From an optimization exercise on the open Yosys and OpenROAD flow, aimed at small area; shortcuts taken in it are not production practice. At most, simulation tests tie the RTL to the original design; equivalence was not proved. Some runs may be left out. An edit can pass the tests and still lose a function that they never use. The RTL of run 6 was laid out without a check of its function. The clock port is modelled as an ideal driver; clocking choices that lean on that would not hold on a real chip.

==> flow/design.v <==
module spi_slave(clk, rst_n, ss_n, mosi, miso, we, wdata, rgrp, rdata);
input clk, rst_n, ss_n, mosi;
output miso;
output [15:0] we;
output [7:0] wdata;
output [3:0] rgrp;
input [7:0] rdata;
reg [4:0] cnt;         
reg [3:0] ph;          
reg wpend;             
reg [8:0] sh;          
reg [7:0] addr;        
reg [7:0] wa, wd;      
reg [7:0] rb;          
wire frame_end = (cnt == 5'd11);      
wire [7:0] fbyte = {sh[6:0], mosi};
wire set_addr = frame_end & ~sh[7];   
wire write = frame_end & sh[7] & ~sh[8];
wire commit = wpend & (ph == wa[3:0]);
wire shift_out = (cnt >= 5'd15) & (cnt <= 5'd21);
always @(posedge clk or negedge rst_n)
  if (~rst_n) begin
    cnt <= 5'd0;
    ph <= 4'd0;
    wpend <= 1'b0;
  end else begin
    ph <= ph + 4'd1;
    if (ss_n)
      cnt <= 5'd0;
    else if (cnt != 5'd31)
      cnt <= cnt + 5'd1;
    if (write)
      wpend <= 1'b1;
    else if (commit)
      wpend <= 1'b0;
  end
always @(posedge clk) begin
  sh <= {sh[7:0], mosi};
  if (set_addr)
    addr <= fbyte;
  if (write) begin
    wd <= fbyte;
    wa <= addr;
  end
  if (shift_out)
    rb <= {rb[6:0], 1'b0};
  else if (ph == addr[3:0])
    rb <= rdata;
end
assign miso = rb[7];
assign wdata = wd;
assign rgrp = addr[7:4];
assign we = commit ? (16'd1 << wa[7:4]) : 16'd0;
endmodule
module ram(clk, we, wdata, rgrp, rdata);
input clk;
input [15:0] we;       
input [7:0] wdata;
input [3:0] rgrp;      
output [7:0] rdata;    
wire [127:0] ins;
genvar g;
generate
  for (g = 0; g < 16; g = g + 1) begin : grp
    reg [127:0] r;     
    assign ins[8*g+7:8*g] = we[g] ? wdata : r[127:120];
    always @(posedge clk)
      r <= {r[119:0], ins[8*g+7:8*g]};
  end
endgenerate
assign rdata = ins[8*rgrp +: 8];
endmodule
module spi_ram(clk,rst_n,ss_n,mosi,miso);
input clk,rst_n,ss_n,mosi;
output miso;
wire [15:0] we;
wire [7:0] wdata, rdata;
wire [3:0] rgrp;
ram r(clk,we,wdata,rgrp,rdata);
spi_slave s(clk,rst_n,ss_n,mosi,miso,we,wdata,rgrp,rdata);
endmodule
==> flow/run.sh <==
#!/bin/bash
# synth_recipe.tcl (not shown) runs the flow's synth.tcl, then flattens the netlist and writes it again
# the make line also repeats each setting of config.mk as NAME=value (left out here)
make -C /OpenROAD-flow-scripts/flow DESIGN_CONFIG=/design/flow/config.mk WORK_HOME=/design/flow/orfs CLKGATE_MAP_FILE= SYNTH_SCRIPT=/design/flow/synth_recipe.tcl finish
==> flow/config.mk <==
export PLATFORM = sky130hd
export DESIGN_NAME = spi_ram
export DESIGN_NICKNAME = spi_ram
export VERILOG_FILES = /design/flow/design.v
export SDC_FILE = /design/flow/constraint.sdc
export NUM_CORES = 4
export LEC_CHECK = 0
export CAP_MARGIN = 40
export CORE_MARGIN = 2
export CORE_UTILIZATION = 40
export SLEW_MARGIN = 40
==> flow/constraint.sdc <==
create_clock -name core_clock -period 10.0 [get_ports {clk}]
set_input_delay 2.0000 -clock core_clock [delete_from_list [all_inputs] [get_ports {clk}]]
set_output_delay 2.0000 -clock core_clock [all_outputs]
set_load 0.01 [all_outputs]
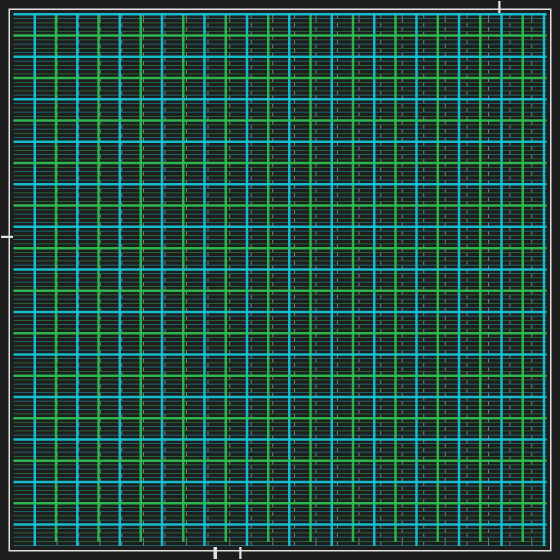
run_1/power_grid.png
Pins as bars on the die edge. Tap cells in grey.
legend:
  green:
    net: VDD
  cyan:
    net: VSS
met4 straps: 25
signal pins: 5
met1 rails: 126
tap cells: 1524
met5 straps: 25

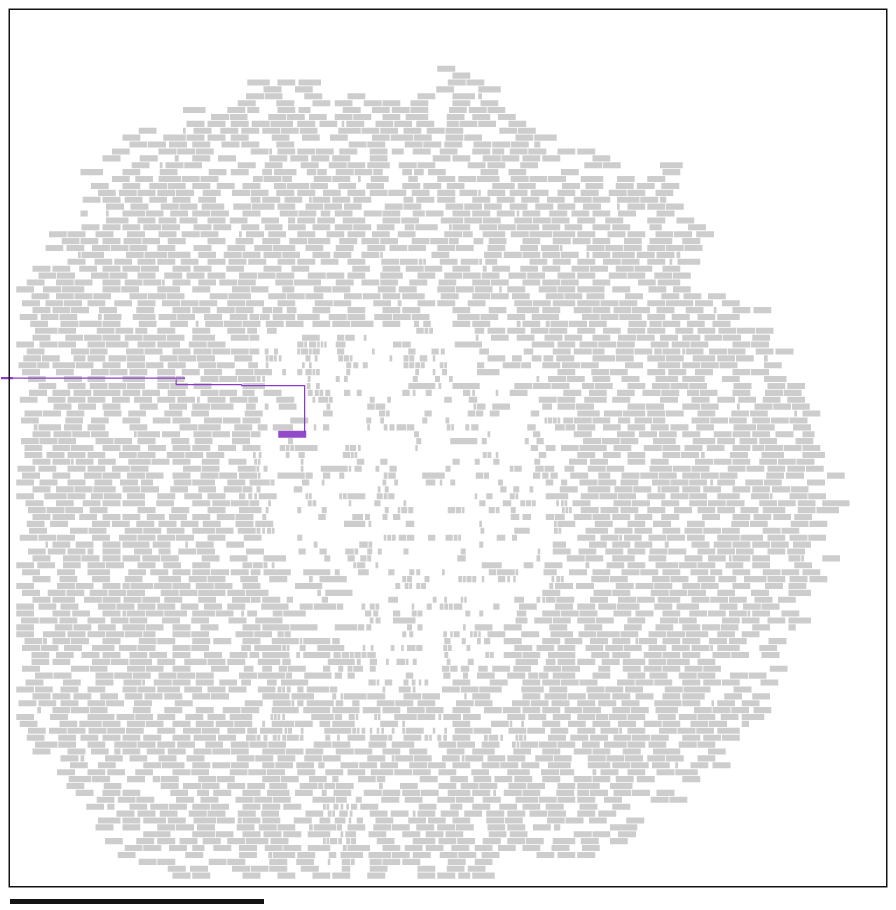
run_1/io_fan.png
The bar under the picture is 100 um long.
legend:
  purple:
    port: miso
    direction: output
    edge: west
    end_cells: 1
    buffers: 1
    wire: 140 um
Top-Level Pins: 5
Buffers on Ports: 4

==> results.txt, run 1 <==
number of fill cells in the layout just under 10k; clk sinks 2099; Arr. time, crit path 1750 ps; Site Rows 125; Worst Setup EP miso; Synth-to-Final Area Change 17.2%; Post-Synth Simple-Gate Area under 10%; Layout Nets 2907; cell total after placement around 4.2k; tapcell count 1524; Antenna diodes 2; Hold/Removal Path Class register to register; Worst Tran Pin Value approximately 830 ps; vias in the first global route between 15k and 20k; slew margin rel. between 40% and 50%; slowest stage delay, CP 600 ps; post-synthesis compound-gate area fraction under 10%; Post-Synth XOR/XNOR Area 0.319%; status no timing/DRC/antenna violations; RSZ-0062 raised after global routing no; Critical Path RT 8000 ps; WL met1 38000 um; ratio of final minimum period to clock period between 30% and 40%; largest family of logic cells by synthesized area compound AO/OA/AOI/OAI gates; commonest non-fill, non-tap cell in the layout dfxtp_1; flip-flop and latch area 42400 um^2; Reg2Reg Capture Point s.rb[0]; Seq cells 2099; CP cell instances clkdlybuf4s50_1; met2 wire length 32300 um; post-synthesis mux area share under 10%; dominant cells by area after synthesis dfxtp_1 88%, edfxtp_1 2.0%, mux2_2 1.8%; Largest Register r.grp.r; Final Hold Viols 0; layout cells sized above 1 a little over an eighth; Non-clock buffer share 0.355%; Post-Syn Nets between 2k and 3k; CTS Buffer Depth 3; ClkCell Share around 11%; WP buf/inv 1; slowest CP cell clkdlybuf4s50_1; initial antenna violation count 12; Netlist cell types around 70; max cap viols 0; CTS Buf Count 181; most used routing layer met2; Levels on crit path 1; CTS tree built; First-pass DRT Iterations 5; global routing usage on met1 roughly 18%; pre-CTS setup slack ~6500 ps; Setup Viol. Count Final 0; worst hold slack about 280 ps; Vias roughly 19k; M2 GR Usage 19.0%; WS Path Type register to output port; ANT nets after route 0; flops & latches, synth around 2.1k; Detailed Route Iter0 Violations approximately 1.1k; final worst path period need 3750 ps; max layer used met4; Root Buffer clkbuf_16; Hold Path Sink r.grp[1].r[16]; element type at the critical path start register; core area about 120000 um^2; Worst R2R Setup Slack around 6500 ps; H-Tree Level Count 4; Final Worst Setup Slack around 6200 ps; Largest cell class flip-flops and latches; Post-DP Area between 40000 and 50000 um^2; first-pass GRT wire length between 100000 and 150000 um; Synth area leader dfxtp_1; Finished Cell Area 54600 um^2; Largest register FFs 2048; DRC viols 0; wire per inst roughly 17 um; fmax about 270 MHz; largest net degree at the start of global routing between 40 and 50; top_reg_cell synth dfxtp_1; cts repair resizes 0; most frequent cells in the layout 2058 x dfxtp_1, 183 x clkbuf_16, 96 x nand2_1, 74 x mux2_2, 67 x o21ai_0; final WL between 70000 and 80000 um; met3 Usage GRT under 10%; post-synthesis sequential area ratio about nine tenths; CP Launch Point s.rb[7]; r2r startpoint s.ph[0]; Starting Density about two fifths; hold path start r.grp[1].r[8]; fraction of area in registers 77.6%; # hold bufs at CTS 0; met3 wire length 3760 um; Synth Area in Adders less than 1%; Synth top cells by count 2058 x dfxtp_1, 96 x nand2_1, 74 x mux2_2, 67 x o21ai_0, 47 x clkbuf_1; Post-synth ARST share less than 1%; total track usage 12.9%; top-count cell post-synth dfxtp_1
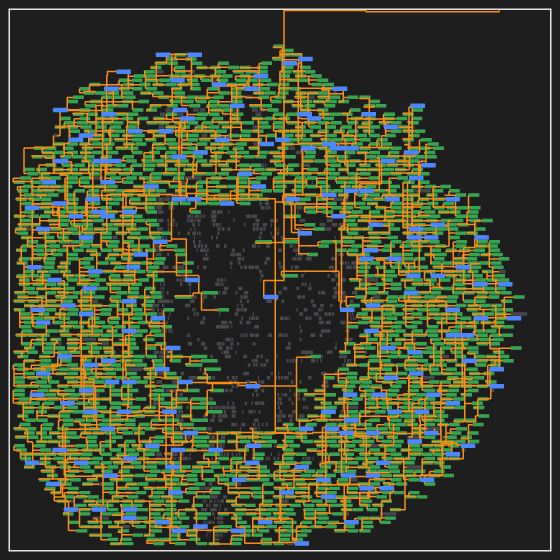
run_1/clk_routes.png
legend:
  green:
    item: flip-flops
    count: 2099
  blue:
    item: clock drivers
    count: 181
  orange:
    item: clock wires
    length: 19000 um
routed clock nets: 182
flops lie: spread over the die
clk_skew: 52.4 ps
later-pin clock latency in the skew report: 770 ps

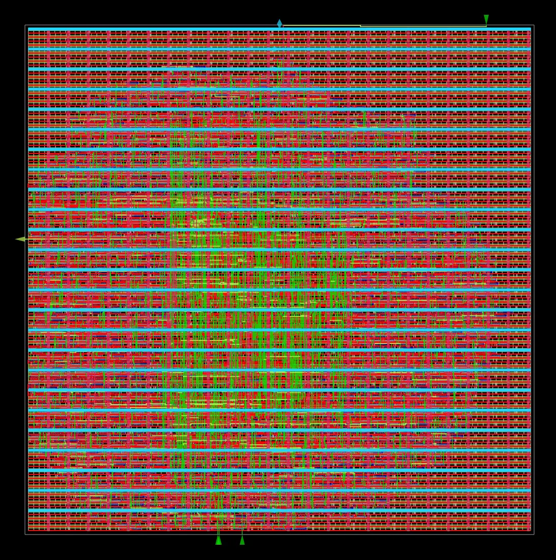
run_1/chip.png
Util after Layout: 47.1%
die width: 345 um
DIE HEIGHT: 345 um
Post-Layout Cell Count: 4573
DIE AREA: 119000 um^2

## Run 2: what changed since run 1
--- a/flow/config.mk
+++ b/flow/config.mk
@@ -8,4 +8,4 @@
 export CAP_MARGIN = 40
 export CORE_MARGIN = 2
-export CORE_UTILIZATION = 40
+export CORE_UTILIZATION = 70
 export SLEW_MARGIN = 40
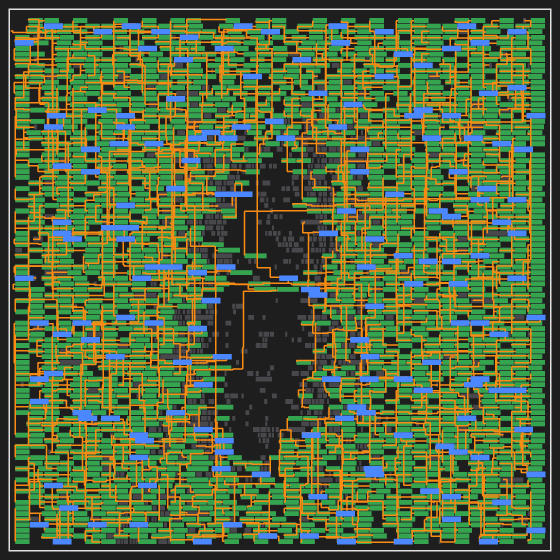
run_2/clk_routes.png
legend:
  orange:
    item: clock wires
    length: 21.3 mm
  green:
    item: flip-flops
    count: 2099
  blue:
    item: clock drivers
    count: 172
routed clock nets: 173
later-pin clock latency in the skew report: 780 ps
clk_skew: 47.0 ps

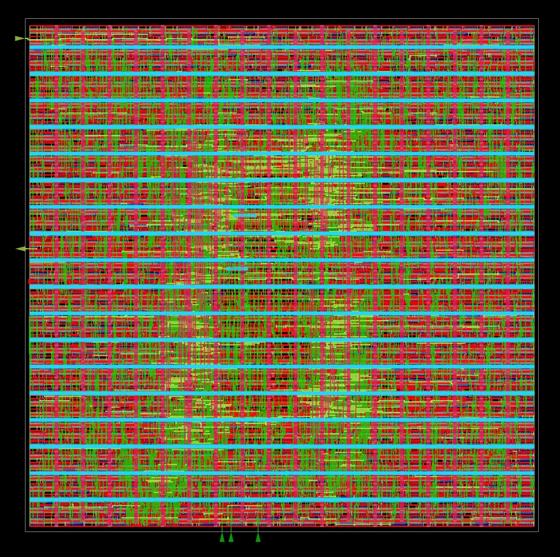
run_2/chip.png
Post-Layout Cell Count: 3897
Site Rows: 94
final WL: 102000 um

==> results.txt, run 2 <==
Critical Path RT 10470 ps (was 8000 ps); Worst Tran Pin Value 925 ps (was 827 ps); Worst Setup EP s.rb[5] (was miso); r2r startpoint s.ph[0] (unchanged); worst hold slack 304 ps (was 278 ps); post-synthesis mux area share 2.10% (unchanged); initial antenna violation count 13 (was 12); wire per inst 26.1 um (was 16.8 um); top-count cell post-synth dfxtp_1 (unchanged); post-synthesis compound-gate area fraction 2.94% (unchanged); WS Path Type register to register (was register to output port); global routing usage on met1 40.6% (was 18.1%); most used routing layer met2 (unchanged); element type at the critical path start register (unchanged); Post-DP Area 47600 um^2 (was 48500 um^2); dominant cells by area after synthesis dfxtp_1 88%, edfxtp_1 2.0%, mux2_2 1.8% (unchanged); slowest CP cell nand3_1 (was clkdlybuf4s50_1); fraction of area in registers 79.1% (was 77.6%); Post-Synth XOR/XNOR Area 0.319% (unchanged); ratio of final minimum period to clock period 37.7% (was 37.5%); Post-Synth Simple-Gate Area 2.82% (unchanged); Reg2Reg Capture Point s.rb[5] (was s.rb[0]); Largest Register r.grp.r (unchanged); tapcell count 864 (was 1524); fmax 265 MHz (was 267 MHz); Post-Syn Nets 2768 (unchanged); WL met1 43500 um (was 38000 um); M2 GR Usage 47.7% (was 19.0%); core area 65900 um^2 (was 116000 um^2); Synth Area in Adders 0.134% (unchanged); Finished Cell Area 53600 um^2 (was 54600 um^2); status no timing/DRC/antenna violations (unchanged); slew margin rel. 38.2% (was 44.5%); commonest non-fill, non-tap cell in the layout dfxtp_1 (unchanged); flip-flop and latch area 42400 um^2 (unchanged); CTS tree built (unchanged); pre-CTS setup slack 6410 ps (was 6470 ps); CTS Buf Count 172 (was 181); Largest cell class flip-flops and latches (unchanged); Non-clock buffer share 0.334% (was 0.355%); met3 Usage GRT 6.84% (was 3.06%); Final Worst Setup Slack 6230 ps (was 6250 ps); Top-Level Pins 5 (unchanged); flops & latches, synth 2099 (unchanged); Hold Path Sink r.grp[0].r[21] (was r.grp[1].r[16]); Starting Density 70.8% (was 40.2%); Vias 20.8k (was 18.8k); CP cell instances xnor2_1 -> and4_4 -> nand3_1 -> nand3_1 -> o21ai_0 -> a2111oi_0 -> o41ai_1 (was clkdlybuf4s50_1); slowest stage delay, CP 740 ps (was 600 ps); Arr. time, crit path 4250 ps (was 1750 ps); max cap viols 0 (unchanged); Final Hold Viols 0 (unchanged); ANT nets after route 0 (unchanged); Synth-to-Final Area Change 14.9% (was 17.2%); largest family of logic cells by synthesized area compound AO/OA/AOI/OAI gates (unchanged); cts repair resizes 0 (unchanged); Hold/Removal Path Class register to register (unchanged); CP Launch Point s.ph[0] (was s.rb[7]); total track usage 30.1% (was 12.9%); Seq cells 2099 (unchanged); Util after Layout 81.3% (was 47.1%); first-pass GRT wire length 149000 um (was 113000 um); Layout Nets 2897 (was 2907); Detailed Route Iter0 Violations 2211 (was 1115); Levels on crit path 7 (was 1); Post-synth ARST share 0.476% (unchanged); number of fill cells in the layout 2737 (was 9739); DIE AREA 68700 um^2 (was 119000 um^2); Antenna diodes 3 (was 2); Setup Viol. Count Final 0 (unchanged); top_reg_cell synth dfxtp_1 (unchanged); WP buf/inv 0 (was 1); RSZ-0062 raised after global routing no (unchanged); die width 262 um (was 345 um); max layer used met5 (was met4); most frequent cells in the layout 2058 x dfxtp_1, 175 x clkbuf_16, 96 x nand2_1, 74 x mux2_2, 67 x o21ai_0 (was 2058 x dfxtp_1, 183 x clkbuf_16, 96 x nand2_1, 74 x mux2_2, 67 x o21ai_0); largest net degree at the start of global routing 49 (unchanged); ClkCell Share 11.1% (was 11.3%); H-Tree Level Count 4 (unchanged); post-synthesis sequential area ratio 90.9% (unchanged); cell total after placement 3578 (was 4239); Root Buffer clkbuf_16 (unchanged)
## Run 3: what changed since run 2
--- a/flow/config.mk
+++ b/flow/config.mk
@@ -8,4 +8,7 @@
 export CAP_MARGIN = 40
 export CORE_MARGIN = 2
-export CORE_UTILIZATION = 70
+export CORE_UTILIZATION = 60
+export CTS_BUF_LIST = sky130_fd_sc_hd__clkbuf_4 sky130_fd_sc_hd__clkbuf_8
+export CTS_CLUSTER_DIAMETER = 60
+export CTS_CLUSTER_SIZE = 20
 export SLEW_MARGIN = 40
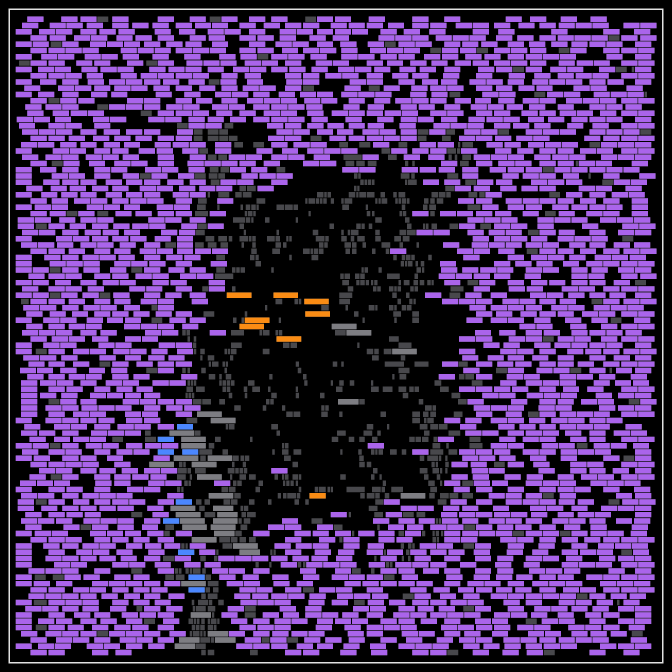
run_3/flops_by_reg.png
Other sequential cells in the stronger grey, the rest of the logic in the fainter grey.
legend:
  blue:
    signal: s.sh
    placed_flops: 9
    where: south-west
  orange:
    signal: s.rb
    placed_flops: 8
    where: centre
  purple:
    signal: r.grp.r
    placed_flops: 2048
    where: spread over the die
not coloured: 34

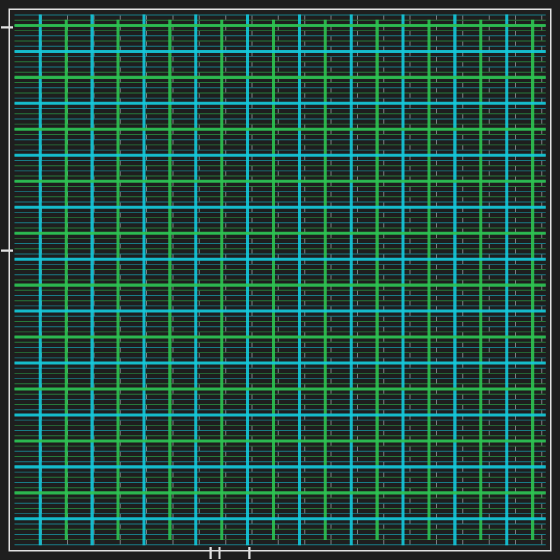
run_3/power_grid.png
Pins as bars on the die edge. Tap cells in grey.
legend:
  cyan:
    net: VSS
  green:
    net: VDD
met1 rails: 103
tap cells: 1040
met5 straps: 20
signal pins: 5
rows: 102
core area: 77200 um^2
die width: 283 um
DIE HEIGHT: 283 um

==> results.txt, run 3 <==
status no timing/DRC/antenna violations (unchanged); WL met1 37400 um (was 43500 um); RSZ-0062 raised after global routing no (unchanged); fmax 264 MHz (was 265 MHz); H-Tree Level Count 3 (was 4); CTS tree built (unchanged); slowest CP cell clkdlybuf4s50_1 (was nand3_1); top-count cell post-synth dfxtp_1 (unchanged); Arr. time, crit path 1790 ps (was 4250 ps); CP Launch Point s.rb[7] (was s.ph[0]); Starting Density 60.4% (was 70.8%); Post-Synth Simple-Gate Area 2.82% (unchanged); met3 wire length 3690 um (was 6840 um); slowest stage delay, CP 570 ps (was 740 ps); pre-CTS setup slack 6410 ps (about the same); Synth Area in Adders 0.134% (unchanged); met3 Usage GRT 4.15% (was 6.84%); Largest register FFs 2048 (unchanged); largest net degree at the start of global routing 58 (was 49); Largest cell class flip-flops and latches (unchanged); hold path start r.grp[13].r[95] (was r.grp[0].r[13]); global routing usage on met1 27.6% (was 40.6%); Synth top cells by count 2058 x dfxtp_1, 96 x nand2_1, 74 x mux2_2, 67 x o21ai_0, 47 x clkbuf_1 (unchanged); Post-Syn Nets 2768 (unchanged); total track usage 18.7% (was 30.1%); Non-clock buffer share 0.367% (was 0.334%); r2r startpoint s.ph[1] (was s.ph[0]); Hold/Removal Path Class register to register (unchanged); met2 wire length 30300 um (was 47400 um); max cap viols 0 (unchanged); flops & latches, synth 2099 (unchanged); Util after Layout 64.5% (was 81.3%); Buffers on Ports 4 (unchanged); Seq cells 2099 (unchanged); final WL 74300 um (was 102000 um); WS Path Type register to output port (was register to register); later-pin clock latency in the skew report 780 ps (about the same); first-pass GRT wire length 109000 um (was 149000 um); max layer used met4 (was met5); CP cell instances clkdlybuf4s50_1 (was xnor2_1 -> and4_4 -> nand3_1 -> nand3_1 -> o21ai_0 -> a2111oi_0 -> o41ai_1); ANT nets after route 0 (unchanged); Synth area leader dfxtp_1 (unchanged); largest family of logic cells by synthesized area compound AO/OA/AOI/OAI gates (unchanged); Critical Path RT 8000 ps (was 10470 ps); Post-Layout Cell Count 3903 (was 3897); Post-Synth XOR/XNOR Area 0.319% (unchanged); slew margin rel. 48.2% (was 38.2%); ClkCell Share 3.94% (was 11.1%); initial antenna violation count 6 (was 13); Top-Level Pins 5 (unchanged); number of fill cells in the layout 5350 (was 2737); flip-flop and latch area 42400 um^2 (unchanged); worst hold slack 307 ps (was 304 ps); CTS Buffer Depth 3 (unchanged); wire per inst 19.0 um (was 26.1 um); Setup Viol. Count Final 0 (unchanged); clk_skew 43.7 ps (was 47.0 ps); fraction of area in registers 85.1% (was 79.1%); most used routing layer met1 (was met2); most frequent cells in the layout 2058 x dfxtp_1, 124 x clkbuf_8, 96 x nand2_1, 74 x mux2_2, 67 x o21ai_0 (was 2058 x dfxtp_1, 175 x clkbuf_16, 96 x nand2_1, 74 x mux2_2, 67 x o21ai_0); final worst path period need 3790 ps (was 3770 ps); element type at the critical path start register (unchanged)
## Run 4: what changed since run 3
--- a/flow/config.mk
+++ b/flow/config.mk
@@ -9,6 +9,6 @@
 export CORE_MARGIN = 2
 export CORE_UTILIZATION = 60
-export CTS_BUF_LIST = sky130_fd_sc_hd__clkbuf_4 sky130_fd_sc_hd__clkbuf_8
-export CTS_CLUSTER_DIAMETER = 60
+export CTS_BUF_LIST = sky130_fd_sc_hd__clkbuf_8
+export CTS_CLUSTER_DIAMETER = 50
 export CTS_CLUSTER_SIZE = 20
 export SLEW_MARGIN = 40
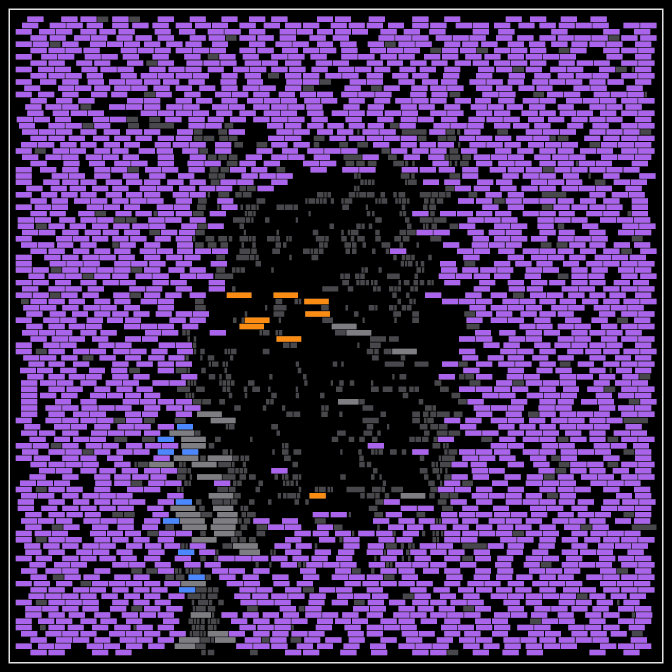
run_4/flops_by_reg.png
Other sequential cells in the stronger grey, the rest of the logic in the fainter grey.
legend:
  blue:
    signal: s.sh
    placed_flops: 9
    where: south-west
  orange:
    signal: s.rb
    placed_flops: 8
    where: centre
  purple:
    signal: r.grp.r
    placed_flops: 2048
    where: spread over the die
not coloured: 34
fraction of area in registers: 84.1%
Util after Layout: 65.3%

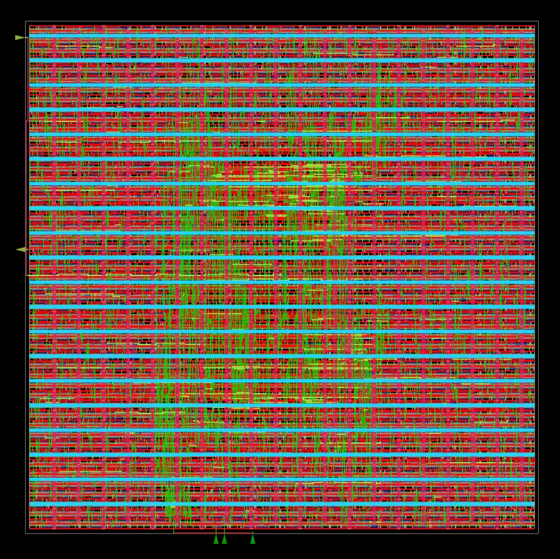
run_4/chip.png
Site Rows: 102
Finished Cell Area: 50400 um^2
Post-Layout Cell Count: 3943
final WL: 74900 um
DIE AREA: 80000 um^2

==> results.txt, run 4 <==
WP buf/inv 1 (unchanged); CP cell instances clkdlybuf4s50_1 (unchanged); worst hold slack 300 ps (was 307 ps); Seq cells 2099 (unchanged); Worst R2R Setup Slack 6410 ps (about the same); max cap viols 0 (unchanged); RSZ-0062 raised after global routing no (unchanged); largest net degree at the start of global routing 58 (unchanged); ratio of final minimum period to clock period 38.1% (was 37.9%); DIE HEIGHT 283 um (unchanged); post-synthesis compound-gate area fraction 2.94% (unchanged); Largest register FFs 2048 (unchanged); hold path start r.grp[9].r[51] (was r.grp[13].r[95]); flops & latches, synth 2099 (unchanged); fmax 262 MHz (was 264 MHz); Largest cell class flip-flops and latches (unchanged); most used routing layer met1 (unchanged); wire per inst 19.0 um (about the same); Post-Synth XOR/XNOR Area 0.319% (unchanged); status no timing/DRC/antenna violations (unchanged); max layer used met4 (unchanged); cts repair resizes 0 (unchanged); Layout Nets 2859 (was 2845); die width 283 um (unchanged); met2 wire length 31200 um (was 30300 um); tapcell count 1040 (unchanged); flip-flop and latch area 42400 um^2 (unchanged); Synth-to-Final Area Change 8.09% (was 6.82%); ANT nets after route 0 (unchanged); clk sinks 2099 (unchanged); clk_skew 34.1 ps (was 43.7 ps); total track usage 19.0% (was 18.7%); Worst Tran Pin Value 802 ps (was 775 ps); first-pass GRT wire length 110000 um (was 109000 um); H-Tree Level Count 4 (was 3); Hold Path Sink r.grp[9].r[59] (was r.grp[13].r[103]); Buffers on Ports 4 (unchanged); Top-Level Pins 5 (unchanged); commonest non-fill, non-tap cell in the layout dfxtp_1 (unchanged); WS Path Type register to output port (unchanged); CTS tree built (unchanged); CP Launch Point s.rb[7] (unchanged); Critical Path RT 8000 ps (about the same); top-count cell post-synth dfxtp_1 (unchanged); layout cells sized above 1 10.2% (was 9.23%); CTS Buf Count 134 (was 120); Synth top cells by count 2058 x dfxtp_1, 96 x nand2_1, 74 x mux2_2, 67 x o21ai_0, 47 x clkbuf_1 (unchanged); met3 wire length 3350 um (was 3690 um); initial antenna violation count 3 (was 6); Reg2Reg Capture Point s.rb[0] (unchanged); DRC viols 0 (unchanged); Non-clock buffer share 0.362% (was 0.367%); core area 77200 um^2 (unchanged); Vias 18.4k (was 18.3k); Levels on crit path 1 (unchanged); Post-synth ARST share 0.476% (unchanged); element type at the critical path start register (unchanged); Final Hold Viols 0 (unchanged); Final Worst Setup Slack 6190 ps (was 6210 ps); number of fill cells in the layout 5295 (was 5350); Post-Syn Nets 2768 (unchanged); top_reg_cell synth dfxtp_1 (unchanged); M2 GR Usage 27.4% (was 26.7%); CTS Buffer Depth 3 (unchanged); Synth area leader dfxtp_1 (unchanged); global routing usage on met1 28.0% (was 27.6%); Setup Viol. Count Final 0 (unchanged)
## Run 5: what changed since run 4
--- a/flow/config.mk
+++ b/flow/config.mk
@@ -9,6 +9,6 @@
 export CORE_MARGIN = 2
 export CORE_UTILIZATION = 60
-export CTS_BUF_LIST = sky130_fd_sc_hd__clkbuf_8
-export CTS_CLUSTER_DIAMETER = 50
-export CTS_CLUSTER_SIZE = 20
+export CTS_BUF_LIST = sky130_fd_sc_hd__clkbuf_16
+export CTS_CLUSTER_DIAMETER = 60
+export CTS_CLUSTER_SIZE = 30
 export SLEW_MARGIN = 40
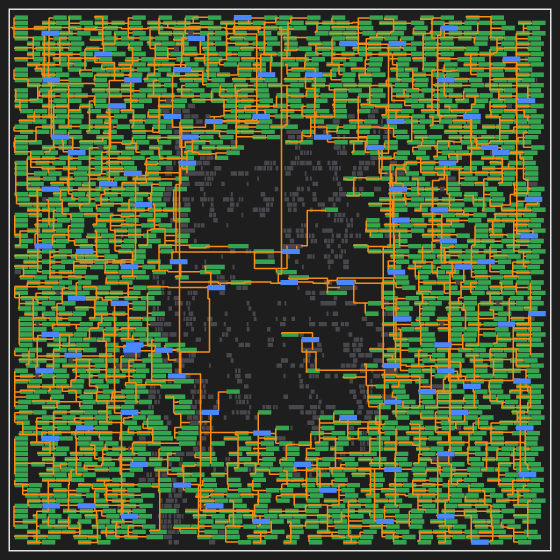
run_5/clk_routes.png
legend:
  green:
    item: flip-flops
    count: 2099
  orange:
    item: clock wires
    length: 16500 um
  blue:
    item: clock drivers
    count: 94
flops lie: spread over the die

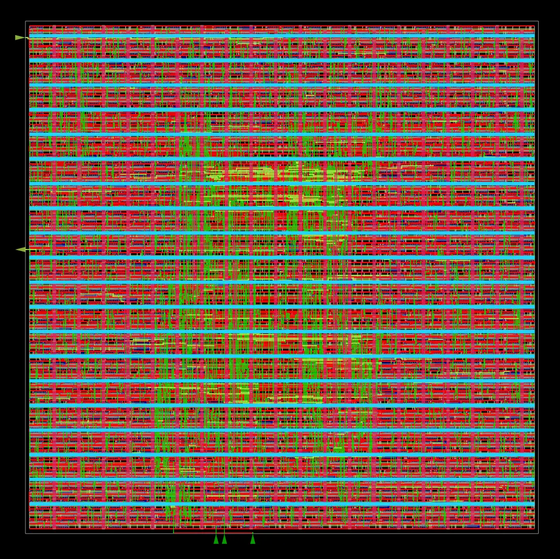
run_5/chip.png
Finished Cell Area: 51000 um^2
Util after Layout: 66.0%

==> results.txt, run 5 <==
Non-clock buffer share 0.358% (was 0.362%); Total Negative Setup Slacks 0 ps (unchanged); element type at the critical path start register (unchanged); fmax 269 MHz (was 262 MHz); layout cells sized above 1 9.18% (was 10.2%); CTS tree built (unchanged); synthesized area per cell 16.9 um^2 (unchanged); Top-Level Pins 5 (unchanged); Critical Path RT 8000 ps (about the same); Hold/Removal Path Class register to register (unchanged); Placer Congestion 0.836 (unchanged); Synth Area in Adders 0.134% (unchanged); Syn Inst Count 2759 (unchanged); DRC viols 0 (unchanged); Hold Path Sink r.grp[9].r[59] (unchanged); Worst R2R Setup Slack 6420 ps (was 6410 ps); Site Rows 102 (unchanged); slew margin rel. 40.7% (was 46.5%); number of fill cells in the layout 5184 (was 5295); H-Tree Level Count 3 (was 4); met2 wire length 31600 um (was 31200 um); CTS Buf Count 94 (was 134); Starting Density 60.4% (unchanged); Post-Layout Cell Count 3907 (was 3943); met3 wire length 3220 um (was 3350 um); clk_skew 36.4 ps (was 34.1 ps); largest family of logic cells by synthesized area compound AO/OA/AOI/OAI gates (unchanged); DR vias/cell 4.67 (was 4.65); Post-CTS Repair Setup Buffers 0 (unchanged); top cell type's share of synthesized area 88.3% (unchanged); EDFF count, synth 31 (unchanged); Levels on crit path 1 (unchanged); core area 77200 um^2 (unchanged); most frequent cells in the layout 2058 x dfxtp_1, 97 x clkbuf_16, 96 x nand2_1, 74 x mux2_2, 67 x o21ai_0 (was 2058 x dfxtp_1, 140 x clkbuf_8, 96 x nand2_1, 74 x mux2_2, 67 x o21ai_0); CP delay by family, top buffers and inverters (unchanged); Final Worst Setup Slack 6280 ps (was 6190 ps); Mapped Area 46600 um^2 (unchanged); initial antenna violation count 1 (was 3); Syn. warnings 2 (unchanged); final worst path period need 3720 ps (was 3810 ps); DIE AREA 80000 um^2 (unchanged); Detailed Route Iter0 Violations 1157 (was 1104); final WL 75600 um (was 74900 um); ANT nets after route 0 (unchanged); area of the multi-input gates 3900 um^2 (unchanged); Root Buffer clkbuf_16 (was clkbuf_8); Slew Viols, Final 0 (unchanged); tapcell count 1040 (unchanged); CP max FO 1 (unchanged); cell total after placement 3754 (unchanged); Reg2Reg Capture Point s.rb[0] (unchanged); gr ovfl total 0 (unchanged); dominant cells by area after synthesis dfxtp_1 88%, edfxtp_1 2.0%, mux2_2 1.8% (unchanged); Arr. time, crit path 1720 ps (was 1810 ps); flip-flop and latch area 42400 um^2 (unchanged); most used routing layer met1 (unchanged); # hold bufs at CTS 0 (unchanged); post-synthesis compound-gate area fraction 2.94% (unchanged); Post-Synth Simple-Gate Area 2.82% (unchanged); First-pass DRT Iterations 7 (was 5); wire per inst 19.4 um (was 19.0 um); WHS Path Cells 0 (unchanged); WP buf/inv 1 (unchanged); r2r startpoint s.ph[0] (unchanged); total track usage 19.1% (was 19.0%); RSZ-0062 raised after global routing no (unchanged); vias in the first global route 17.6k (was 17.9k); fraction of area in registers 83.1% (was 84.1%); Worst Tran Pin Value 876 ps (was 802 ps); Antenna diodes 2 (unchanged); global routing usage on met1 28.2% (was 28.0%); invs w/o clock 23 (unchanged); multi-input logic portion of the cell area 7.65% (was 7.74%); Post-Synth XOR/XNOR Area 0.319% (unchanged); CP cell instances clkdlybuf4s50_1 (unchanged); largest net degree at the start of global routing 58 (unchanged); slowest CP cell clkdlybuf4s50_1 (unchanged); max layer used met4 (unchanged); flops & latches, synth 2099 (unchanged); M2 GR Usage 27.8% (was 27.4%); Layout Nets 2819 (was 2859); Largest register FFs 2048 (unchanged); worst hold slack 311 ps (was 300 ps); hold path start r.grp[9].r[51] (unchanged); DIE HEIGHT 283 um (unchanged); Post-DP Area 47800 um^2 (unchanged); Seq cells 2099 (unchanged); top_reg_cell synth dfxtp_1 (unchanged); clk sinks 2099 (unchanged); commonest non-fill, non-tap cell in the layout dfxtp_1 (unchanged); CP Launch Point s.rb[7] (unchanged); Buffers on Ports 4 (unchanged); Worst Reg-to-Reg Cells 7 (unchanged); Post-Syn Nets 2768 (unchanged); ClkCell Share 6.15% (was 5.06%); Synth top cells by count 2058 x dfxtp_1, 96 x nand2_1, 74 x mux2_2, 67 x o21ai_0, 47 x clkbuf_1 (unchanged); met3 Usage GRT 3.53% (was 4.11%); post-synthesis mux area share 2.10% (unchanged); max cap viols 0 (unchanged); CTS Buffer Depth 3 (unchanged); post-synthesis sequential area ratio 90.9% (unchanged); Largest Register r.grp.r (unchanged); Synth area leader dfxtp_1 (unchanged); die width 283 um (unchanged); Layout clock buffers 97 (was 140); Post-synth ARST share 0.476% (unchanged); ratio of final minimum period to clock period 37.2% (was 38.1%); Largest cell class flip-flops and latches (unchanged); largest registers r.grp.r (2048), s.sh (9) (unchanged); Netlist cell types 72 (unchanged); WL met1 37700 um (was 37900 um); Final Hold Viols 0 (unchanged); Worst Setup EP miso (unchanged); top-count cell post-synth dfxtp_1 (unchanged); first-pass GRT wire length 110000 um (about the same); slowest stage delay, CP 580 ps (was 570 ps); WS Path Type register to output port (unchanged); Setup Viol. Count Final 0 (unchanged); bufs w/o clock 22 (unchanged); Synth-to-Final Area Change 9.34% (was 8.09%); clock-pin slew on the worst setup and hold paths 100 ps (was 110 ps); pre-CTS setup slack 6410 ps (unchanged); status no timing/DRC/antenna violations (unchanged); multi-input gates 570 (unchanged); later-pin clock latency in the skew report 680 ps (was 810 ps); cts repair resizes 0 (unchanged); Vias 18.3k (was 18.4k); Final HPWL DP 48500 um (unchanged); CP endpoint kind output port (unchanged)
## Run 6: what changed since run 5
--- a/flow/design.v
+++ b/flow/design.v
@@ -4,5 +4,5 @@
 output [15:0] we;
 output [7:0] wdata;
-output [3:0] rgrp;
+output [15:0] rgrp;
 input [7:0] rdata;
 reg [4:0] cnt;         
@@ -19,4 +19,5 @@
 wire commit = wpend & (ph == wa[3:0]);
 wire shift_out = (cnt >= 5'd15) & (cnt <= 5'd21);
+wire bypass = commit & (wa[7:4] == addr[7:4]);
 always @(posedge clk or negedge rst_n)
   if (~rst_n) begin
@@ -46,9 +47,9 @@
     rb <= {rb[6:0], 1'b0};
   else if (ph == addr[3:0])
-    rb <= rdata;
+    rb <= bypass ? wd : rdata;
 end
 assign miso = rb[7];
 assign wdata = wd;
-assign rgrp = addr[7:4];
+assign rgrp = 16'd1 << addr[7:4];
 assign we = commit ? (16'd1 << wa[7:4]) : 16'd0;
 endmodule
@@ -57,17 +58,20 @@
 input [15:0] we;       
 input [7:0] wdata;
-input [3:0] rgrp;      
+input [15:0] rgrp;     
 output [7:0] rdata;    
-wire [127:0] ins;
+wire [127:0] sel;
 genvar g;
 generate
   for (g = 0; g < 16; g = g + 1) begin : grp
     reg [127:0] r;     
-    assign ins[8*g+7:8*g] = we[g] ? wdata : r[127:120];
     always @(posedge clk)
-      r <= {r[119:0], ins[8*g+7:8*g]};
+      r <= {r[119:0], we[g] ? wdata : r[127:120]};
+    assign sel[8*g+7:8*g] = rgrp[g] ? r[127:120] : 8'd0;
   end
 endgenerate
-assign rdata = ins[8*rgrp +: 8];
+assign rdata = sel[7:0] | sel[15:8] | sel[23:16] | sel[31:24]
+             | sel[39:32] | sel[47:40] | sel[55:48] | sel[63:56]
+             | sel[71:64] | sel[79:72] | sel[87:80] | sel[95:88]
+             | sel[103:96] | sel[111:104] | sel[119:112] | sel[127:120];
 endmodule
 module spi_ram(clk,rst_n,ss_n,mosi,miso);
@@ -76,5 +80,5 @@
 wire [15:0] we;
 wire [7:0] wdata, rdata;
-wire [3:0] rgrp;
+wire [15:0] rgrp;
 ram r(clk,we,wdata,rgrp,rdata);
 spi_slave s(clk,rst_n,ss_n,mosi,miso,we,wdata,rgrp,rdata);
--- a/flow/config.mk
+++ b/flow/config.mk
@@ -9,6 +9,6 @@
 export CORE_MARGIN = 2
 export CORE_UTILIZATION = 60
-export CTS_BUF_LIST = sky130_fd_sc_hd__clkbuf_16
+export CTS_BUF_LIST = sky130_fd_sc_hd__clkbuf_4 sky130_fd_sc_hd__clkbuf_8
 export CTS_CLUSTER_DIAMETER = 60
-export CTS_CLUSTER_SIZE = 30
+export CTS_CLUSTER_SIZE = 20
 export SLEW_MARGIN = 40
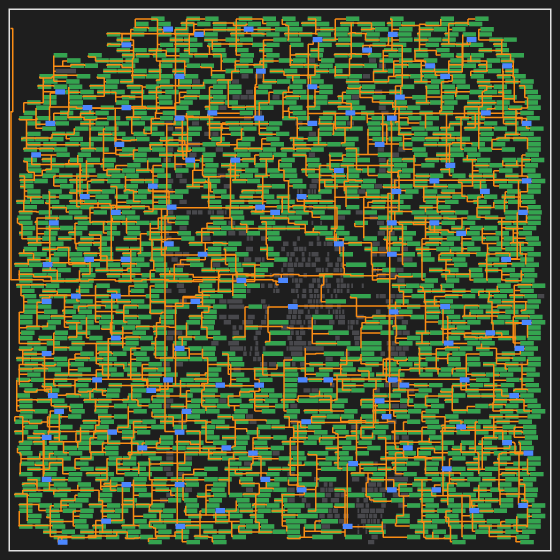
run_6/clk_routes.png
legend:
  blue:
    item: clock drivers
    count: 117
  orange:
    item: clock wires
    length: 16900 um
  green:
    item: flip-flops
    count: 2099
routed clock nets: 118
flops lie: spread over the die

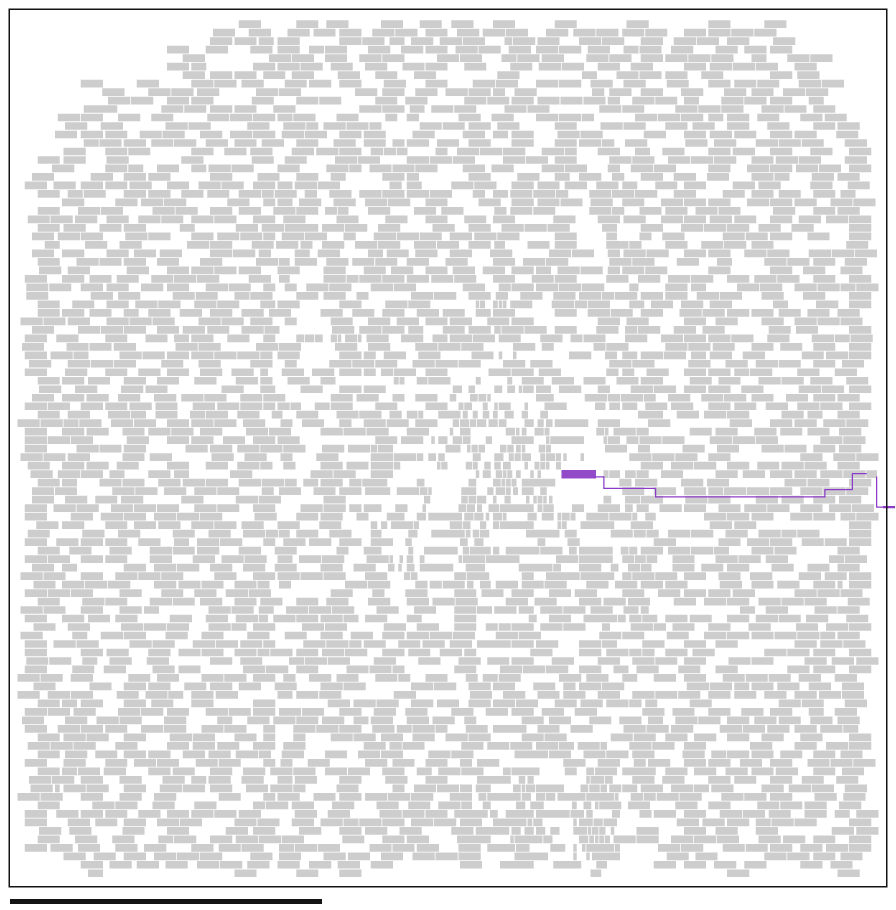
run_6/io_fan.png
The bar under the picture is 100 um long.
legend:
  purple:
    port: miso
    direction: output
    edge: east
    end_cells: 1
    buffers: 1
    wire: 113 um

==> results.txt, run 6 <==
Synth-to-Final Area Change 6.97% (was 9.34%); CP Launch Point s.rb[7] (unchanged); DIE HEIGHT 281 um (was 283 um); ANT nets after route 0 (unchanged); Antenna diodes 3 (was 2); Final Hold Viols 0 (unchanged); slowest stage delay, CP 570 ps (was 580 ps); status no timing/DRC/antenna violations (unchanged); Synth Area in Adders 0.136% (was 0.134%); element type at the critical path start register (unchanged); Post-Synth Simple-Gate Area 1.72% (was 2.82%); Starting Density 60.5% (was 60.4%); max cap viols 0 (unchanged); layout cells sized above 1 11.9% (was 9.18%); Post-Syn Nets 2541 (was 2768); Worst R2R Setup Slack 6900 ps (was 6420 ps); EDFF count, synth 31 (unchanged); RSZ-0062 raised after global routing no (unchanged); WP buf/inv 1 (unchanged); WS Path Type register to output port (unchanged); slowest CP cell clkdlybuf4s50_1 (unchanged); Slew Viols, Final 0 (unchanged); top cell type's share of synthesized area 89.7% (was 88.3%); post-synthesis sequential area ratio 92.3% (was 90.9%); Post-Synth XOR/XNOR Area 0.305% (was 0.319%); slew margin rel. 50.0% (was 40.7%); global routing usage on met1 24.3% (was 28.2%); flip-flop and latch area 42400 um^2 (unchanged); Netlist cell types 56 (was 72); final WL 63300 um (was 75600 um); Detailed Route Iter0 Violations 1043 (was 1157); Largest cell class flip-flops and latches (unchanged); Post-Layout Cell Count 3642 (was 3907); top_reg_cell synth dfxtp_1 (unchanged); Top-Level Pins 5 (unchanged); gr ovfl total 0 (unchanged); Mapped Area 45900 um^2 (was 46600 um^2); synthesized area per cell 18.1 um^2 (was 16.9 um^2); # hold bufs at CTS 0 (unchanged); CTS Buffer Depth 3 (unchanged); Reg2Reg Capture Point s.rb[4] (was s.rb[0]); Syn. warnings 2 (unchanged); Finished Cell Area 49100 um^2 (was 51000 um^2); cts repair resizes 0 (unchanged); Site Rows 101 (was 102); Total Negative Setup Slacks 0 ps (unchanged); Non-clock buffer share 0.372% (was 0.358%); Vias 16.6k (was 18.3k); Levels on crit path 1 (unchanged); Buffers on Ports 4 (unchanged); tapcell count 978 (was 1040); area of the multi-input gates 3370 um^2 (was 3900 um^2); number of fill cells in the layout 5315 (was 5184); ratio of final minimum period to clock period 37.8% (was 37.2%); Hold/Removal Path Class register to register (unchanged); pre-CTS setup slack 6970 ps (was 6410 ps); final worst path period need 3780 ps (was 3720 ps); flops & latches, synth 2099 (unchanged); WL met1 32300 um (was 37700 um); CTS tree built (unchanged); Layout clock buffers 127 (was 97); multi-input gates 393 (was 570); clk_skew 27.0 ps (was 36.4 ps); DRC viols 0 (unchanged); CP endpoint kind output port (unchanged); cell total after placement 3499 (was 3754); hold path start r.grp[10].r[113] (was r.grp[9].r[51]); Worst Tran Pin Value 750 ps (was 876 ps); CP delay by family, top buffers and inverters (unchanged); bufs w/o clock 21 (was 22); worst hold slack 315 ps (was 311 ps); post-synthesis mux area share 4.01% (was 2.10%)
## Run 7: what changed since run 6
--- a/flow/design.v
+++ b/flow/design.v
@@ -9,12 +9,12 @@
 reg [3:0] ph;          
 reg wpend;             
-reg [8:0] sh;          
+reg m1;                
+reg ta, tw;            
 reg [7:0] addr;        
 reg [7:0] wa, wd;      
 reg [7:0] rb;          
-wire frame_end = (cnt == 5'd11);      
-wire [7:0] fbyte = {sh[6:0], mosi};
-wire set_addr = frame_end & ~sh[7];   
-wire write = frame_end & sh[7] & ~sh[8];
+wire typ = (cnt == 5'd3);                      
+wire body = (cnt >= 5'd4) & (cnt <= 5'd11);    
+wire write = (cnt == 5'd11) & tw;
 wire commit = wpend & (ph == wa[3:0]);
 wire shift_out = (cnt >= 5'd15) & (cnt <= 5'd21);
@@ -37,11 +37,15 @@
   end
 always @(posedge clk) begin
-  sh <= {sh[7:0], mosi};
-  if (set_addr)
-    addr <= fbyte;
-  if (write) begin
-    wd <= fbyte;
+  m1 <= mosi;
+  if (typ) begin
+    ta <= ~mosi;
+    tw <= mosi & ~m1;
+  end
+  if (body & ta)
+    addr <= {addr[6:0], mosi};
+  if (body & tw)
+    wd <= {wd[6:0], mosi};
+  if (write)
     wa <= addr;
-  end
   if (shift_out)
     rb <= {rb[6:0], 1'b0};
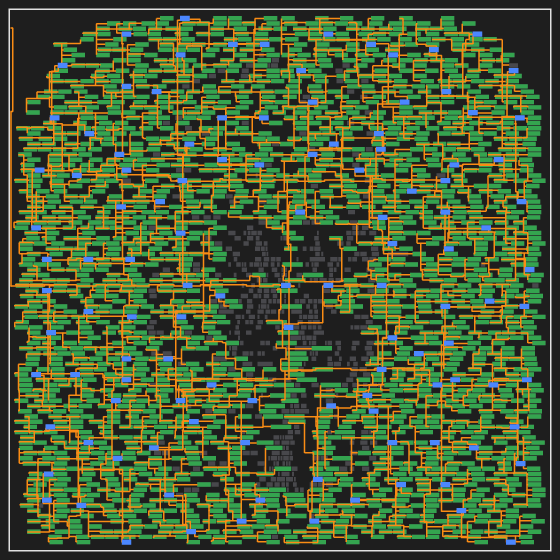
run_7/clk_routes.png
legend:
  green:
    item: flip-flops
    count: 2093
  blue:
    item: clock drivers
    count: 116
  orange:
    item: clock wires
    length: 17000 um
routed clock nets: 117
flops lie: spread over the die
later-pin clock latency in the skew report: 760 ps
clk_skew: 22.1 ps

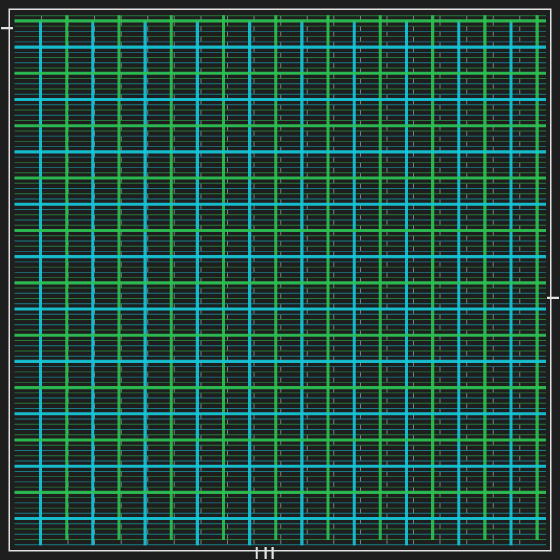
run_7/power_grid.png
Pins as bars on the die edge. Tap cells in grey.
legend:
  green:
    net: VDD
  cyan:
    net: VSS
signal pins: 5
met5 straps: 20

==> results.txt, run 7 <==
first-pass GRT wire length 96100 um (was 95600 um); final WL 64000 um (was 63300 um); area of the multi-input gates 3410 um^2 (was 3370 um^2); element type at the critical path start register (unchanged); Final HPWL DP 40500 um (was 39500 um); largest net degree at the start of global routing 49 (was 56); Top-Level Pins 5 (unchanged); H-Tree Level Count 3 (unchanged); Starting Density 60.4% (was 60.5%); CTS tree built (unchanged); Netlist cell types 65 (was 56); number of fill cells in the layout 5345 (was 5315); Antenna diodes 4 (was 3); Post-DP Area 47100 um^2 (was 47200 um^2); WHS Path Cells 0 (unchanged); CP Launch Point s.rb[7] (unchanged); wire per inst 17.6 um (was 17.4 um); CP max FO 1 (unchanged); Setup Viol. Count Final 0 (unchanged); dominant cells by area after synthesis dfxtp_1 90%, mux2_2 3.4%, edfxtp_1 2.2% (was dfxtp_1 90%, mux2_2 3.3%, edfxtp_1 2.0%); Mapped Area 45800 um^2 (was 45900 um^2); Post-Synth XOR/XNOR Area 0.325% (was 0.305%); Seq cells 2093 (was 2099); slowest CP cell clkdlybuf4s50_1 (unchanged); most used routing layer met2 (was met1); Hold Path Sink r.grp[12].r[12] (was r.grp[10].r[121]); Largest Register r.grp.r (unchanged); invs w/o clock 13 (was 8); Synth Area in Adders 0.164% (was 0.136%); Vias 16.7k (was 16.6k); ClkCell Share 3.74% (was 3.89%); multi-input logic portion of the cell area 6.96% (was 6.86%); flops & latches, synth 2093 (was 2099); CP delay by family, top buffers and inverters (unchanged); Syn Inst Count 2518 (was 2532); Worst Tran Pin Value 811 ps (was 750 ps); Synth area leader dfxtp_1 (unchanged); post-synthesis mux area share 3.91% (was 4.01%); Largest cell class flip-flops and latches (unchanged); top cell type's share of synthesized area 89.5% (was 89.7%); DR vias/cell 4.60 (was 4.57); Detailed Route Iter0 Violations 998 (was 1043); Hold/Removal Path Class register to register (unchanged); multi-input gates 380 (was 393); Root Buffer clkbuf_8 (unchanged); DIE HEIGHT 280 um (was 281 um); Critical Path RT 8000 ps (about the same); Final Hold Viols 0 (unchanged); clock-pin slew on the worst setup and hold paths 110 ps (was 120 ps); max layer used met4 (unchanged); Worst R2R Setup Slack 7010 ps (was 6900 ps); largest family of logic cells by synthesized area multiplexers (unchanged); CP cell instances clkdlybuf4s50_1 (unchanged); hold path start r.grp[12].r[4] (was r.grp[10].r[113]); Synth top cells by count 2050 x dfxtp_1, 137 x mux2_2, 33 x edfxtp_1, 22 x clkbuf_1, 18 x nor2_1 (was 2058 x dfxtp_1, 136 x mux2_2, 31 x edfxtp_1, 28 x nand2_1, 28 x o21ai_0); Levels on crit path 1 (unchanged); global routing usage on met1 24.5% (was 24.3%); worst hold slack 322 ps (was 315 ps); most frequent cells in the layout 2050 x dfxtp_1, 137 x mux2_2, 120 x clkbuf_8, 33 x edfxtp_1, 18 x nor2_1 (was 2058 x dfxtp_1, 136 x mux2_2, 121 x clkbuf_8, 31 x edfxtp_1); Post-Syn Nets 2528 (was 2541); gr ovfl total 0 (unchanged); final worst path period need 3630 ps (was 3780 ps); cell total after placement 3481 (was 3499); Non-clock buffer share 0.312% (was 0.372%); Post-synth ARST share 0.478% (was 0.476%); post-synthesis sequential area ratio 92.2% (was 92.3%); DIE AREA 78600 um^2 (was 78700 um^2); Synth-to-Final Area Change 6.81% (was 6.97%); Worst Reg-to-Reg Cells 8 (was 7); max cap viols 0 (unchanged); DRC viols 0 (unchanged); CTS Buffer Depth 3 (unchanged); WS Path Type register to output port (unchanged); Final Worst Setup Slack 6370 ps (was 6220 ps); WL met1 32300 um (about the same); synthesized area per cell 18.2 um^2 (was 18.1 um^2); First-pass DRT Iterations 5 (unchanged); EDFF count, synth 33 (was 31); bufs w/o clock 17 (was 21); slowest stage delay, CP 540 ps (was 570 ps); layout cells sized above 1 11.8% (was 11.9%); # hold bufs at CTS 0 (unchanged); CTS Buf Count 116 (was 117); CP endpoint kind output port (unchanged); status no timing/DRC/antenna violations (unchanged); met3 wire length 2440 um (was 2500 um); Worst Setup EP miso (unchanged); ANT nets after route 0 (unchanged); Syn. warnings 2 (unchanged); Post-Layout Cell Count 3625 (was 3642); r2r startpoint s.cnt[0] (was s.addr[6]); Largest register FFs 2048 (unchanged); Slew Viols, Final 0 (unchanged); pre-CTS setup slack 7120 ps (was 6970 ps); die width 280 um (was 281 um); Util after Layout 64.6% (was 64.8%); Layout clock buffers 129 (was 127); fmax 275 MHz (was 264 MHz); flip-flop and latch area 42300 um^2 (was 42400 um^2); top_reg_cell synth dfxtp_1 (unchanged); Site Rows 101 (unchanged); slew margin rel. 45.8% (was 50.0%); clk sinks 2093 (was 2099); top-count cell post-synth dfxtp_1 (unchanged); post-synthesis compound-gate area fraction 1.52% (was 1.15%); total track usage 16.6% (was 16.4%); Buffers on Ports 4 (unchanged); core area 75800 um^2 (unchanged); Placer Congestion 0.883 (was 0.870); met3 Usage GRT 3.17% (was 2.97%); initial antenna violation count 2 (was 4); Arr. time, crit path 1630 ps (was 1780 ps); Layout Nets 2631 (was 2649); vias in the first global route 16.2k (was 16.4k); tapcell count 978 (unchanged); Total Negative Setup Slacks 0 ps (unchanged); Reg2Reg Capture Point s.rb[7] (was s.rb[4]); met2 wire length 27300 um (was 26500 um); Finished Cell Area 49000 um^2 (was 49100 um^2); cts repair resizes 0 (unchanged); ratio of final minimum period to clock period 36.3% (was 37.8%); Post-CTS Repair Setup Buffers 0 (unchanged); fraction of area in registers 86.4% (was 86.3%); WP buf/inv 1 (unchanged); Post-Synth Simple-Gate Area 1.44% (was 1.72%); commonest non-fill, non-tap cell in the layout dfxtp_1 (unchanged); RSZ-0062 raised after global routing no (unchanged); M2 GR Usage 24.7% (was 24.1%)
## Run 8: what changed since run 7
--- a/flow/config.mk
+++ b/flow/config.mk
@@ -13,2 +13,3 @@
 export CTS_CLUSTER_SIZE = 20
 export SLEW_MARGIN = 40
+export SYNTH_HIERARCHICAL = 1
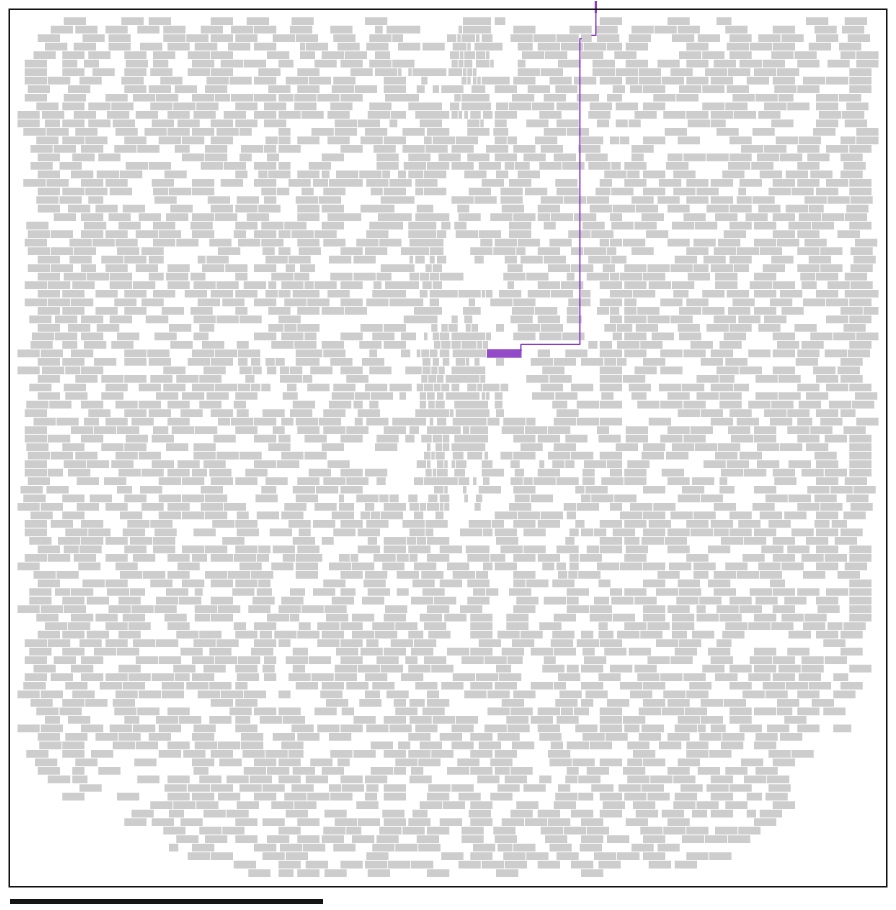
run_8/io_fan.png
The bar under the picture is 100 um long.
legend:
  purple:
    port: miso
    direction: output
    edge: north
    end_cells: 1
    buffers: 1
    wire: 128 um

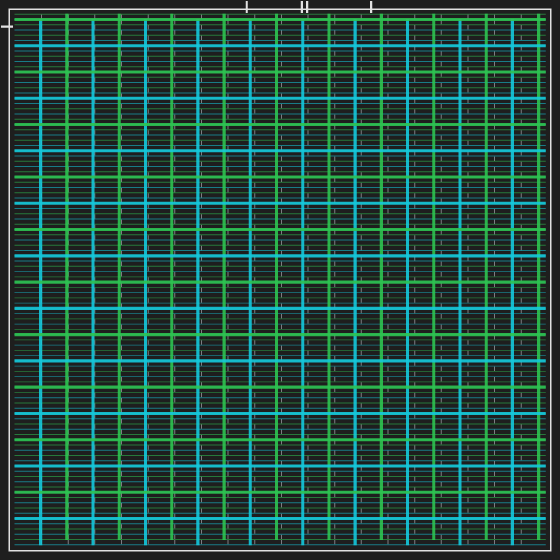
run_8/power_grid.png
Pins as bars on the die edge. Tap cells in grey.
legend:
  green:
    net: VDD
  cyan:
    net: VSS
tap cells: 978
rows: 101
signal pins: 5
DIE HEIGHT: 280 um
die width: 280 um
core area: 75600 um^2

==> results.txt, run 8 <==
Worst Tran Pin Value 849 ps (was 811 ps); Root Buffer clkbuf_8 (unchanged); Mapped Area 45600 um^2 (was 45800 um^2); post-synthesis compound-gate area fraction 1.76% (was 1.52%); tapcell count 978 (unchanged); bufs w/o clock 25 (was 17); Detailed Route Iter0 Violations 978 (was 998); fmax 267 MHz (was 275 MHz); max cap viols 0 (unchanged); ClkCell Share 4.05% (was 3.74%); top_reg_cell synth dfxtp_1 (unchanged); Final HPWL DP 38800 um (was 40500 um); Arr. time, crit path 1750 ps (was 1630 ps); Finished Cell Area 48900 um^2 (was 49000 um^2); Starting Density 60.3% (was 60.4%); Worst R2R Setup Slack 6980 ps (was 7010 ps); CP cell instances clkdlybuf4s50_1 (unchanged); Critical Path RT 8000 ps (about the same); multi-input gates 336 (was 380); Synth-to-Final Area Change 7.21% (was 6.81%); most used routing layer met2 (unchanged); WP buf/inv 1 (unchanged); WS Path Type register to output port (unchanged); Worst Reg-to-Reg Cells 5 (was 8); WL met1 30700 um (was 32300 um); Post-Synth Simple-Gate Area 1.13% (was 1.44%); commonest non-fill, non-tap cell in the layout dfxtp_1 (unchanged); area of the multi-input gates 3110 um^2 (was 3410 um^2); Synth Area in Adders 0.165% (was 0.164%); wire per inst 17.1 um (was 17.6 um); number of fill cells in the layout 5303 (was 5345); met3 wire length 2660 um (was 2440 um); ratio of final minimum period to clock period 37.5% (was 36.3%); flops & latches, synth 2093 (unchanged); ANT nets after route 0 (unchanged); largest family of logic cells by synthesized area multiplexers (unchanged); Non-clock buffer share 0.461% (was 0.312%); status no timing/DRC/antenna violations (unchanged); DR vias/cell 4.58 (was 4.60); pre-CTS setup slack 6880 ps (was 7120 ps); Post-Syn Nets 2499 (was 2528); met2 wire length 26100 um (was 27300 um); synthesized area per cell 18.3 um^2 (was 18.2 um^2); # hold bufs at CTS 0 (unchanged); vias in the first global route 16.0k (was 16.2k); Post-synth ARST share 0.478% (unchanged); later-pin clock latency in the skew report 750 ps (was 760 ps); Buffers on Ports 4 (unchanged); Site Rows 101 (unchanged); CTS Buf Count 119 (was 116); Layout clock buffers 134 (was 129); Post-CTS Repair Setup Buffers 0 (unchanged); CP delay by family, top buffers and inverters (unchanged); Antenna diodes 3 (was 4); M2 GR Usage 23.6% (was 24.7%); Layout Nets 2594 (was 2631); WHS Path Cells 0 (unchanged); H-Tree Level Count 3 (unchanged); Setup Viol. Count Final 0 (unchanged); CP endpoint kind output port (unchanged); Reg2Reg Capture Point r.grp[1].r[4] (was s.rb[7]); post-synthesis sequential area ratio 92.8% (was 92.2%); clk_skew 37.2 ps (was 22.1 ps); invs w/o clock 9 (was 13); DRC viols 0 (unchanged); r2r startpoint s.ph[2] (was s.cnt[0]); CTS Buffer Depth 3 (unchanged); post-synthesis mux area share 3.18% (was 3.91%); max layer used met4 (unchanged); slowest CP cell clkdlybuf4s50_1 (unchanged); largest net degree at the start of global routing 22 (was 49); DIE AREA 78200 um^2 (was 78600 um^2); top cell type's share of synthesized area 90.0% (was 89.5%); Post-Layout Cell Count 3599 (was 3625); Final Worst Setup Slack 6250 ps (was 6370 ps); Worst Setup EP miso (unchanged); EDFF count, synth 33 (unchanged); cts repair resizes 0 (unchanged); flip-flop and latch area 42300 um^2 (unchanged); Util after Layout 64.7% (was 64.6%); Syn. warnings 8 (was 2); hold path start r.grp[15].r[75] (was r.grp[12].r[4]); top-count cell post-synth dfxtp_1 (unchanged); first-pass GRT wire length 93100 um (was 96100 um); layout cells sized above 1 12.5% (was 11.8%); Final Hold Viols 0 (unchanged); cell total after placement 3440 (was 3481); Hold Path Sink r.grp[15].r[83] (was r.grp[12].r[12]); element type at the critical path start register (unchanged); dominant cells by area after synthesis dfxtp_1 90%, mux2_2 3.2%, edfxtp_1 2.2% (was dfxtp_1 90%, mux2_2 3.4%, edfxtp_1 2.2%); CP max FO 1 (unchanged); Synth top cells by count 2050 x dfxtp_1, 128 x mux2_2, 33 x edfxtp_1, 32 x a221oi_1, 32 x a22o_1 (was 2050 x dfxtp_1, 137 x mux2_2, 33 x edfxtp_1, 22 x clkbuf_1, 18 x nor2_1); clock-pin slew on the worst setup and hold paths 100 ps (was 110 ps); Seq cells 2093 (unchanged); slowest stage delay, CP 570 ps (was 540 ps); clk sinks 2093 (unchanged); final WL 61600 um (was 64000 um); Slew Viols, Final 0 (unchanged); Netlist cell types 46 (was 65); RSZ-0062 raised after global routing no (unchanged); met3 Usage GRT 3.40% (was 3.17%); gr ovfl total 0 (unchanged); Largest cell class flip-flops and latches (unchanged); Top-Level Pins 5 (unchanged)
## Run 9: what changed since run 8
==> flow/config.mk (replaced) <==
export PLATFORM = sky130hd
export DESIGN_NAME = spi_ram
export DESIGN_NICKNAME = spi_ram
export VERILOG_FILES = /design/flow/design.v
export SDC_FILE = /design/flow/constraint.sdc
export NUM_CORES = 4
export LEC_CHECK = 0
export CAP_MARGIN = 0
export CORE_MARGIN = 2
export CORE_UTILIZATION = 60
export CTS_BUF_LIST = sky130_fd_sc_hd__clkbuf_8
export CTS_CLUSTER_DIAMETER = 60
export CTS_CLUSTER_SIZE = 18
export SLEW_MARGIN = 0
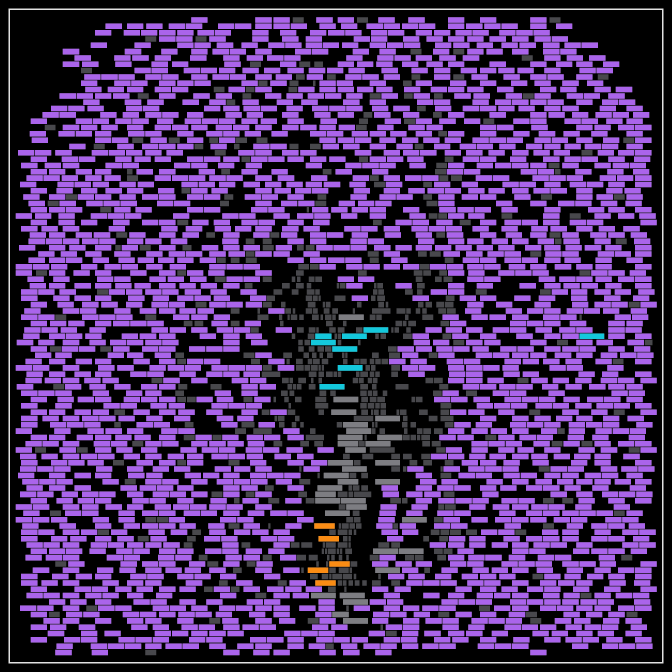
run_9/flops_by_reg.png
Other sequential cells in the stronger grey, the rest of the logic in the fainter grey.
legend:
  cyan:
    signal: s.rb
    placed_flops: 8
    where: centre
  purple:
    signal: r.grp.r
    placed_flops: 2048
    where: spread over the die
  orange:
    signal: s.cnt
    placed_flops: 5
    where: south
Util after Layout: 64.9%
flip-flop and latch area: 42300 um^2
fraction of area in registers: 85.9%

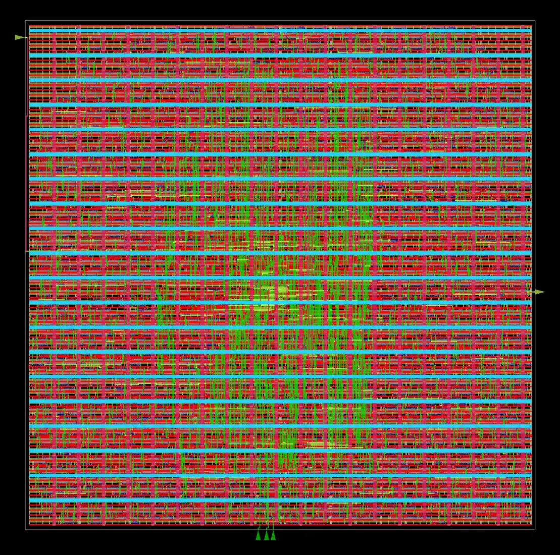
run_9/chip.png
Site Rows: 101
Finished Cell Area: 49200 um^2
DIE HEIGHT: 280 um
Post-Layout Cell Count: 3647
die width: 280 um

==> results.txt, run 9 <==
slowest CP cell clkdlybuf4s50_1 (unchanged); cts repair resizes 0 (unchanged); commonest non-fill, non-tap cell in the layout dfxtp_1 (unchanged); slowest stage delay, CP 530 ps (was 570 ps); post-synthesis compound-gate area fraction 1.52% (was 1.76%); later-pin clock latency in the skew report 810 ps (was 750 ps); first-pass GRT wire length 96100 um (was 93100 um); top-count cell post-synth dfxtp_1 (unchanged); dominant cells by area after synthesis dfxtp_1 90%, mux2_2 3.4%, edfxtp_1 2.2% (was dfxtp_1 90%, mux2_2 3.2%, edfxtp_1 2.2%); max cap viols 0 (unchanged); multi-input logic portion of the cell area 6.86% (was 6.37%); Synth-to-Final Area Change 7.38% (was 7.21%); largest family of logic cells by synthesized area multiplexers (unchanged); H-Tree Level Count 4 (was 3); ClkCell Share 4.40% (was 4.05%); clk sinks 2093 (unchanged); Largest Register r.grp.r (unchanged); tapcell count 978 (unchanged); worst hold slack 310 ps (was 314 ps); Vias 16.8k (was 16.5k); element type at the critical path start register (unchanged); DR vias/cell 4.60 (was 4.58); Worst Reg-to-Reg Cells 8 (was 5); Final Worst Setup Slack 6330 ps (was 6250 ps); Starting Density 60.4% (was 60.3%); ratio of final minimum period to clock period 36.7% (was 37.5%); r2r startpoint s.cnt[0] (was s.ph[2]); slew margin rel. 16.6% (was 43.3%); synthesized area per cell 18.2 um^2 (was 18.3 um^2); vias in the first global route 16.4k (was 16.0k); post-synthesis mux area share 3.91% (was 3.18%); Largest cell class flip-flops and latches (unchanged); DIE AREA 78600 um^2 (was 78200 um^2); Synth top cells by count 2050 x dfxtp_1, 137 x mux2_2, 33 x edfxtp_1, 22 x clkbuf_1, 18 x nor2_1 (was 2050 x dfxtp_1, 128 x mux2_2, 33 x edfxtp_1, 32 x a221oi_1, 32 x a22o_1); RSZ-0062 raised after global routing no (unchanged); layout cells sized above 1 12.2% (was 12.5%); Slew Viols, Final 0 (unchanged); Hold Path Sink r.grp[5].r[121] (was r.grp[15].r[83]); WP buf/inv 1 (unchanged); Non-clock buffer share 0.234% (was 0.461%); Buffers on Ports 4 (unchanged); largest net degree at the start of global routing 49 (was 22); ANT nets after route 0 (unchanged); First-pass DRT Iterations 5 (was 8); wire per inst 17.6 um (was 17.1 um); core area 75800 um^2 (was 75600 um^2); WHS Path Cells 0 (unchanged); WL met1 32100 um (was 30700 um); Synth Area in Adders 0.164% (was 0.165%); Post-synth ARST share 0.478% (unchanged); multi-input gates 380 (was 336); # hold bufs at CTS 0 (unchanged); area of the multi-input gates 3380 um^2 (was 3110 um^2); Worst Tran Pin Value 1240 ps (was 849 ps); Root Buffer clkbuf_8 (unchanged); status no timing/DRC/antenna violations (unchanged); Placer Congestion 0.883 (was 0.846); CP delay by family, top buffers and inverters (unchanged); pre-CTS setup slack 6780 ps (was 6880 ps); DRC viols 0 (unchanged); Layout clock buffers 140 (was 134); Seq cells 2093 (unchanged); Synth area leader dfxtp_1 (unchanged); CTS tree built (unchanged); Final HPWL DP 40300 um (was 38800 um); Antenna diodes 2 (was 3); Post-Synth XOR/XNOR Area 0.325% (was 0.327%); final WL 64100 um (was 61600 um); met3 wire length 2420 um (was 2660 um); total track usage 16.7% (was 16.0%); top_reg_cell synth dfxtp_1 (unchanged); hold path start r.grp[5].r[113] (was r.grp[15].r[75]); CTS Buffer Depth 3 (unchanged); Top-Level Pins 5 (unchanged); Syn. warnings 2 (was 8); number of fill cells in the layout 5362 (was 5303); CP max FO 1 (unchanged); Final Hold Viols 0 (unchanged); M2 GR Usage 24.6% (was 23.6%); invs w/o clock 13 (was 9); initial antenna violation count 7 (was 2); met2 wire length 27400 um (was 26100 um); Reg2Reg Capture Point s.rb[7] (was r.grp[1].r[4]); post-synthesis sequential area ratio 92.2% (was 92.8%); Total Negative Setup Slacks 0 ps (unchanged); max layer used met4 (unchanged); CP Launch Point s.rb[7] (unchanged); Syn Inst Count 2518 (was 2489); gr ovfl total 0 (unchanged); Worst R2R Setup Slack 6560 ps (was 6980 ps); global routing usage on met1 24.1% (was 23.2%); Post-Syn Nets 2528 (was 2499); Netlist cell types 65 (was 46); fmax 272 MHz (was 267 MHz); most used routing layer met2 (unchanged); Post-CTS Repair Setup Buffers 0 (unchanged); EDFF count, synth 33 (unchanged); Arr. time, crit path 1670 ps (was 1750 ps); bufs w/o clock 14 (was 25); Largest register FFs 2048 (unchanged); Post-Synth Simple-Gate Area 1.44% (was 1.13%); Critical Path RT 8000 ps (about the same); Levels on crit path 1 (unchanged); clock-pin slew on the worst setup and hold paths 110 ps (was 100 ps); Hold/Removal Path Class register to register (unchanged); Mapped Area 45800 um^2 (was 45600 um^2)
## Run 10: what changed since run 9
--- a/flow/config.mk
+++ b/flow/config.mk
@@ -8,7 +8,8 @@
 export CAP_MARGIN = 0
 export CORE_MARGIN = 2
-export CORE_UTILIZATION = 60
+export CORE_UTILIZATION = 50
 export CTS_BUF_LIST = sky130_fd_sc_hd__clkbuf_8
 export CTS_CLUSTER_DIAMETER = 60
 export CTS_CLUSTER_SIZE = 18
+export PLACE_DENSITY = 0.7
 export SLEW_MARGIN = 0
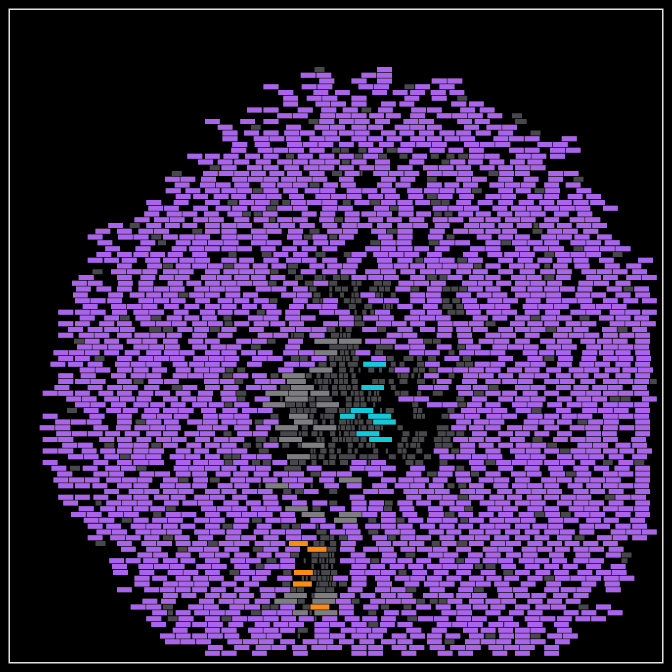
run_10/flops_by_reg.png
Other sequential cells in the stronger grey, the rest of the logic in the fainter grey.
legend:
  orange:
    signal: s.cnt
    placed_flops: 5
    where: south
  purple:
    signal: r.grp.r
    placed_flops: 2048
    where: spread over the die
  cyan:
    signal: s.rb
    placed_flops: 8
not coloured: 32

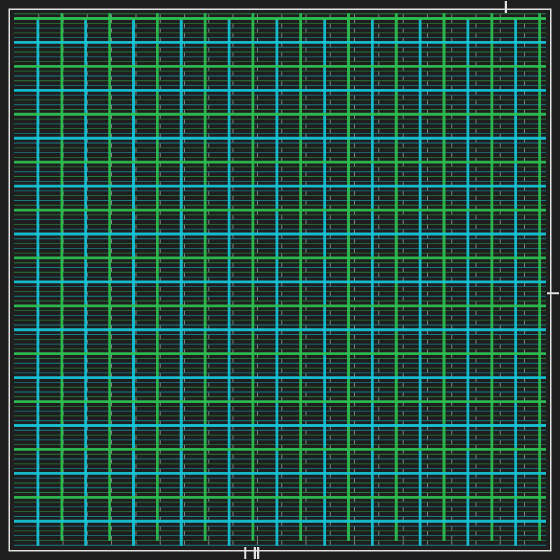
run_10/power_grid.png
Pins as bars on the die edge. Tap cells in grey.
legend:
  green:
    net: VDD
  cyan:
    net: VSS
met4 straps: 22
signal pins: 5
tap cells: 1186
rows: 111

==> results.txt, run 10 <==
RSZ-0062 raised after global routing no (unchanged); Post-Syn Nets 2528 (unchanged); invs w/o clock 13 (unchanged); slowest CP cell clkdlybuf4s50_1 (unchanged); core area 91200 um^2 (was 75800 um^2); number of fill cells in the layout 6850 (was 5362); Post-DP Area 47300 um^2 (was 47000 um^2); status no timing/DRC/antenna violations (unchanged); H-Tree Level Count 4 (unchanged); met2 wire length 27600 um (was 27400 um); Post-Synth XOR/XNOR Area 0.325% (unchanged); Synth top cells by count 2050 x dfxtp_1, 137 x mux2_2, 33 x edfxtp_1, 22 x clkbuf_1, 18 x nor2_1 (unchanged); DIE AREA 94100 um^2 (was 78600 um^2); ratio of final minimum period to clock period 39.1% (was 36.7%); WHS Path Cells 0 (unchanged); Antenna diodes 1 (was 2); slowest stage delay, CP 600 ps (was 530 ps); Largest cell class flip-flops and latches (unchanged); Synth Area in Adders 0.164% (unchanged); CTS tree built (unchanged); Top-Level Pins 5 (unchanged); Seq cells 2093 (unchanged); bufs w/o clock 9 (was 14); tapcell count 1186 (was 978); multi-input gates 380 (unchanged); commonest non-fill, non-tap cell in the layout dfxtp_1 (unchanged); Final Worst Setup Slack 6090 ps (was 6330 ps); WL met1 31400 um (was 32100 um); global routing usage on met1 19.5% (was 24.1%); Hold Path Sink r.grp[11].r[77] (was r.grp[5].r[121]); Placer Congestion 0.913 (was 0.883); DRC viols 0 (unchanged); worst hold slack 304 ps (was 310 ps); Finished Cell Area 49400 um^2 (was 49200 um^2); flip-flop and latch area 42300 um^2 (unchanged); Syn Inst Count 2518 (unchanged); Levels on crit path 1 (unchanged); Largest Register r.grp.r (unchanged); layout cells sized above 1 11.9% (was 12.2%); clk_skew 38.3 ps (was 33.3 ps); CP endpoint kind output port (unchanged); Largest register FFs 2048 (unchanged); ANT nets after route 0 (unchanged); initial antenna violation count 7 (unchanged); Total Negative Setup Slacks 0 ps (unchanged); final worst path period need 3910 ps (was 3670 ps); clk sinks 2093 (unchanged); Mapped Area 45800 um^2 (unchanged); M2 GR Usage 21.0% (was 24.6%); # hold bufs at CTS 0 (unchanged); Site Rows 111 (was 101); final WL 64300 um (was 64100 um); First-pass DRT Iterations 8 (was 5); top cell type's share of synthesized area 89.5% (unchanged); Post-CTS Repair Setup Buffers 0 (unchanged); Synth-to-Final Area Change 7.79% (was 7.38%); WS Path Type register to output port (unchanged)
## Run 11: what changed since run 10
--- a/flow/config.mk
+++ b/flow/config.mk
@@ -6,10 +6,9 @@
 export NUM_CORES = 4
 export LEC_CHECK = 0
-export CAP_MARGIN = 0
+export CAP_MARGIN = 40
 export CORE_MARGIN = 2
-export CORE_UTILIZATION = 50
+export CORE_UTILIZATION = 60
 export CTS_BUF_LIST = sky130_fd_sc_hd__clkbuf_8
 export CTS_CLUSTER_DIAMETER = 60
 export CTS_CLUSTER_SIZE = 18
-export PLACE_DENSITY = 0.7
-export SLEW_MARGIN = 0
+export SLEW_MARGIN = 40
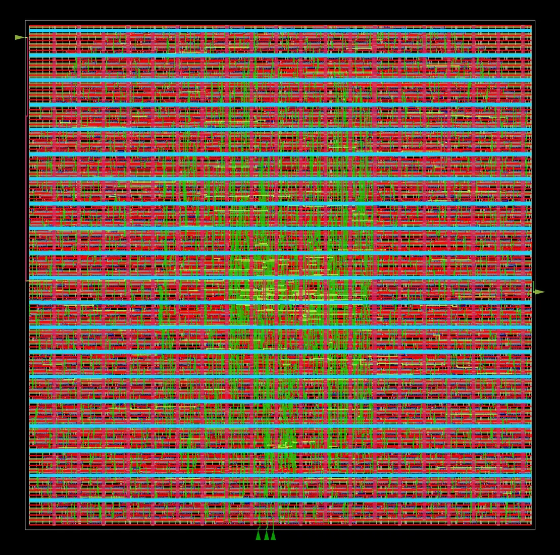
run_11/chip.png
Util after Layout: 65.0%
Post-Layout Cell Count: 3652
final WL: 64300 um
DIE AREA: 78600 um^2

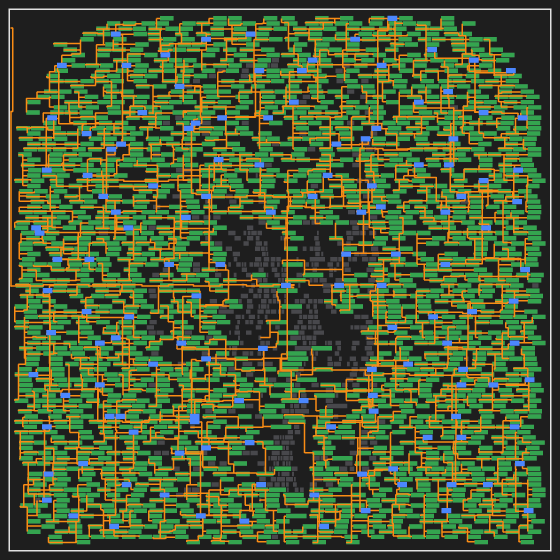
run_11/clk_routes.png
legend:
  green:
    item: flip-flops
    count: 2093
  orange:
    item: clock wires
    length: 17300 um
  blue:
    item: clock drivers
    count: 136
flops lie: spread over the die
routed clock nets: 137

==> results.txt, run 11 <==
status no timing/DRC/antenna violations (unchanged); most frequent cells in the layout 2050 x dfxtp_1, 144 x clkbuf_8, 137 x mux2_2, 33 x edfxtp_1, 22 x inv_1 (was 2050 x dfxtp_1, 140 x clkbuf_8, 137 x mux2_2, 33 x edfxtp_1, 23 x inv_1); flops & latches, synth 2093 (unchanged); slew margin rel. 45.1% (was 25.1%); CTS Buf Count 136 (unchanged); H-Tree Level Count 4 (unchanged); CTS Buffer Depth 3 (unchanged); DRC viols 0 (unchanged); First-pass DRT Iterations 6 (was 8); dominant cells by area after synthesis dfxtp_1 90%, mux2_2 3.4%, edfxtp_1 2.2% (unchanged); Netlist cell types 65 (unchanged); Worst Tran Pin Value 822 ps (was 1120 ps); Buffers on Ports 4 (unchanged); Critical Path RT 8000 ps (about the same); clk sinks 2093 (unchanged); ANT nets after route 0 (unchanged); WP buf/inv 1 (unchanged); Site Rows 101 (was 111); Syn Inst Count 2518 (unchanged); WHS Path Cells 0 (unchanged); fraction of area in registers 85.8% (was 85.6%); Reg2Reg Capture Point s.rb[7] (was s.rb[1]); Arr. time, crit path 1660 ps (was 1910 ps); top_reg_cell synth dfxtp_1 (unchanged); Largest cell class flip-flops and latches (unchanged); RSZ-0062 raised after global routing no (unchanged); Largest Register r.grp.r (unchanged); Post-synth ARST share 0.478% (unchanged); max layer used met4 (unchanged); element type at the critical path start register (unchanged); Slew Viols, Final 0 (unchanged); Seq cells 2093 (unchanged); Hold/Removal Path Class register to register (unchanged); Top-Level Pins 5 (unchanged); ClkCell Share 4.37% (was 4.32%); multi-input logic portion of the cell area 6.91% (was 6.84%); pre-CTS setup slack 7120 ps (was 6930 ps); vias in the first global route 16.4k (was 17.4k); slowest stage delay, CP 540 ps (was 600 ps); post-synthesis mux area share 3.91% (unchanged); area of the multi-input gates 3410 um^2 (was 3380 um^2); Layout clock buffers 144 (was 140); Levels on crit path 1 (unchanged); post-synthesis sequential area ratio 92.2% (unchanged); CP delay by family, top buffers and inverters (unchanged); cts repair resizes 0 (unchanged); Starting Density 60.4% (was 50.2%); Placer Congestion 0.883 (was 0.913); invs w/o clock 13 (unchanged); Finished Cell Area 49300 um^2 (was 49400 um^2); Final HPWL DP 40500 um (was 40200 um); hold path start r.grp[6].r[89] (was r.grp[11].r[69]); synthesized area per cell 18.2 um^2 (unchanged); worst hold slack 320 ps (was 304 ps); Syn. warnings 2 (unchanged); Synth-to-Final Area Change 7.52% (was 7.79%); Worst Reg-to-Reg Cells 8 (was 6); core area 75800 um^2 (was 91200 um^2); CP Launch Point s.rb[7] (unchanged); CTS tree built (unchanged); Post-CTS Repair Setup Buffers 0 (unchanged); CP endpoint kind output port (unchanged); multi-input gates 380 (unchanged); Synth top cells by count 2050 x dfxtp_1, 137 x mux2_2, 33 x edfxtp_1, 22 x clkbuf_1, 18 x nor2_1 (unchanged); top-count cell post-synth dfxtp_1 (unchanged); Total Negative Setup Slacks 0 ps (unchanged); fmax 273 MHz (was 256 MHz); layout cells sized above 1 12.3% (was 11.9%); Root Buffer clkbuf_8 (unchanged); clk_skew 27.0 ps (was 38.3 ps); commonest non-fill, non-tap cell in the layout dfxtp_1 (unchanged); gr ovfl total 0 (unchanged); flip-flop and latch area 42300 um^2 (unchanged); met3 wire length 2680 um (was 3180 um); Post-Syn Nets 2528 (unchanged); Setup Viol. Count Final 0 (unchanged); Worst Setup EP miso (unchanged); Antenna diodes 5 (was 1); Post-Synth XOR/XNOR Area 0.325% (unchanged); DIE HEIGHT 280 um (was 307 um); max cap viols 0 (unchanged); final worst path period need 3660 ps (was 3910 ps); initial antenna violation count 3 (was 7); Hold Path Sink r.grp[6].r[97] (was r.grp[11].r[77])
## Run 12: what changed since run 11
--- a/flow/config.mk
+++ b/flow/config.mk
@@ -8,7 +8,7 @@
 export CAP_MARGIN = 40
 export CORE_MARGIN = 2
-export CORE_UTILIZATION = 60
-export CTS_BUF_LIST = sky130_fd_sc_hd__clkbuf_8
-export CTS_CLUSTER_DIAMETER = 60
-export CTS_CLUSTER_SIZE = 18
+export CORE_UTILIZATION = 75
+export CTS_BUF_LIST = sky130_fd_sc_hd__clkbuf_16
+export CTS_CLUSTER_DIAMETER = 40
+export CTS_CLUSTER_SIZE = 40
 export SLEW_MARGIN = 40
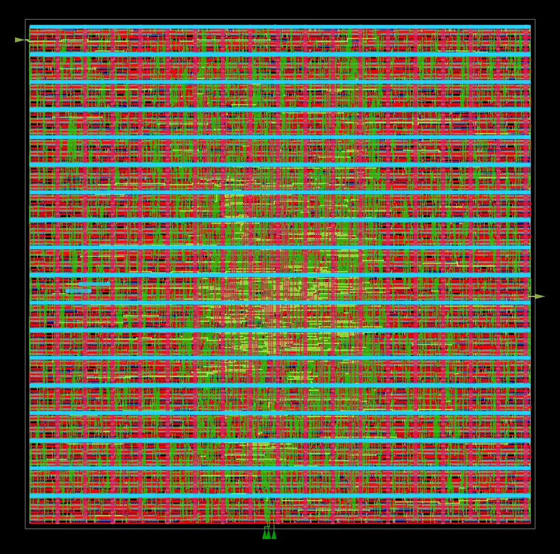
run_12/chip.png
Post-Layout Cell Count: 3549
die width: 251 um

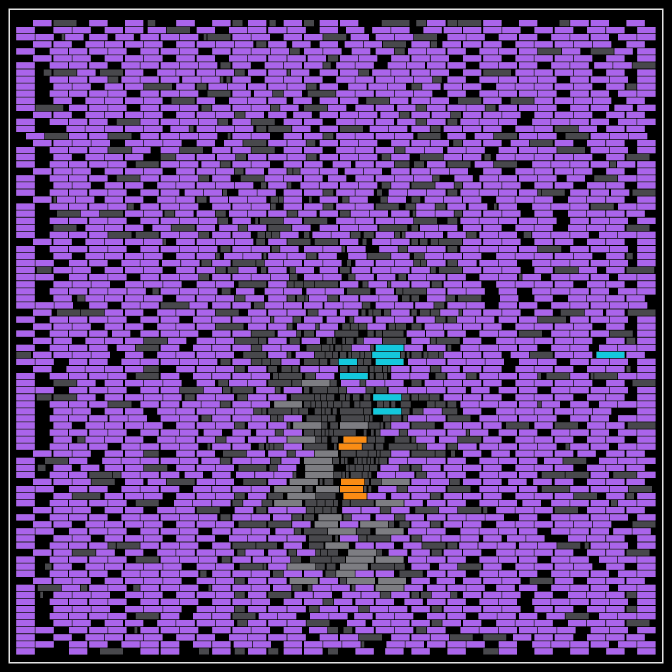
run_12/flops_by_reg.png
Other sequential cells in the stronger grey, the rest of the logic in the fainter grey.
legend:
  orange:
    signal: s.cnt
    placed_flops: 5
    where: south
  purple:
    signal: r.grp.r
    placed_flops: 2048
    where: spread over the die
  cyan:
    signal: s.rb
    placed_flops: 8
    where: centre
not coloured: 32

==> results.txt, run 12 <==
area of the multi-input gates 3410 um^2 (unchanged); ratio of final minimum period to clock period 36.0% (was 36.6%); Synth Area in Adders 0.164% (unchanged); flip-flop and latch area 42300 um^2 (unchanged); Worst Tran Pin Value 908 ps (was 822 ps); clock-pin slew on the worst setup and hold paths 90 ps (was 100 ps); Critical Path RT 8000 ps (about the same); vias in the first global route 20.4k (was 16.4k); Worst Setup EP miso (unchanged); Worst R2R Setup Slack 6990 ps (was 7060 ps); Mapped Area 45800 um^2 (unchanged); Levels on crit path 1 (unchanged); Largest Register r.grp.r (unchanged); cell total after placement 3283 (was 3481); most used routing layer met2 (unchanged); fraction of area in registers 81.2% (was 85.8%); r2r startpoint s.addr[6] (was s.cnt[0]); tapcell count 782 (was 978); Syn Inst Count 2518 (unchanged); H-Tree Level Count 4 (unchanged); Hold/Removal Path Class register to register (unchanged); DRC viols 0 (unchanged); first-pass GRT wire length 129000 um (was 96500 um); clk_skew 36.7 ps (was 27.0 ps); Reg2Reg Capture Point s.rb[7] (unchanged); largest net degree at the start of global routing 54 (was 49); CTS tree built (unchanged); later-pin clock latency in the skew report 740 ps (was 790 ps); Layout Nets 2657 (was 2651); Synth area leader dfxtp_1 (unchanged); slowest stage delay, CP 540 ps (about the same); global routing usage on met1 36.3% (was 24.3%); DIE AREA 63100 um^2 (was 78600 um^2); initial antenna violation count 7 (was 3); Post-Syn Nets 2528 (unchanged); # hold bufs at CTS 0 (unchanged); WHS Path Cells 0 (unchanged); CTS Buffer Depth 3 (unchanged); Non-clock buffer share 0.344% (was 0.310%); CP endpoint kind output port (unchanged); post-synthesis compound-gate area fraction 1.52% (unchanged); Synth-to-Final Area Change 13.6% (was 7.52%); Placer Congestion 0.834 (was 0.883); Synth top cells by count 2050 x dfxtp_1, 137 x mux2_2, 33 x edfxtp_1, 22 x clkbuf_1, 18 x nor2_1 (unchanged); Final Hold Viols 0 (unchanged); invs w/o clock 13 (unchanged); top cell type's share of synthesized area 89.5% (unchanged); fmax 278 MHz (was 273 MHz); Largest register FFs 2048 (unchanged); Syn. warnings 2 (unchanged); RSZ-0062 raised after global routing no (unchanged); number of fill cells in the layout 2130 (was 5322); Starting Density 75.9% (was 60.4%); Site Rows 90 (was 101); gr ovfl total 0 (unchanged); M2 GR Usage 47.0% (was 24.7%); Arr. time, crit path 1600 ps (was 1660 ps); Buffers on Ports 4 (unchanged); met3 Usage GRT 5.40% (was 3.77%); max cap viols 0 (unchanged); total track usage 28.5% (was 16.8%); flops & latches, synth 2093 (unchanged); slowest CP cell clkdlybuf4s50_1 (unchanged); Vias 18.5k (was 16.8k); Setup Viol. Count Final 0 (unchanged); multi-input logic portion of the cell area 6.54% (was 6.91%); most frequent cells in the layout 2050 x dfxtp_1, 152 x clkbuf_16, 137 x mux2_2, 33 x edfxtp_1 (was 2050 x dfxtp_1, 144 x clkbuf_8, 137 x mux2_2, 33 x edfxtp_1, 22 x inv_1); First-pass DRT Iterations 8 (was 6); EDFF count, synth 33 (unchanged); worst hold slack 305 ps (was 320 ps); Detailed Route Iter0 Violations 1586 (was 957); layout cells sized above 1 14.9% (was 12.3%); Hold Path Sink r.grp[13].r[37] (was r.grp[6].r[97]); CP Launch Point s.rb[7] (unchanged); Post-DP Area 46900 um^2 (was 47100 um^2); Slew Viols, Final 0 (unchanged); Netlist cell types 65 (unchanged); Final HPWL DP 41800 um (was 40500 um); CP delay by family, top buffers and inverters (unchanged); CP cell instances clkdlybuf4s50_1 (unchanged); WL met1 36600 um (was 32400 um); met2 wire length 42500 um (was 27300 um); synthesized area per cell 18.2 um^2 (unchanged); ANT nets after route 0 (unchanged); Util after Layout 86.2% (was 65.0%); Post-CTS Repair Setup Buffers 0 (unchanged); slew margin rel. 39.4% (was 45.1%); Seq cells 2093 (unchanged); bufs w/o clock 17 (unchanged); cts repair resizes 0 (unchanged); Root Buffer clkbuf_16 (was clkbuf_8); wire per inst 24.8 um (was 17.6 um); top_reg_cell synth dfxtp_1 (unchanged); largest family of logic cells by synthesized area multiplexers (unchanged); met3 wire length 4570 um (was 2680 um); core area 60400 um^2 (was 75800 um^2); max layer used met5 (was met4); dominant cells by area after synthesis dfxtp_1 90%, mux2_2 3.4%, edfxtp_1 2.2% (unchanged); commonest non-fill, non-tap cell in the layout dfxtp_1 (unchanged); Post-Synth Simple-Gate Area 1.44% (unchanged); DR vias/cell 5.20 (was 4.61); final worst path period need 3600 ps (was 3660 ps); Antenna diodes 3 (was 5); Final Worst Setup Slack 6400 ps (was 6340 ps); status no timing/DRC/antenna violations (unchanged); Top-Level Pins 5 (unchanged); CTS Buf Count 142 (was 136); post-synthesis mux area share 3.91% (unchanged); Largest cell class flip-flops and latches (unchanged); clk sinks 2093 (unchanged); final WL 88100 um (was 64300 um); element type at the critical path start register (unchanged); CP max FO 1 (unchanged); top-count cell post-synth dfxtp_1 (unchanged); ClkCell Share 9.91% (was 4.37%)
## Run 13: what changed since run 12
--- a/flow/config.mk
+++ b/flow/config.mk
@@ -8,7 +8,7 @@
 export CAP_MARGIN = 40
 export CORE_MARGIN = 2
-export CORE_UTILIZATION = 75
+export CORE_UTILIZATION = 60
 export CTS_BUF_LIST = sky130_fd_sc_hd__clkbuf_16
-export CTS_CLUSTER_DIAMETER = 40
-export CTS_CLUSTER_SIZE = 40
+export CTS_CLUSTER_DIAMETER = 80
+export CTS_CLUSTER_SIZE = 32
 export SLEW_MARGIN = 40
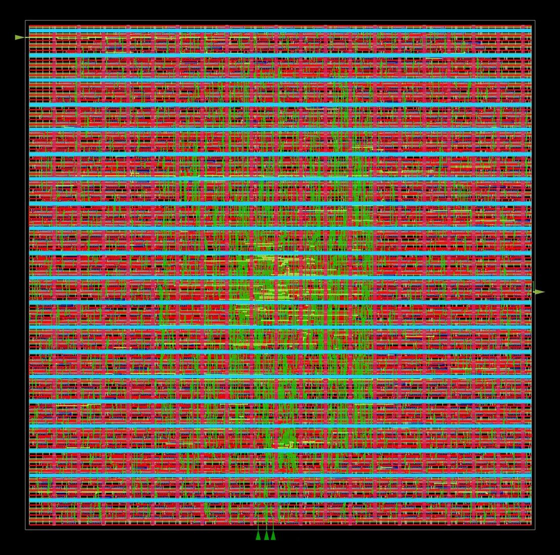
run_13/chip.png
Post-Layout Cell Count: 3575
Util after Layout: 64.9%
final WL: 63600 um
Finished Cell Area: 49200 um^2
die width: 280 um

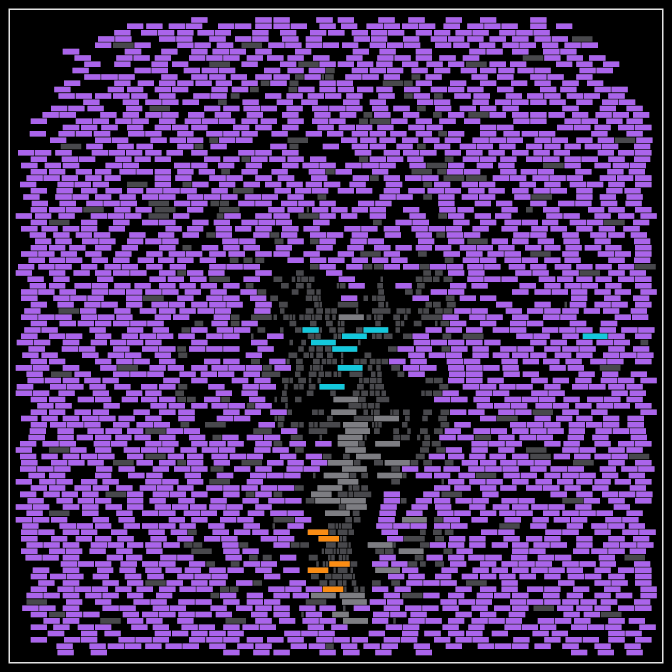
run_13/flops_by_reg.png
Other sequential cells in the stronger grey, the rest of the logic in the fainter grey.
legend:
  purple:
    signal: r.grp.r
    placed_flops: 2048
    where: spread over the die
  cyan:
    signal: s.rb
    placed_flops: 8
    where: centre
  orange:
    signal: s.cnt
    placed_flops: 5
    where: south

==> results.txt, run 13 <==
status no timing/DRC/antenna violations (unchanged); most used routing layer met2 (unchanged); final worst path period need 3540 ps (was 3600 ps); multi-input logic portion of the cell area 6.93% (was 6.54%); CP Launch Point s.rb[7] (unchanged); Setup Viol. Count Final 0 (unchanged); WL met1 32700 um (was 36600 um); clock-pin slew on the worst setup and hold paths 110 ps (was 90 ps); element type at the critical path start register (unchanged); post-synthesis compound-gate area fraction 1.52% (unchanged); Largest cell class flip-flops and latches (unchanged); vias in the first global route 15.7k (was 20.4k); top-count cell post-synth dfxtp_1 (unchanged); top_reg_cell synth dfxtp_1 (unchanged); Final HPWL DP 40500 um (was 41800 um); max cap viols 0 (unchanged); Syn Inst Count 2518 (unchanged); WHS Path Cells 0 (unchanged); Reg2Reg Capture Point s.rb[7] (unchanged); Final Hold Viols 0 (unchanged); cts repair resizes 0 (unchanged); Post-synth ARST share 0.478% (unchanged); slowest CP cell clkdlybuf4s50_1 (unchanged); Synth-to-Final Area Change 7.29% (was 13.6%); CP delay by family, top buffers and inverters (unchanged); Post-CTS Repair Setup Buffers 0 (unchanged); layout cells sized above 1 9.79% (was 14.9%); later-pin clock latency in the skew report 660 ps (was 740 ps); fraction of area in registers 86.0% (was 81.2%); Largest Register r.grp.r (unchanged); ANT nets after route 0 (unchanged); fmax 283 MHz (was 278 MHz); Worst Setup EP miso (unchanged); Layout Nets 2590 (was 2657); Levels on crit path 1 (unchanged); WP buf/inv 1 (unchanged); Synth Area in Adders 0.164% (unchanged); slowest stage delay, CP 540 ps (about the same); CTS tree built (unchanged); Netlist cell types 65 (unchanged); Hold Path Sink r.grp[0].r[48] (was r.grp[13].r[37]); clk_skew 22.6 ps (was 36.7 ps); Critical Path RT 8000 ps (about the same); commonest non-fill, non-tap cell in the layout dfxtp_1 (unchanged); clk sinks 2093 (unchanged); Detailed Route Iter0 Violations 1053 (was 1586); Seq cells 2093 (unchanged); flops & latches, synth 2093 (unchanged); bufs w/o clock 17 (unchanged); Post-Synth Simple-Gate Area 1.44% (unchanged); Top-Level Pins 5 (unchanged); RSZ-0062 raised after global routing no (unchanged); Post-DP Area 47100 um^2 (was 46900 um^2); Mapped Area 45800 um^2 (unchanged); DRC viols 0 (unchanged); Final Worst Setup Slack 6460 ps (was 6400 ps); H-Tree Level Count 3 (was 4); DIE AREA 78600 um^2 (was 63100 um^2); multi-input gates 380 (unchanged); global routing usage on met1 24.5% (was 36.3%); ClkCell Share 4.19% (was 9.91%); initial antenna violation count 2 (was 7); largest net degree at the start of global routing 49 (was 54); met2 wire length 27200 um (was 42500 um); invs w/o clock 13 (unchanged); top cell type's share of synthesized area 89.5% (unchanged); Layout clock buffers 78 (was 152)
## Run 14: what changed since run 13
--- a/flow/design.v
+++ b/flow/design.v
@@ -1,6 +1,6 @@
-module spi_slave(clk, rst_n, ss_n, mosi, miso, we, wdata, rgrp, rdata);
+module spi_slave(clk, rst_n, ss_n, mosi, miso, we, nwe, wdata, rgrp, rdata);
 input clk, rst_n, ss_n, mosi;
 output miso;
-output [15:0] we;
+output [15:0] we, nwe;
 output [7:0] wdata;
 output [15:0] rgrp;
@@ -57,8 +57,10 @@
 assign rgrp = 16'd1 << addr[7:4];
 assign we = commit ? (16'd1 << wa[7:4]) : 16'd0;
+assign nwe = ~we;
 endmodule
-module ram(clk, we, wdata, rgrp, rdata);
+module ram(clk, we, nwe, wdata, rgrp, rdata);
 input clk;
 input [15:0] we;       
+input [15:0] nwe;      
 input [7:0] wdata;
 input [15:0] rgrp;     
@@ -70,5 +72,5 @@
     reg [127:0] r;     
     always @(posedge clk)
-      r <= {r[119:0], we[g] ? wdata : r[127:120]};
+      r <= {r[119:0], {8{we[g]}} & wdata | {8{nwe[g]}} & r[127:120]};
     assign sel[8*g+7:8*g] = rgrp[g] ? r[127:120] : 8'd0;
   end
@@ -82,8 +84,8 @@
 input clk,rst_n,ss_n,mosi;
 output miso;
-wire [15:0] we;
+wire [15:0] we, nwe;
 wire [7:0] wdata, rdata;
 wire [15:0] rgrp;
-ram r(clk,we,wdata,rgrp,rdata);
-spi_slave s(clk,rst_n,ss_n,mosi,miso,we,wdata,rgrp,rdata);
+ram r(clk,we,nwe,wdata,rgrp,rdata);
+spi_slave s(clk,rst_n,ss_n,mosi,miso,we,nwe,wdata,rgrp,rdata);
 endmodule
--- a/flow/config.mk
+++ b/flow/config.mk
@@ -8,7 +8,8 @@
 export CAP_MARGIN = 40
 export CORE_MARGIN = 2
-export CORE_UTILIZATION = 60
+export CORE_UTILIZATION = 80
 export CTS_BUF_LIST = sky130_fd_sc_hd__clkbuf_16
 export CTS_CLUSTER_DIAMETER = 80
-export CTS_CLUSTER_SIZE = 32
+export CTS_CLUSTER_SIZE = 36
 export SLEW_MARGIN = 40
+export SYNTH_HIERARCHICAL = 1
==> results.txt, run 14 <==
top_reg_cell synth dfxtp_1 (unchanged); post-synthesis sequential area ratio 93.1% (was 92.2%); Post-CTS Repair Setup Buffers 0 (unchanged); Buffers on Ports 4 (unchanged); Netlist cell types 45 (was 65); dominant cells by area after synthesis dfxtp_1 90%, a22o_1 3.1%, edfxtp_1 2.2% (was dfxtp_1 90%, mux2_2 3.4%, edfxtp_1 2.2%); Post-Synth Simple-Gate Area 1.34% (was 1.44%); Starting Density 80.7% (was 60.4%); CTS Buffer Depth 3 (unchanged); Placer Congestion 0.863 (was 0.883); Mapped Area 45400 um^2 (was 45800 um^2); flops & latches, synth 2093 (unchanged); CTS Buf Count 68 (was 75); Synth area leader dfxtp_1 (unchanged); cts repair resizes 0 (unchanged); DIE HEIGHT 242 um (was 280 um); synthesized area per cell 17.9 um^2 (was 18.2 um^2); Post-DP Area 46200 um^2 (was 47100 um^2); Syn Inst Count 2533 (was 2518); Post-Syn Nets 2543 (was 2528); post-synthesis mux area share 0.0220% (was 3.91%); H-Tree Level Count 3 (unchanged); top-count cell post-synth dfxtp_1 (unchanged); Post-Synth XOR/XNOR Area 0.328% (was 0.325%); EDFF count, synth 33 (unchanged); # hold bufs at CTS 0 (unchanged); die width 242 um (was 280 um); Top-Level Pins 5 (unchanged); Site Rows 87 (was 101); Synth top cells by count 2050 x dfxtp_1, 160 x a22o_1, 41 x clkbuf_1, 33 x edfxtp_1, 32 x a221oi_1 (was 2050 x dfxtp_1, 137 x mux2_2, 33 x edfxtp_1, 22 x clkbuf_1, 18 x nor2_1); Run Error [ERROR DPL-0033] detailed placement checks failed during check placement.; clk sinks 2093 (unchanged); Final HPWL DP 45900 um (was 40500 um); top cell type's share of synthesized area 90.3% (was 89.5%); largest family of logic cells by synthesized area compound AO/OA/AOI/OAI gates (was multiplexers); Synth Area in Adders 0.165% (was 0.164%); cell total after placement 3223 (was 3481); post-synthesis compound-gate area fraction 4.21% (was 1.52%); status aborted with a tool error (was no timing/DRC/antenna violations); Post-synth ARST share 0.478% (unchanged); pre-CTS setup slack 6890 ps (was 7120 ps); Syn. warnings 8 (was 2); Root Buffer clkbuf_16 (unchanged); failing step 4_1_cts
## Run 15: what changed since run 14
--- a/flow/config.mk
+++ b/flow/config.mk
@@ -8,8 +8,8 @@
 export CAP_MARGIN = 40
 export CORE_MARGIN = 2
-export CORE_UTILIZATION = 80
+export CORE_UTILIZATION = 60
 export CTS_BUF_LIST = sky130_fd_sc_hd__clkbuf_16
 export CTS_CLUSTER_DIAMETER = 80
-export CTS_CLUSTER_SIZE = 36
+export CTS_CLUSTER_SIZE = 32
 export SLEW_MARGIN = 40
 export SYNTH_HIERARCHICAL = 1
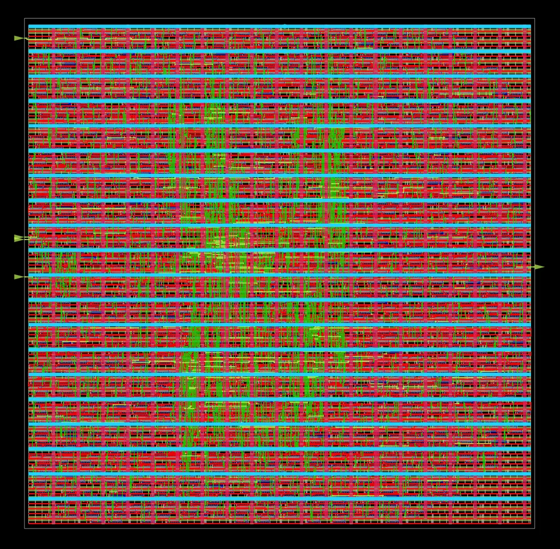
run_15/chip.png
Util after Layout: 65.1%
Finished Cell Area: 48600 um^2
final WL: 61900 um
Post-Layout Cell Count: 3539
die width: 279 um

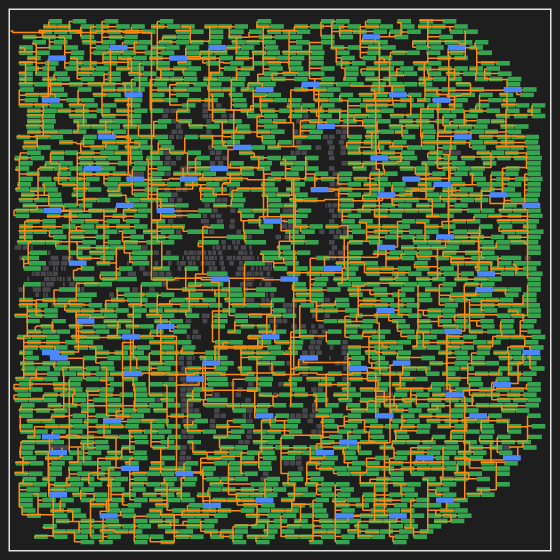
run_15/clk_routes.png
legend:
  green:
    item: flip-flops
    count: 2093
  blue:
    item: clock drivers
    count: 76
  orange:
    item: clock wires
    length: 16100 um
flops lie: spread over the die
clk_skew: 36.8 ps
later-pin clock latency in the skew report: 670 ps

==> results.txt, run 15 <==
status no timing/DRC/antenna violations (was aborted with a tool error); post-synthesis mux area share 0.0220% (unchanged); CTS Buf Count 76 (was 68); Root Buffer clkbuf_16 (unchanged); initial antenna violation count 4; slowest CP cell clkdlybuf4s50_1; Largest cell class flip-flops and latches; DR vias/cell 4.66; most frequent cells in the layout 2050 x dfxtp_1, 160 x a22o_1, 79 x clkbuf_16, 33 x edfxtp_1, 32 x a221oi_1; number of fill cells in the layout 5199; Synth-to-Final Area Change 7.06%; Hold/Removal Path Class register to register; CP delay by family, top buffers and inverters; Site Rows 100 (was 87); met3 Usage GRT under 10%; Post-Synth XOR/XNOR Area 0.328% (unchanged); multi-input gates 352; top-count cell post-synth dfxtp_1 (unchanged); # hold bufs at CTS 0 (unchanged); gr ovfl total 0; met2 wire length ~25000 um; Synth area leader dfxtp_1 (unchanged); Post-Syn Nets 2543 (unchanged); CP endpoint kind output port; Final Hold Viols 0; Worst R2R Setup Slack approximately 7100 ps; vias in the first global route between 15k and 20k; Arr. time, crit path about 1500 ps; pre-CTS setup slack 7090 ps (was 6890 ps); CTS tree built; layout cells sized above 1 4.52%; Final Worst Setup Slack 6490 ps; cell total after placement 3440 (was 3223); CP cell instances clkdlybuf4s50_1; Synth Area in Adders 0.165% (unchanged); Slew Viols, Final 0; Layout Nets roughly 2.6k; max cap viols 0; WP buf/inv 1; M2 GR Usage 22.3%; Final HPWL DP 39200 um (was 45900 um); Non-clock buffer share less than 1%; Total Negative Setup Slacks 0 ps; top cell type's share of synthesized area 90.3% (unchanged); Setup Viol. Count Final 0; cts repair resizes 0 (unchanged); Placer Congestion 0.785 (was 0.863); CP max FO 1; DRC viols 0; clk sinks 2093 (unchanged); Seq cells 2093; WS Path Type register to output port; largest net degree at the start of global routing 34; DIE AREA a little under 80000 um^2; flops & latches, synth 2093 (unchanged); Hold Path Sink r.grp[0].r[53]; WHS Path Cells 0; fmax approximately 280 MHz; Worst Reg-to-Reg Cells 7; dominant cells by area after synthesis dfxtp_1 90%, a22o_1 3.1%, edfxtp_1 2.2% (unchanged); r2r startpoint s.addr[4]; Buffers on Ports 4 (unchanged); Antenna diodes 2; core area ~75000 um^2; post-synthesis compound-gate area fraction 4.21% (unchanged); invs w/o clock 9; Starting Density 60.8% (was 80.7%); Top-Level Pins 5 (unchanged); max layer used met4; Post-synth ARST share 0.478% (unchanged); Detailed Route Iter0 Violations ~1000; multi-input logic portion of the cell area 5.84%; commonest non-fill, non-tap cell in the layout dfxtp_1; Reg2Reg Capture Point s.rb[7]; top_reg_cell synth dfxtp_1 (unchanged); total track usage ~16%; synthesized area per cell 17.9 um^2 (unchanged); Worst Tran Pin Value approximately 850 ps; slew margin rel. 42.8%; clock-pin slew on the worst setup and hold paths roughly 110 ps; first-pass GRT wire length 92200 um; area of the multi-input gates between 2000 and 3000 um^2; worst hold slack roughly 300 ps; slowest stage delay, CP about 530 ps; Largest register FFs between 2k and 2.5k; EDFF count, synth 33 (unchanged); Largest Register r.grp.r; Post-DP Area 46500 um^2 (was 46200 um^2); Vias between 15k and 20k; global routing usage on met1 between 20% and 30%; flip-flop and latch area 42300 um^2; ratio of final minimum period to clock period 35.1%; Worst Setup EP miso; WL met1 around 33000 um; final worst path period need about 3500 ps; ClkCell Share under 10%; largest family of logic cells by synthesized area compound AO/OA/AOI/OAI gates (unchanged); Layout clock buffers between 70 and 80; most used routing layer met1; tapcell count 969; CP Launch Point s.rb[7]; Synth top cells by count 2050 x dfxtp_1, 160 x a22o_1, 41 x clkbuf_1, 33 x edfxtp_1, 32 x a221oi_1 (unchanged); Mapped Area 45400 um^2 (unchanged); ANT nets after route 0
## Run 16: what changed since run 15
==> flow/flow/run.sh (new file) <==
#!/bin/bash
# The standard layout, with two changes to clock tree synthesis: the sinks are
# clustered under clkbuf_8 leaf buffers without dummy loads, and afterwards
# post_cts.tcl upsizes every clock buffer whose sinks see a slow clock edge.
set -euo pipefail
here=$(pwd)
export CTS_ARGS="-sink_clustering_enable -repair_clock_nets -sink_clustering_size ${CTS_SIZE:-24} -sink_clustering_max_diameter ${CTS_DIAM:-70} -buf_list sky130_fd_sc_hd__clkbuf_8 -dont_use_dummy_load"
export POST_CTS_TCL="$here/flow/post_cts.tcl"
export CLK_SLEW_TARGET="${CLK_SLEW_TARGET:-0.100}"
bash standard.sh > "$here/standard.log" 2>&1
==> flow/flow/post_cts.tcl (new file) <==
# Upsize clock buffers whose flip-flop clock pins see a slew above
# CLK_SLEW_TARGET (ns, placement-estimated parasitics), then legalize.
set thr $::env(CLK_SLEW_TARGET)
set up [dict create \
  sky130_fd_sc_hd__clkbuf_1 sky130_fd_sc_hd__clkbuf_2 \
  sky130_fd_sc_hd__clkbuf_2 sky130_fd_sc_hd__clkbuf_4 \
  sky130_fd_sc_hd__clkbuf_4 sky130_fd_sc_hd__clkbuf_8 \
  sky130_fd_sc_hd__clkbuf_8 sky130_fd_sc_hd__clkbuf_16]
for {set it 0} {$it < 4} {incr it} {
  estimate_parasitics -placement
  set drv [dict create]
  set worst 0
  foreach pin [get_pins -hierarchical */CLK] {
    set s [get_property $pin slew_max]
    if {$s > $worst} { set worst $s }
    if {$s > $thr} {
      foreach d [get_pins -of_objects [get_nets -of_objects $pin] -filter "direction==output"] {
        dict set drv [get_full_name [get_cells -of_objects $d]] 1
      }
    }
  }
  set n 0
  foreach inst [dict keys $drv] {
    set master [get_property [get_cells $inst] ref_name]
    if {[dict exists $up $master]} {
      replace_cell $inst [dict get $up $master]
      incr n
    }
  }
  puts "post_cts: pass $it worst clock pin slew $worst, upsized $n buffers"
  if {$n == 0} { break }
}
detailed_placement
check_placement -verbose
estimate_parasitics -placement
==> flow/standard.sh (new file) <==
#!/bin/bash
# synth_recipe.tcl (not shown) runs the flow's synth.tcl, then flattens the netlist and writes it again
# the make line also repeats each setting of config.mk as NAME=value (left out here)
make -C /OpenROAD-flow-scripts/flow DESIGN_CONFIG=/design/flow/config.mk WORK_HOME=/design/flow/orfs CLKGATE_MAP_FILE= SYNTH_SCRIPT=/design/flow/synth_recipe.tcl "${@:-finish}"
removed: flow/run.sh
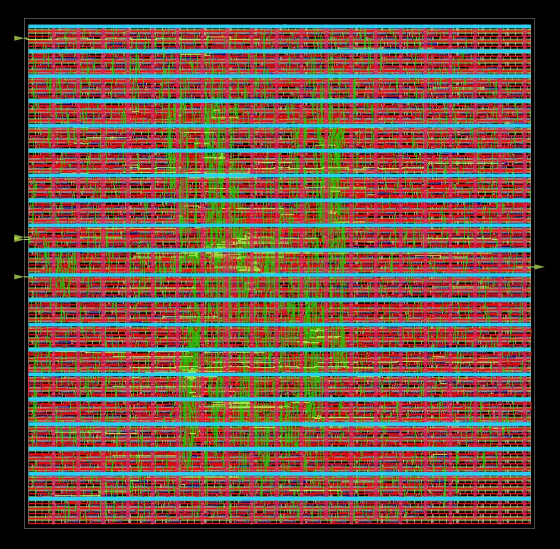
run_16/chip.png
final WL: 62200 um
DIE HEIGHT: 279 um

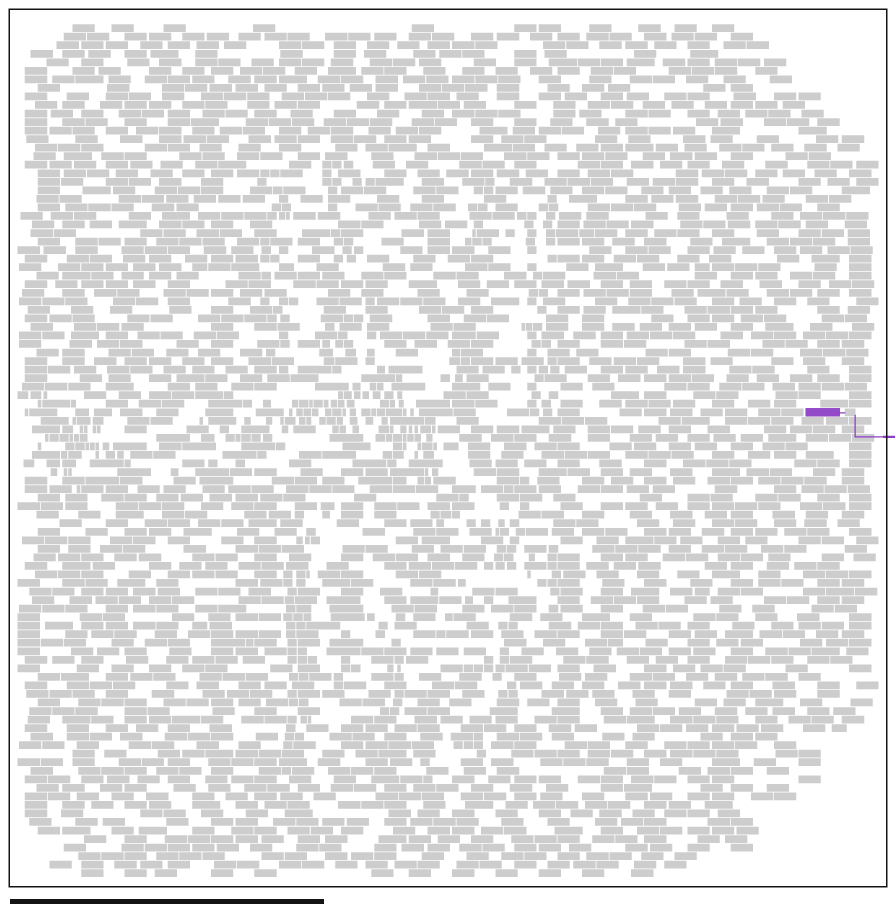
run_16/io_fan.png
The bar under the picture is 100 um long.
legend:
  purple:
    port: miso
    direction: output
    edge: east
    end_cells: 1
    buffers: 1
    wire: 18.5 um

==> results.txt, run 16 <==
status no timing/DRC/antenna violations (unchanged); Worst Tran Pin Value 898 ps (was 851 ps); wire per inst 17.6 um (was 17.5 um); most used routing layer met1 (unchanged); Top-Level Pins 5 (unchanged); layout cells sized above 1 4.95% (was 4.52%); core area 74700 um^2 (unchanged); Syn Inst Count 2533 (unchanged); pre-CTS setup slack 7090 ps (unchanged); Synth Area in Adders 0.165% (unchanged); Post-DP Area 46500 um^2 (unchanged); CP delay by family, top buffers and inverters (unchanged); Site Rows 100 (unchanged); First-pass DRT Iterations 4 (was 5); top_reg_cell synth dfxtp_1 (unchanged); Non-clock buffer share 0.277% (was 0.278%); CP endpoint kind output port (unchanged); global routing usage on met1 24.6% (was 24.7%); Layout Nets 2580 (was 2559); flops & latches, synth 2093 (unchanged); hold path start r.grp[6].r[23] (was r.grp[0].r[45]); Placer Congestion 0.785 (unchanged); total track usage 16.1% (was 15.9%); clk_skew 83.3 ps (was 36.8 ps); first-pass GRT wire length 92900 um (was 92200 um); Layout clock buffers 97 (was 79); invs w/o clock 9 (unchanged); Levels on crit path 1 (unchanged); Hold Path Sink r.grp[6].r[31] (was r.grp[0].r[53]); slew margin rel. 39.6% (was 42.8%); Setup Viol. Count Final 0 (unchanged); dominant cells by area after synthesis dfxtp_1 90%, a22o_1 3.1%, edfxtp_1 2.2% (unchanged); Synth top cells by count 2050 x dfxtp_1, 160 x a22o_1, 41 x clkbuf_1, 33 x edfxtp_1, 32 x a221oi_1 (unchanged); max cap viols 0 (unchanged); Detailed Route Iter0 Violations 1027 (was 997); Post-Syn Nets 2543 (unchanged); Worst R2R Setup Slack 7050 ps (was 7070 ps); fmax 277 MHz (was 285 MHz); area of the multi-input gates 2840 um^2 (unchanged); WL met1 32500 um (was 32900 um); commonest non-fill, non-tap cell in the layout dfxtp_1 (unchanged); synthesized area per cell 17.9 um^2 (unchanged); clk sinks 2093 (unchanged); Final HPWL DP 39200 um (unchanged); ratio of final minimum period to clock period 36.1% (was 35.1%); final worst path period need 3610 ps (was 3510 ps); largest family of logic cells by synthesized area compound AO/OA/AOI/OAI gates (unchanged); Mapped Area 45400 um^2 (unchanged); multi-input logic portion of the cell area 5.81% (was 5.84%); Hold/Removal Path Class register to register (unchanged); bufs w/o clock 17 (unchanged); Worst Setup EP miso (unchanged); DR vias/cell 4.69 (was 4.66); Largest register FFs 2048 (unchanged); element type at the critical path start register (unchanged); clock-pin slew on the worst setup and hold paths 90 ps (was 110 ps); largest net degree at the start of global routing 25 (was 34); Critical Path RT 8000 ps (about the same); EDFF count, synth 33 (unchanged); Syn. warnings 8 (unchanged); post-synthesis mux area share 0.0220% (unchanged); cell total after placement 3440 (unchanged); Worst Reg-to-Reg Cells 7 (unchanged); Vias 16.6k (was 16.5k); gr ovfl total 0 (unchanged); WP buf/inv 1 (unchanged); tapcell count 969 (unchanged); Total Negative Setup Slacks 0 ps (unchanged); Util after Layout 65.4% (was 65.1%); Post-Synth XOR/XNOR Area 0.328% (unchanged); Synth-to-Final Area Change 7.49% (was 7.06%); DRC viols 0 (unchanged); multi-input gates 352 (unchanged); Post-Synth Simple-Gate Area 1.34% (unchanged); fraction of area in registers 86.6% (was 86.9%); met3 wire length 2810 um (was 2370 um); CP max FO 1 (unchanged); CP cell instances clkdlybuf4s50_1 (unchanged); top cell type's share of synthesized area 90.3% (unchanged); die width 279 um (unchanged); initial antenna violation count 4 (unchanged); flip-flop and latch area 42300 um^2 (unchanged); CTS tree built (unchanged); Starting Density 60.8% (unchanged); CP Launch Point s.rb[7] (unchanged); Final Hold Viols 0 (unchanged); Largest cell class flip-flops and latches (unchanged); Antenna diodes 4 (was 2); Finished Cell Area 48800 um^2 (was 48600 um^2); M2 GR Usage 22.4% (was 22.3%); Reg2Reg Capture Point s.rb[4] (was s.rb[7]); slowest stage delay, CP 530 ps (about the same); worst hold slack 258 ps (was 306 ps); r2r startpoint s.cnt[0] (was s.addr[4])

[afterwards: timing with drivers on the ports]
How much do the figures lean on ideal ports? The routed layouts below were timed once more, with nothing changed but the port constraints. Step 1 (the two cells are an assumption about what drives the block):
set clk [get_ports {clk}]
set_driving_cell -lib_cell sky130_fd_sc_hd__clkbuf_16 $clk
set_driving_cell -lib_cell sky130_fd_sc_hd__buf_2 [delete_from_list [all_inputs] $clk]
Step 2 adds t to the input delays and takes it off the output delays; t is the mean of the earliest and latest rising clock arrival at the registers after step 1. Input paths then give back, and output paths get back, about the clock's delay inside the block. Three values: ideal ports, drivers, drivers and shift; two values: the first two.
run	t, ns	setup slack, ns	hold slack, ns	slew at the worst register clock pin (ns)
run 1	0.811	6.248 / 6.178 / 6.477	0.278 / 0.278 / 0.278	0.07 / 0.07
run 2	0.817	6.227 / 6.170 / 6.227	0.304 / 0.304 / 0.304	0.09 / 0.09
run 3	0.821	6.206 / 6.146 / 6.409	0.307 / 0.307 / 0.307	0.12 / 0.12
run 4	0.851	6.186 / 6.126 / 6.408	0.300 / 0.300 / 0.300	0.11 / 0.11
run 5	0.733	6.279 / 6.211 / 6.425	0.311 / 0.311 / 0.311	0.10 / 0.10
run 6	0.800	6.215 / 6.158 / 6.904	0.315 / 0.315 / 0.315	0.12 / 0.12
run 7	0.804	6.365 / 6.307 / 7.010	0.322 / 0.322 / 0.322	0.12 / 0.12
run 8	0.797	6.249 / 6.192 / 6.982	0.314 / 0.314 / 0.314	0.12 / 0.12
run 9	0.847	6.327 / 6.270 / 6.558	0.310 / 0.310 / 0.310	0.12 / 0.12
run 10	0.861	6.087 / 6.022 / 6.882	0.304 / 0.304 / 0.304	0.11 / 0.11
run 11	0.833	6.339 / 6.280 / 7.057	0.320 / 0.320 / 0.320	0.11 / 0.11
run 12	0.790	6.404 / 6.339 / 6.985	0.305 / 0.305 / 0.305	0.10 / 0.10
run 13	0.710	6.463 / 6.399 / 7.067	0.315 / 0.315 / 0.315	0.12 / 0.12
run 15	0.708	6.490 / 6.424 / 7.068	0.306 / 0.306 / 0.306	0.12 / 0.12
run 16	0.805	6.387 / 6.325 / 7.046	0.258 / 0.258 / 0.258	0.09 / 0.09
After both steps setup and hold are still met in every run listed.
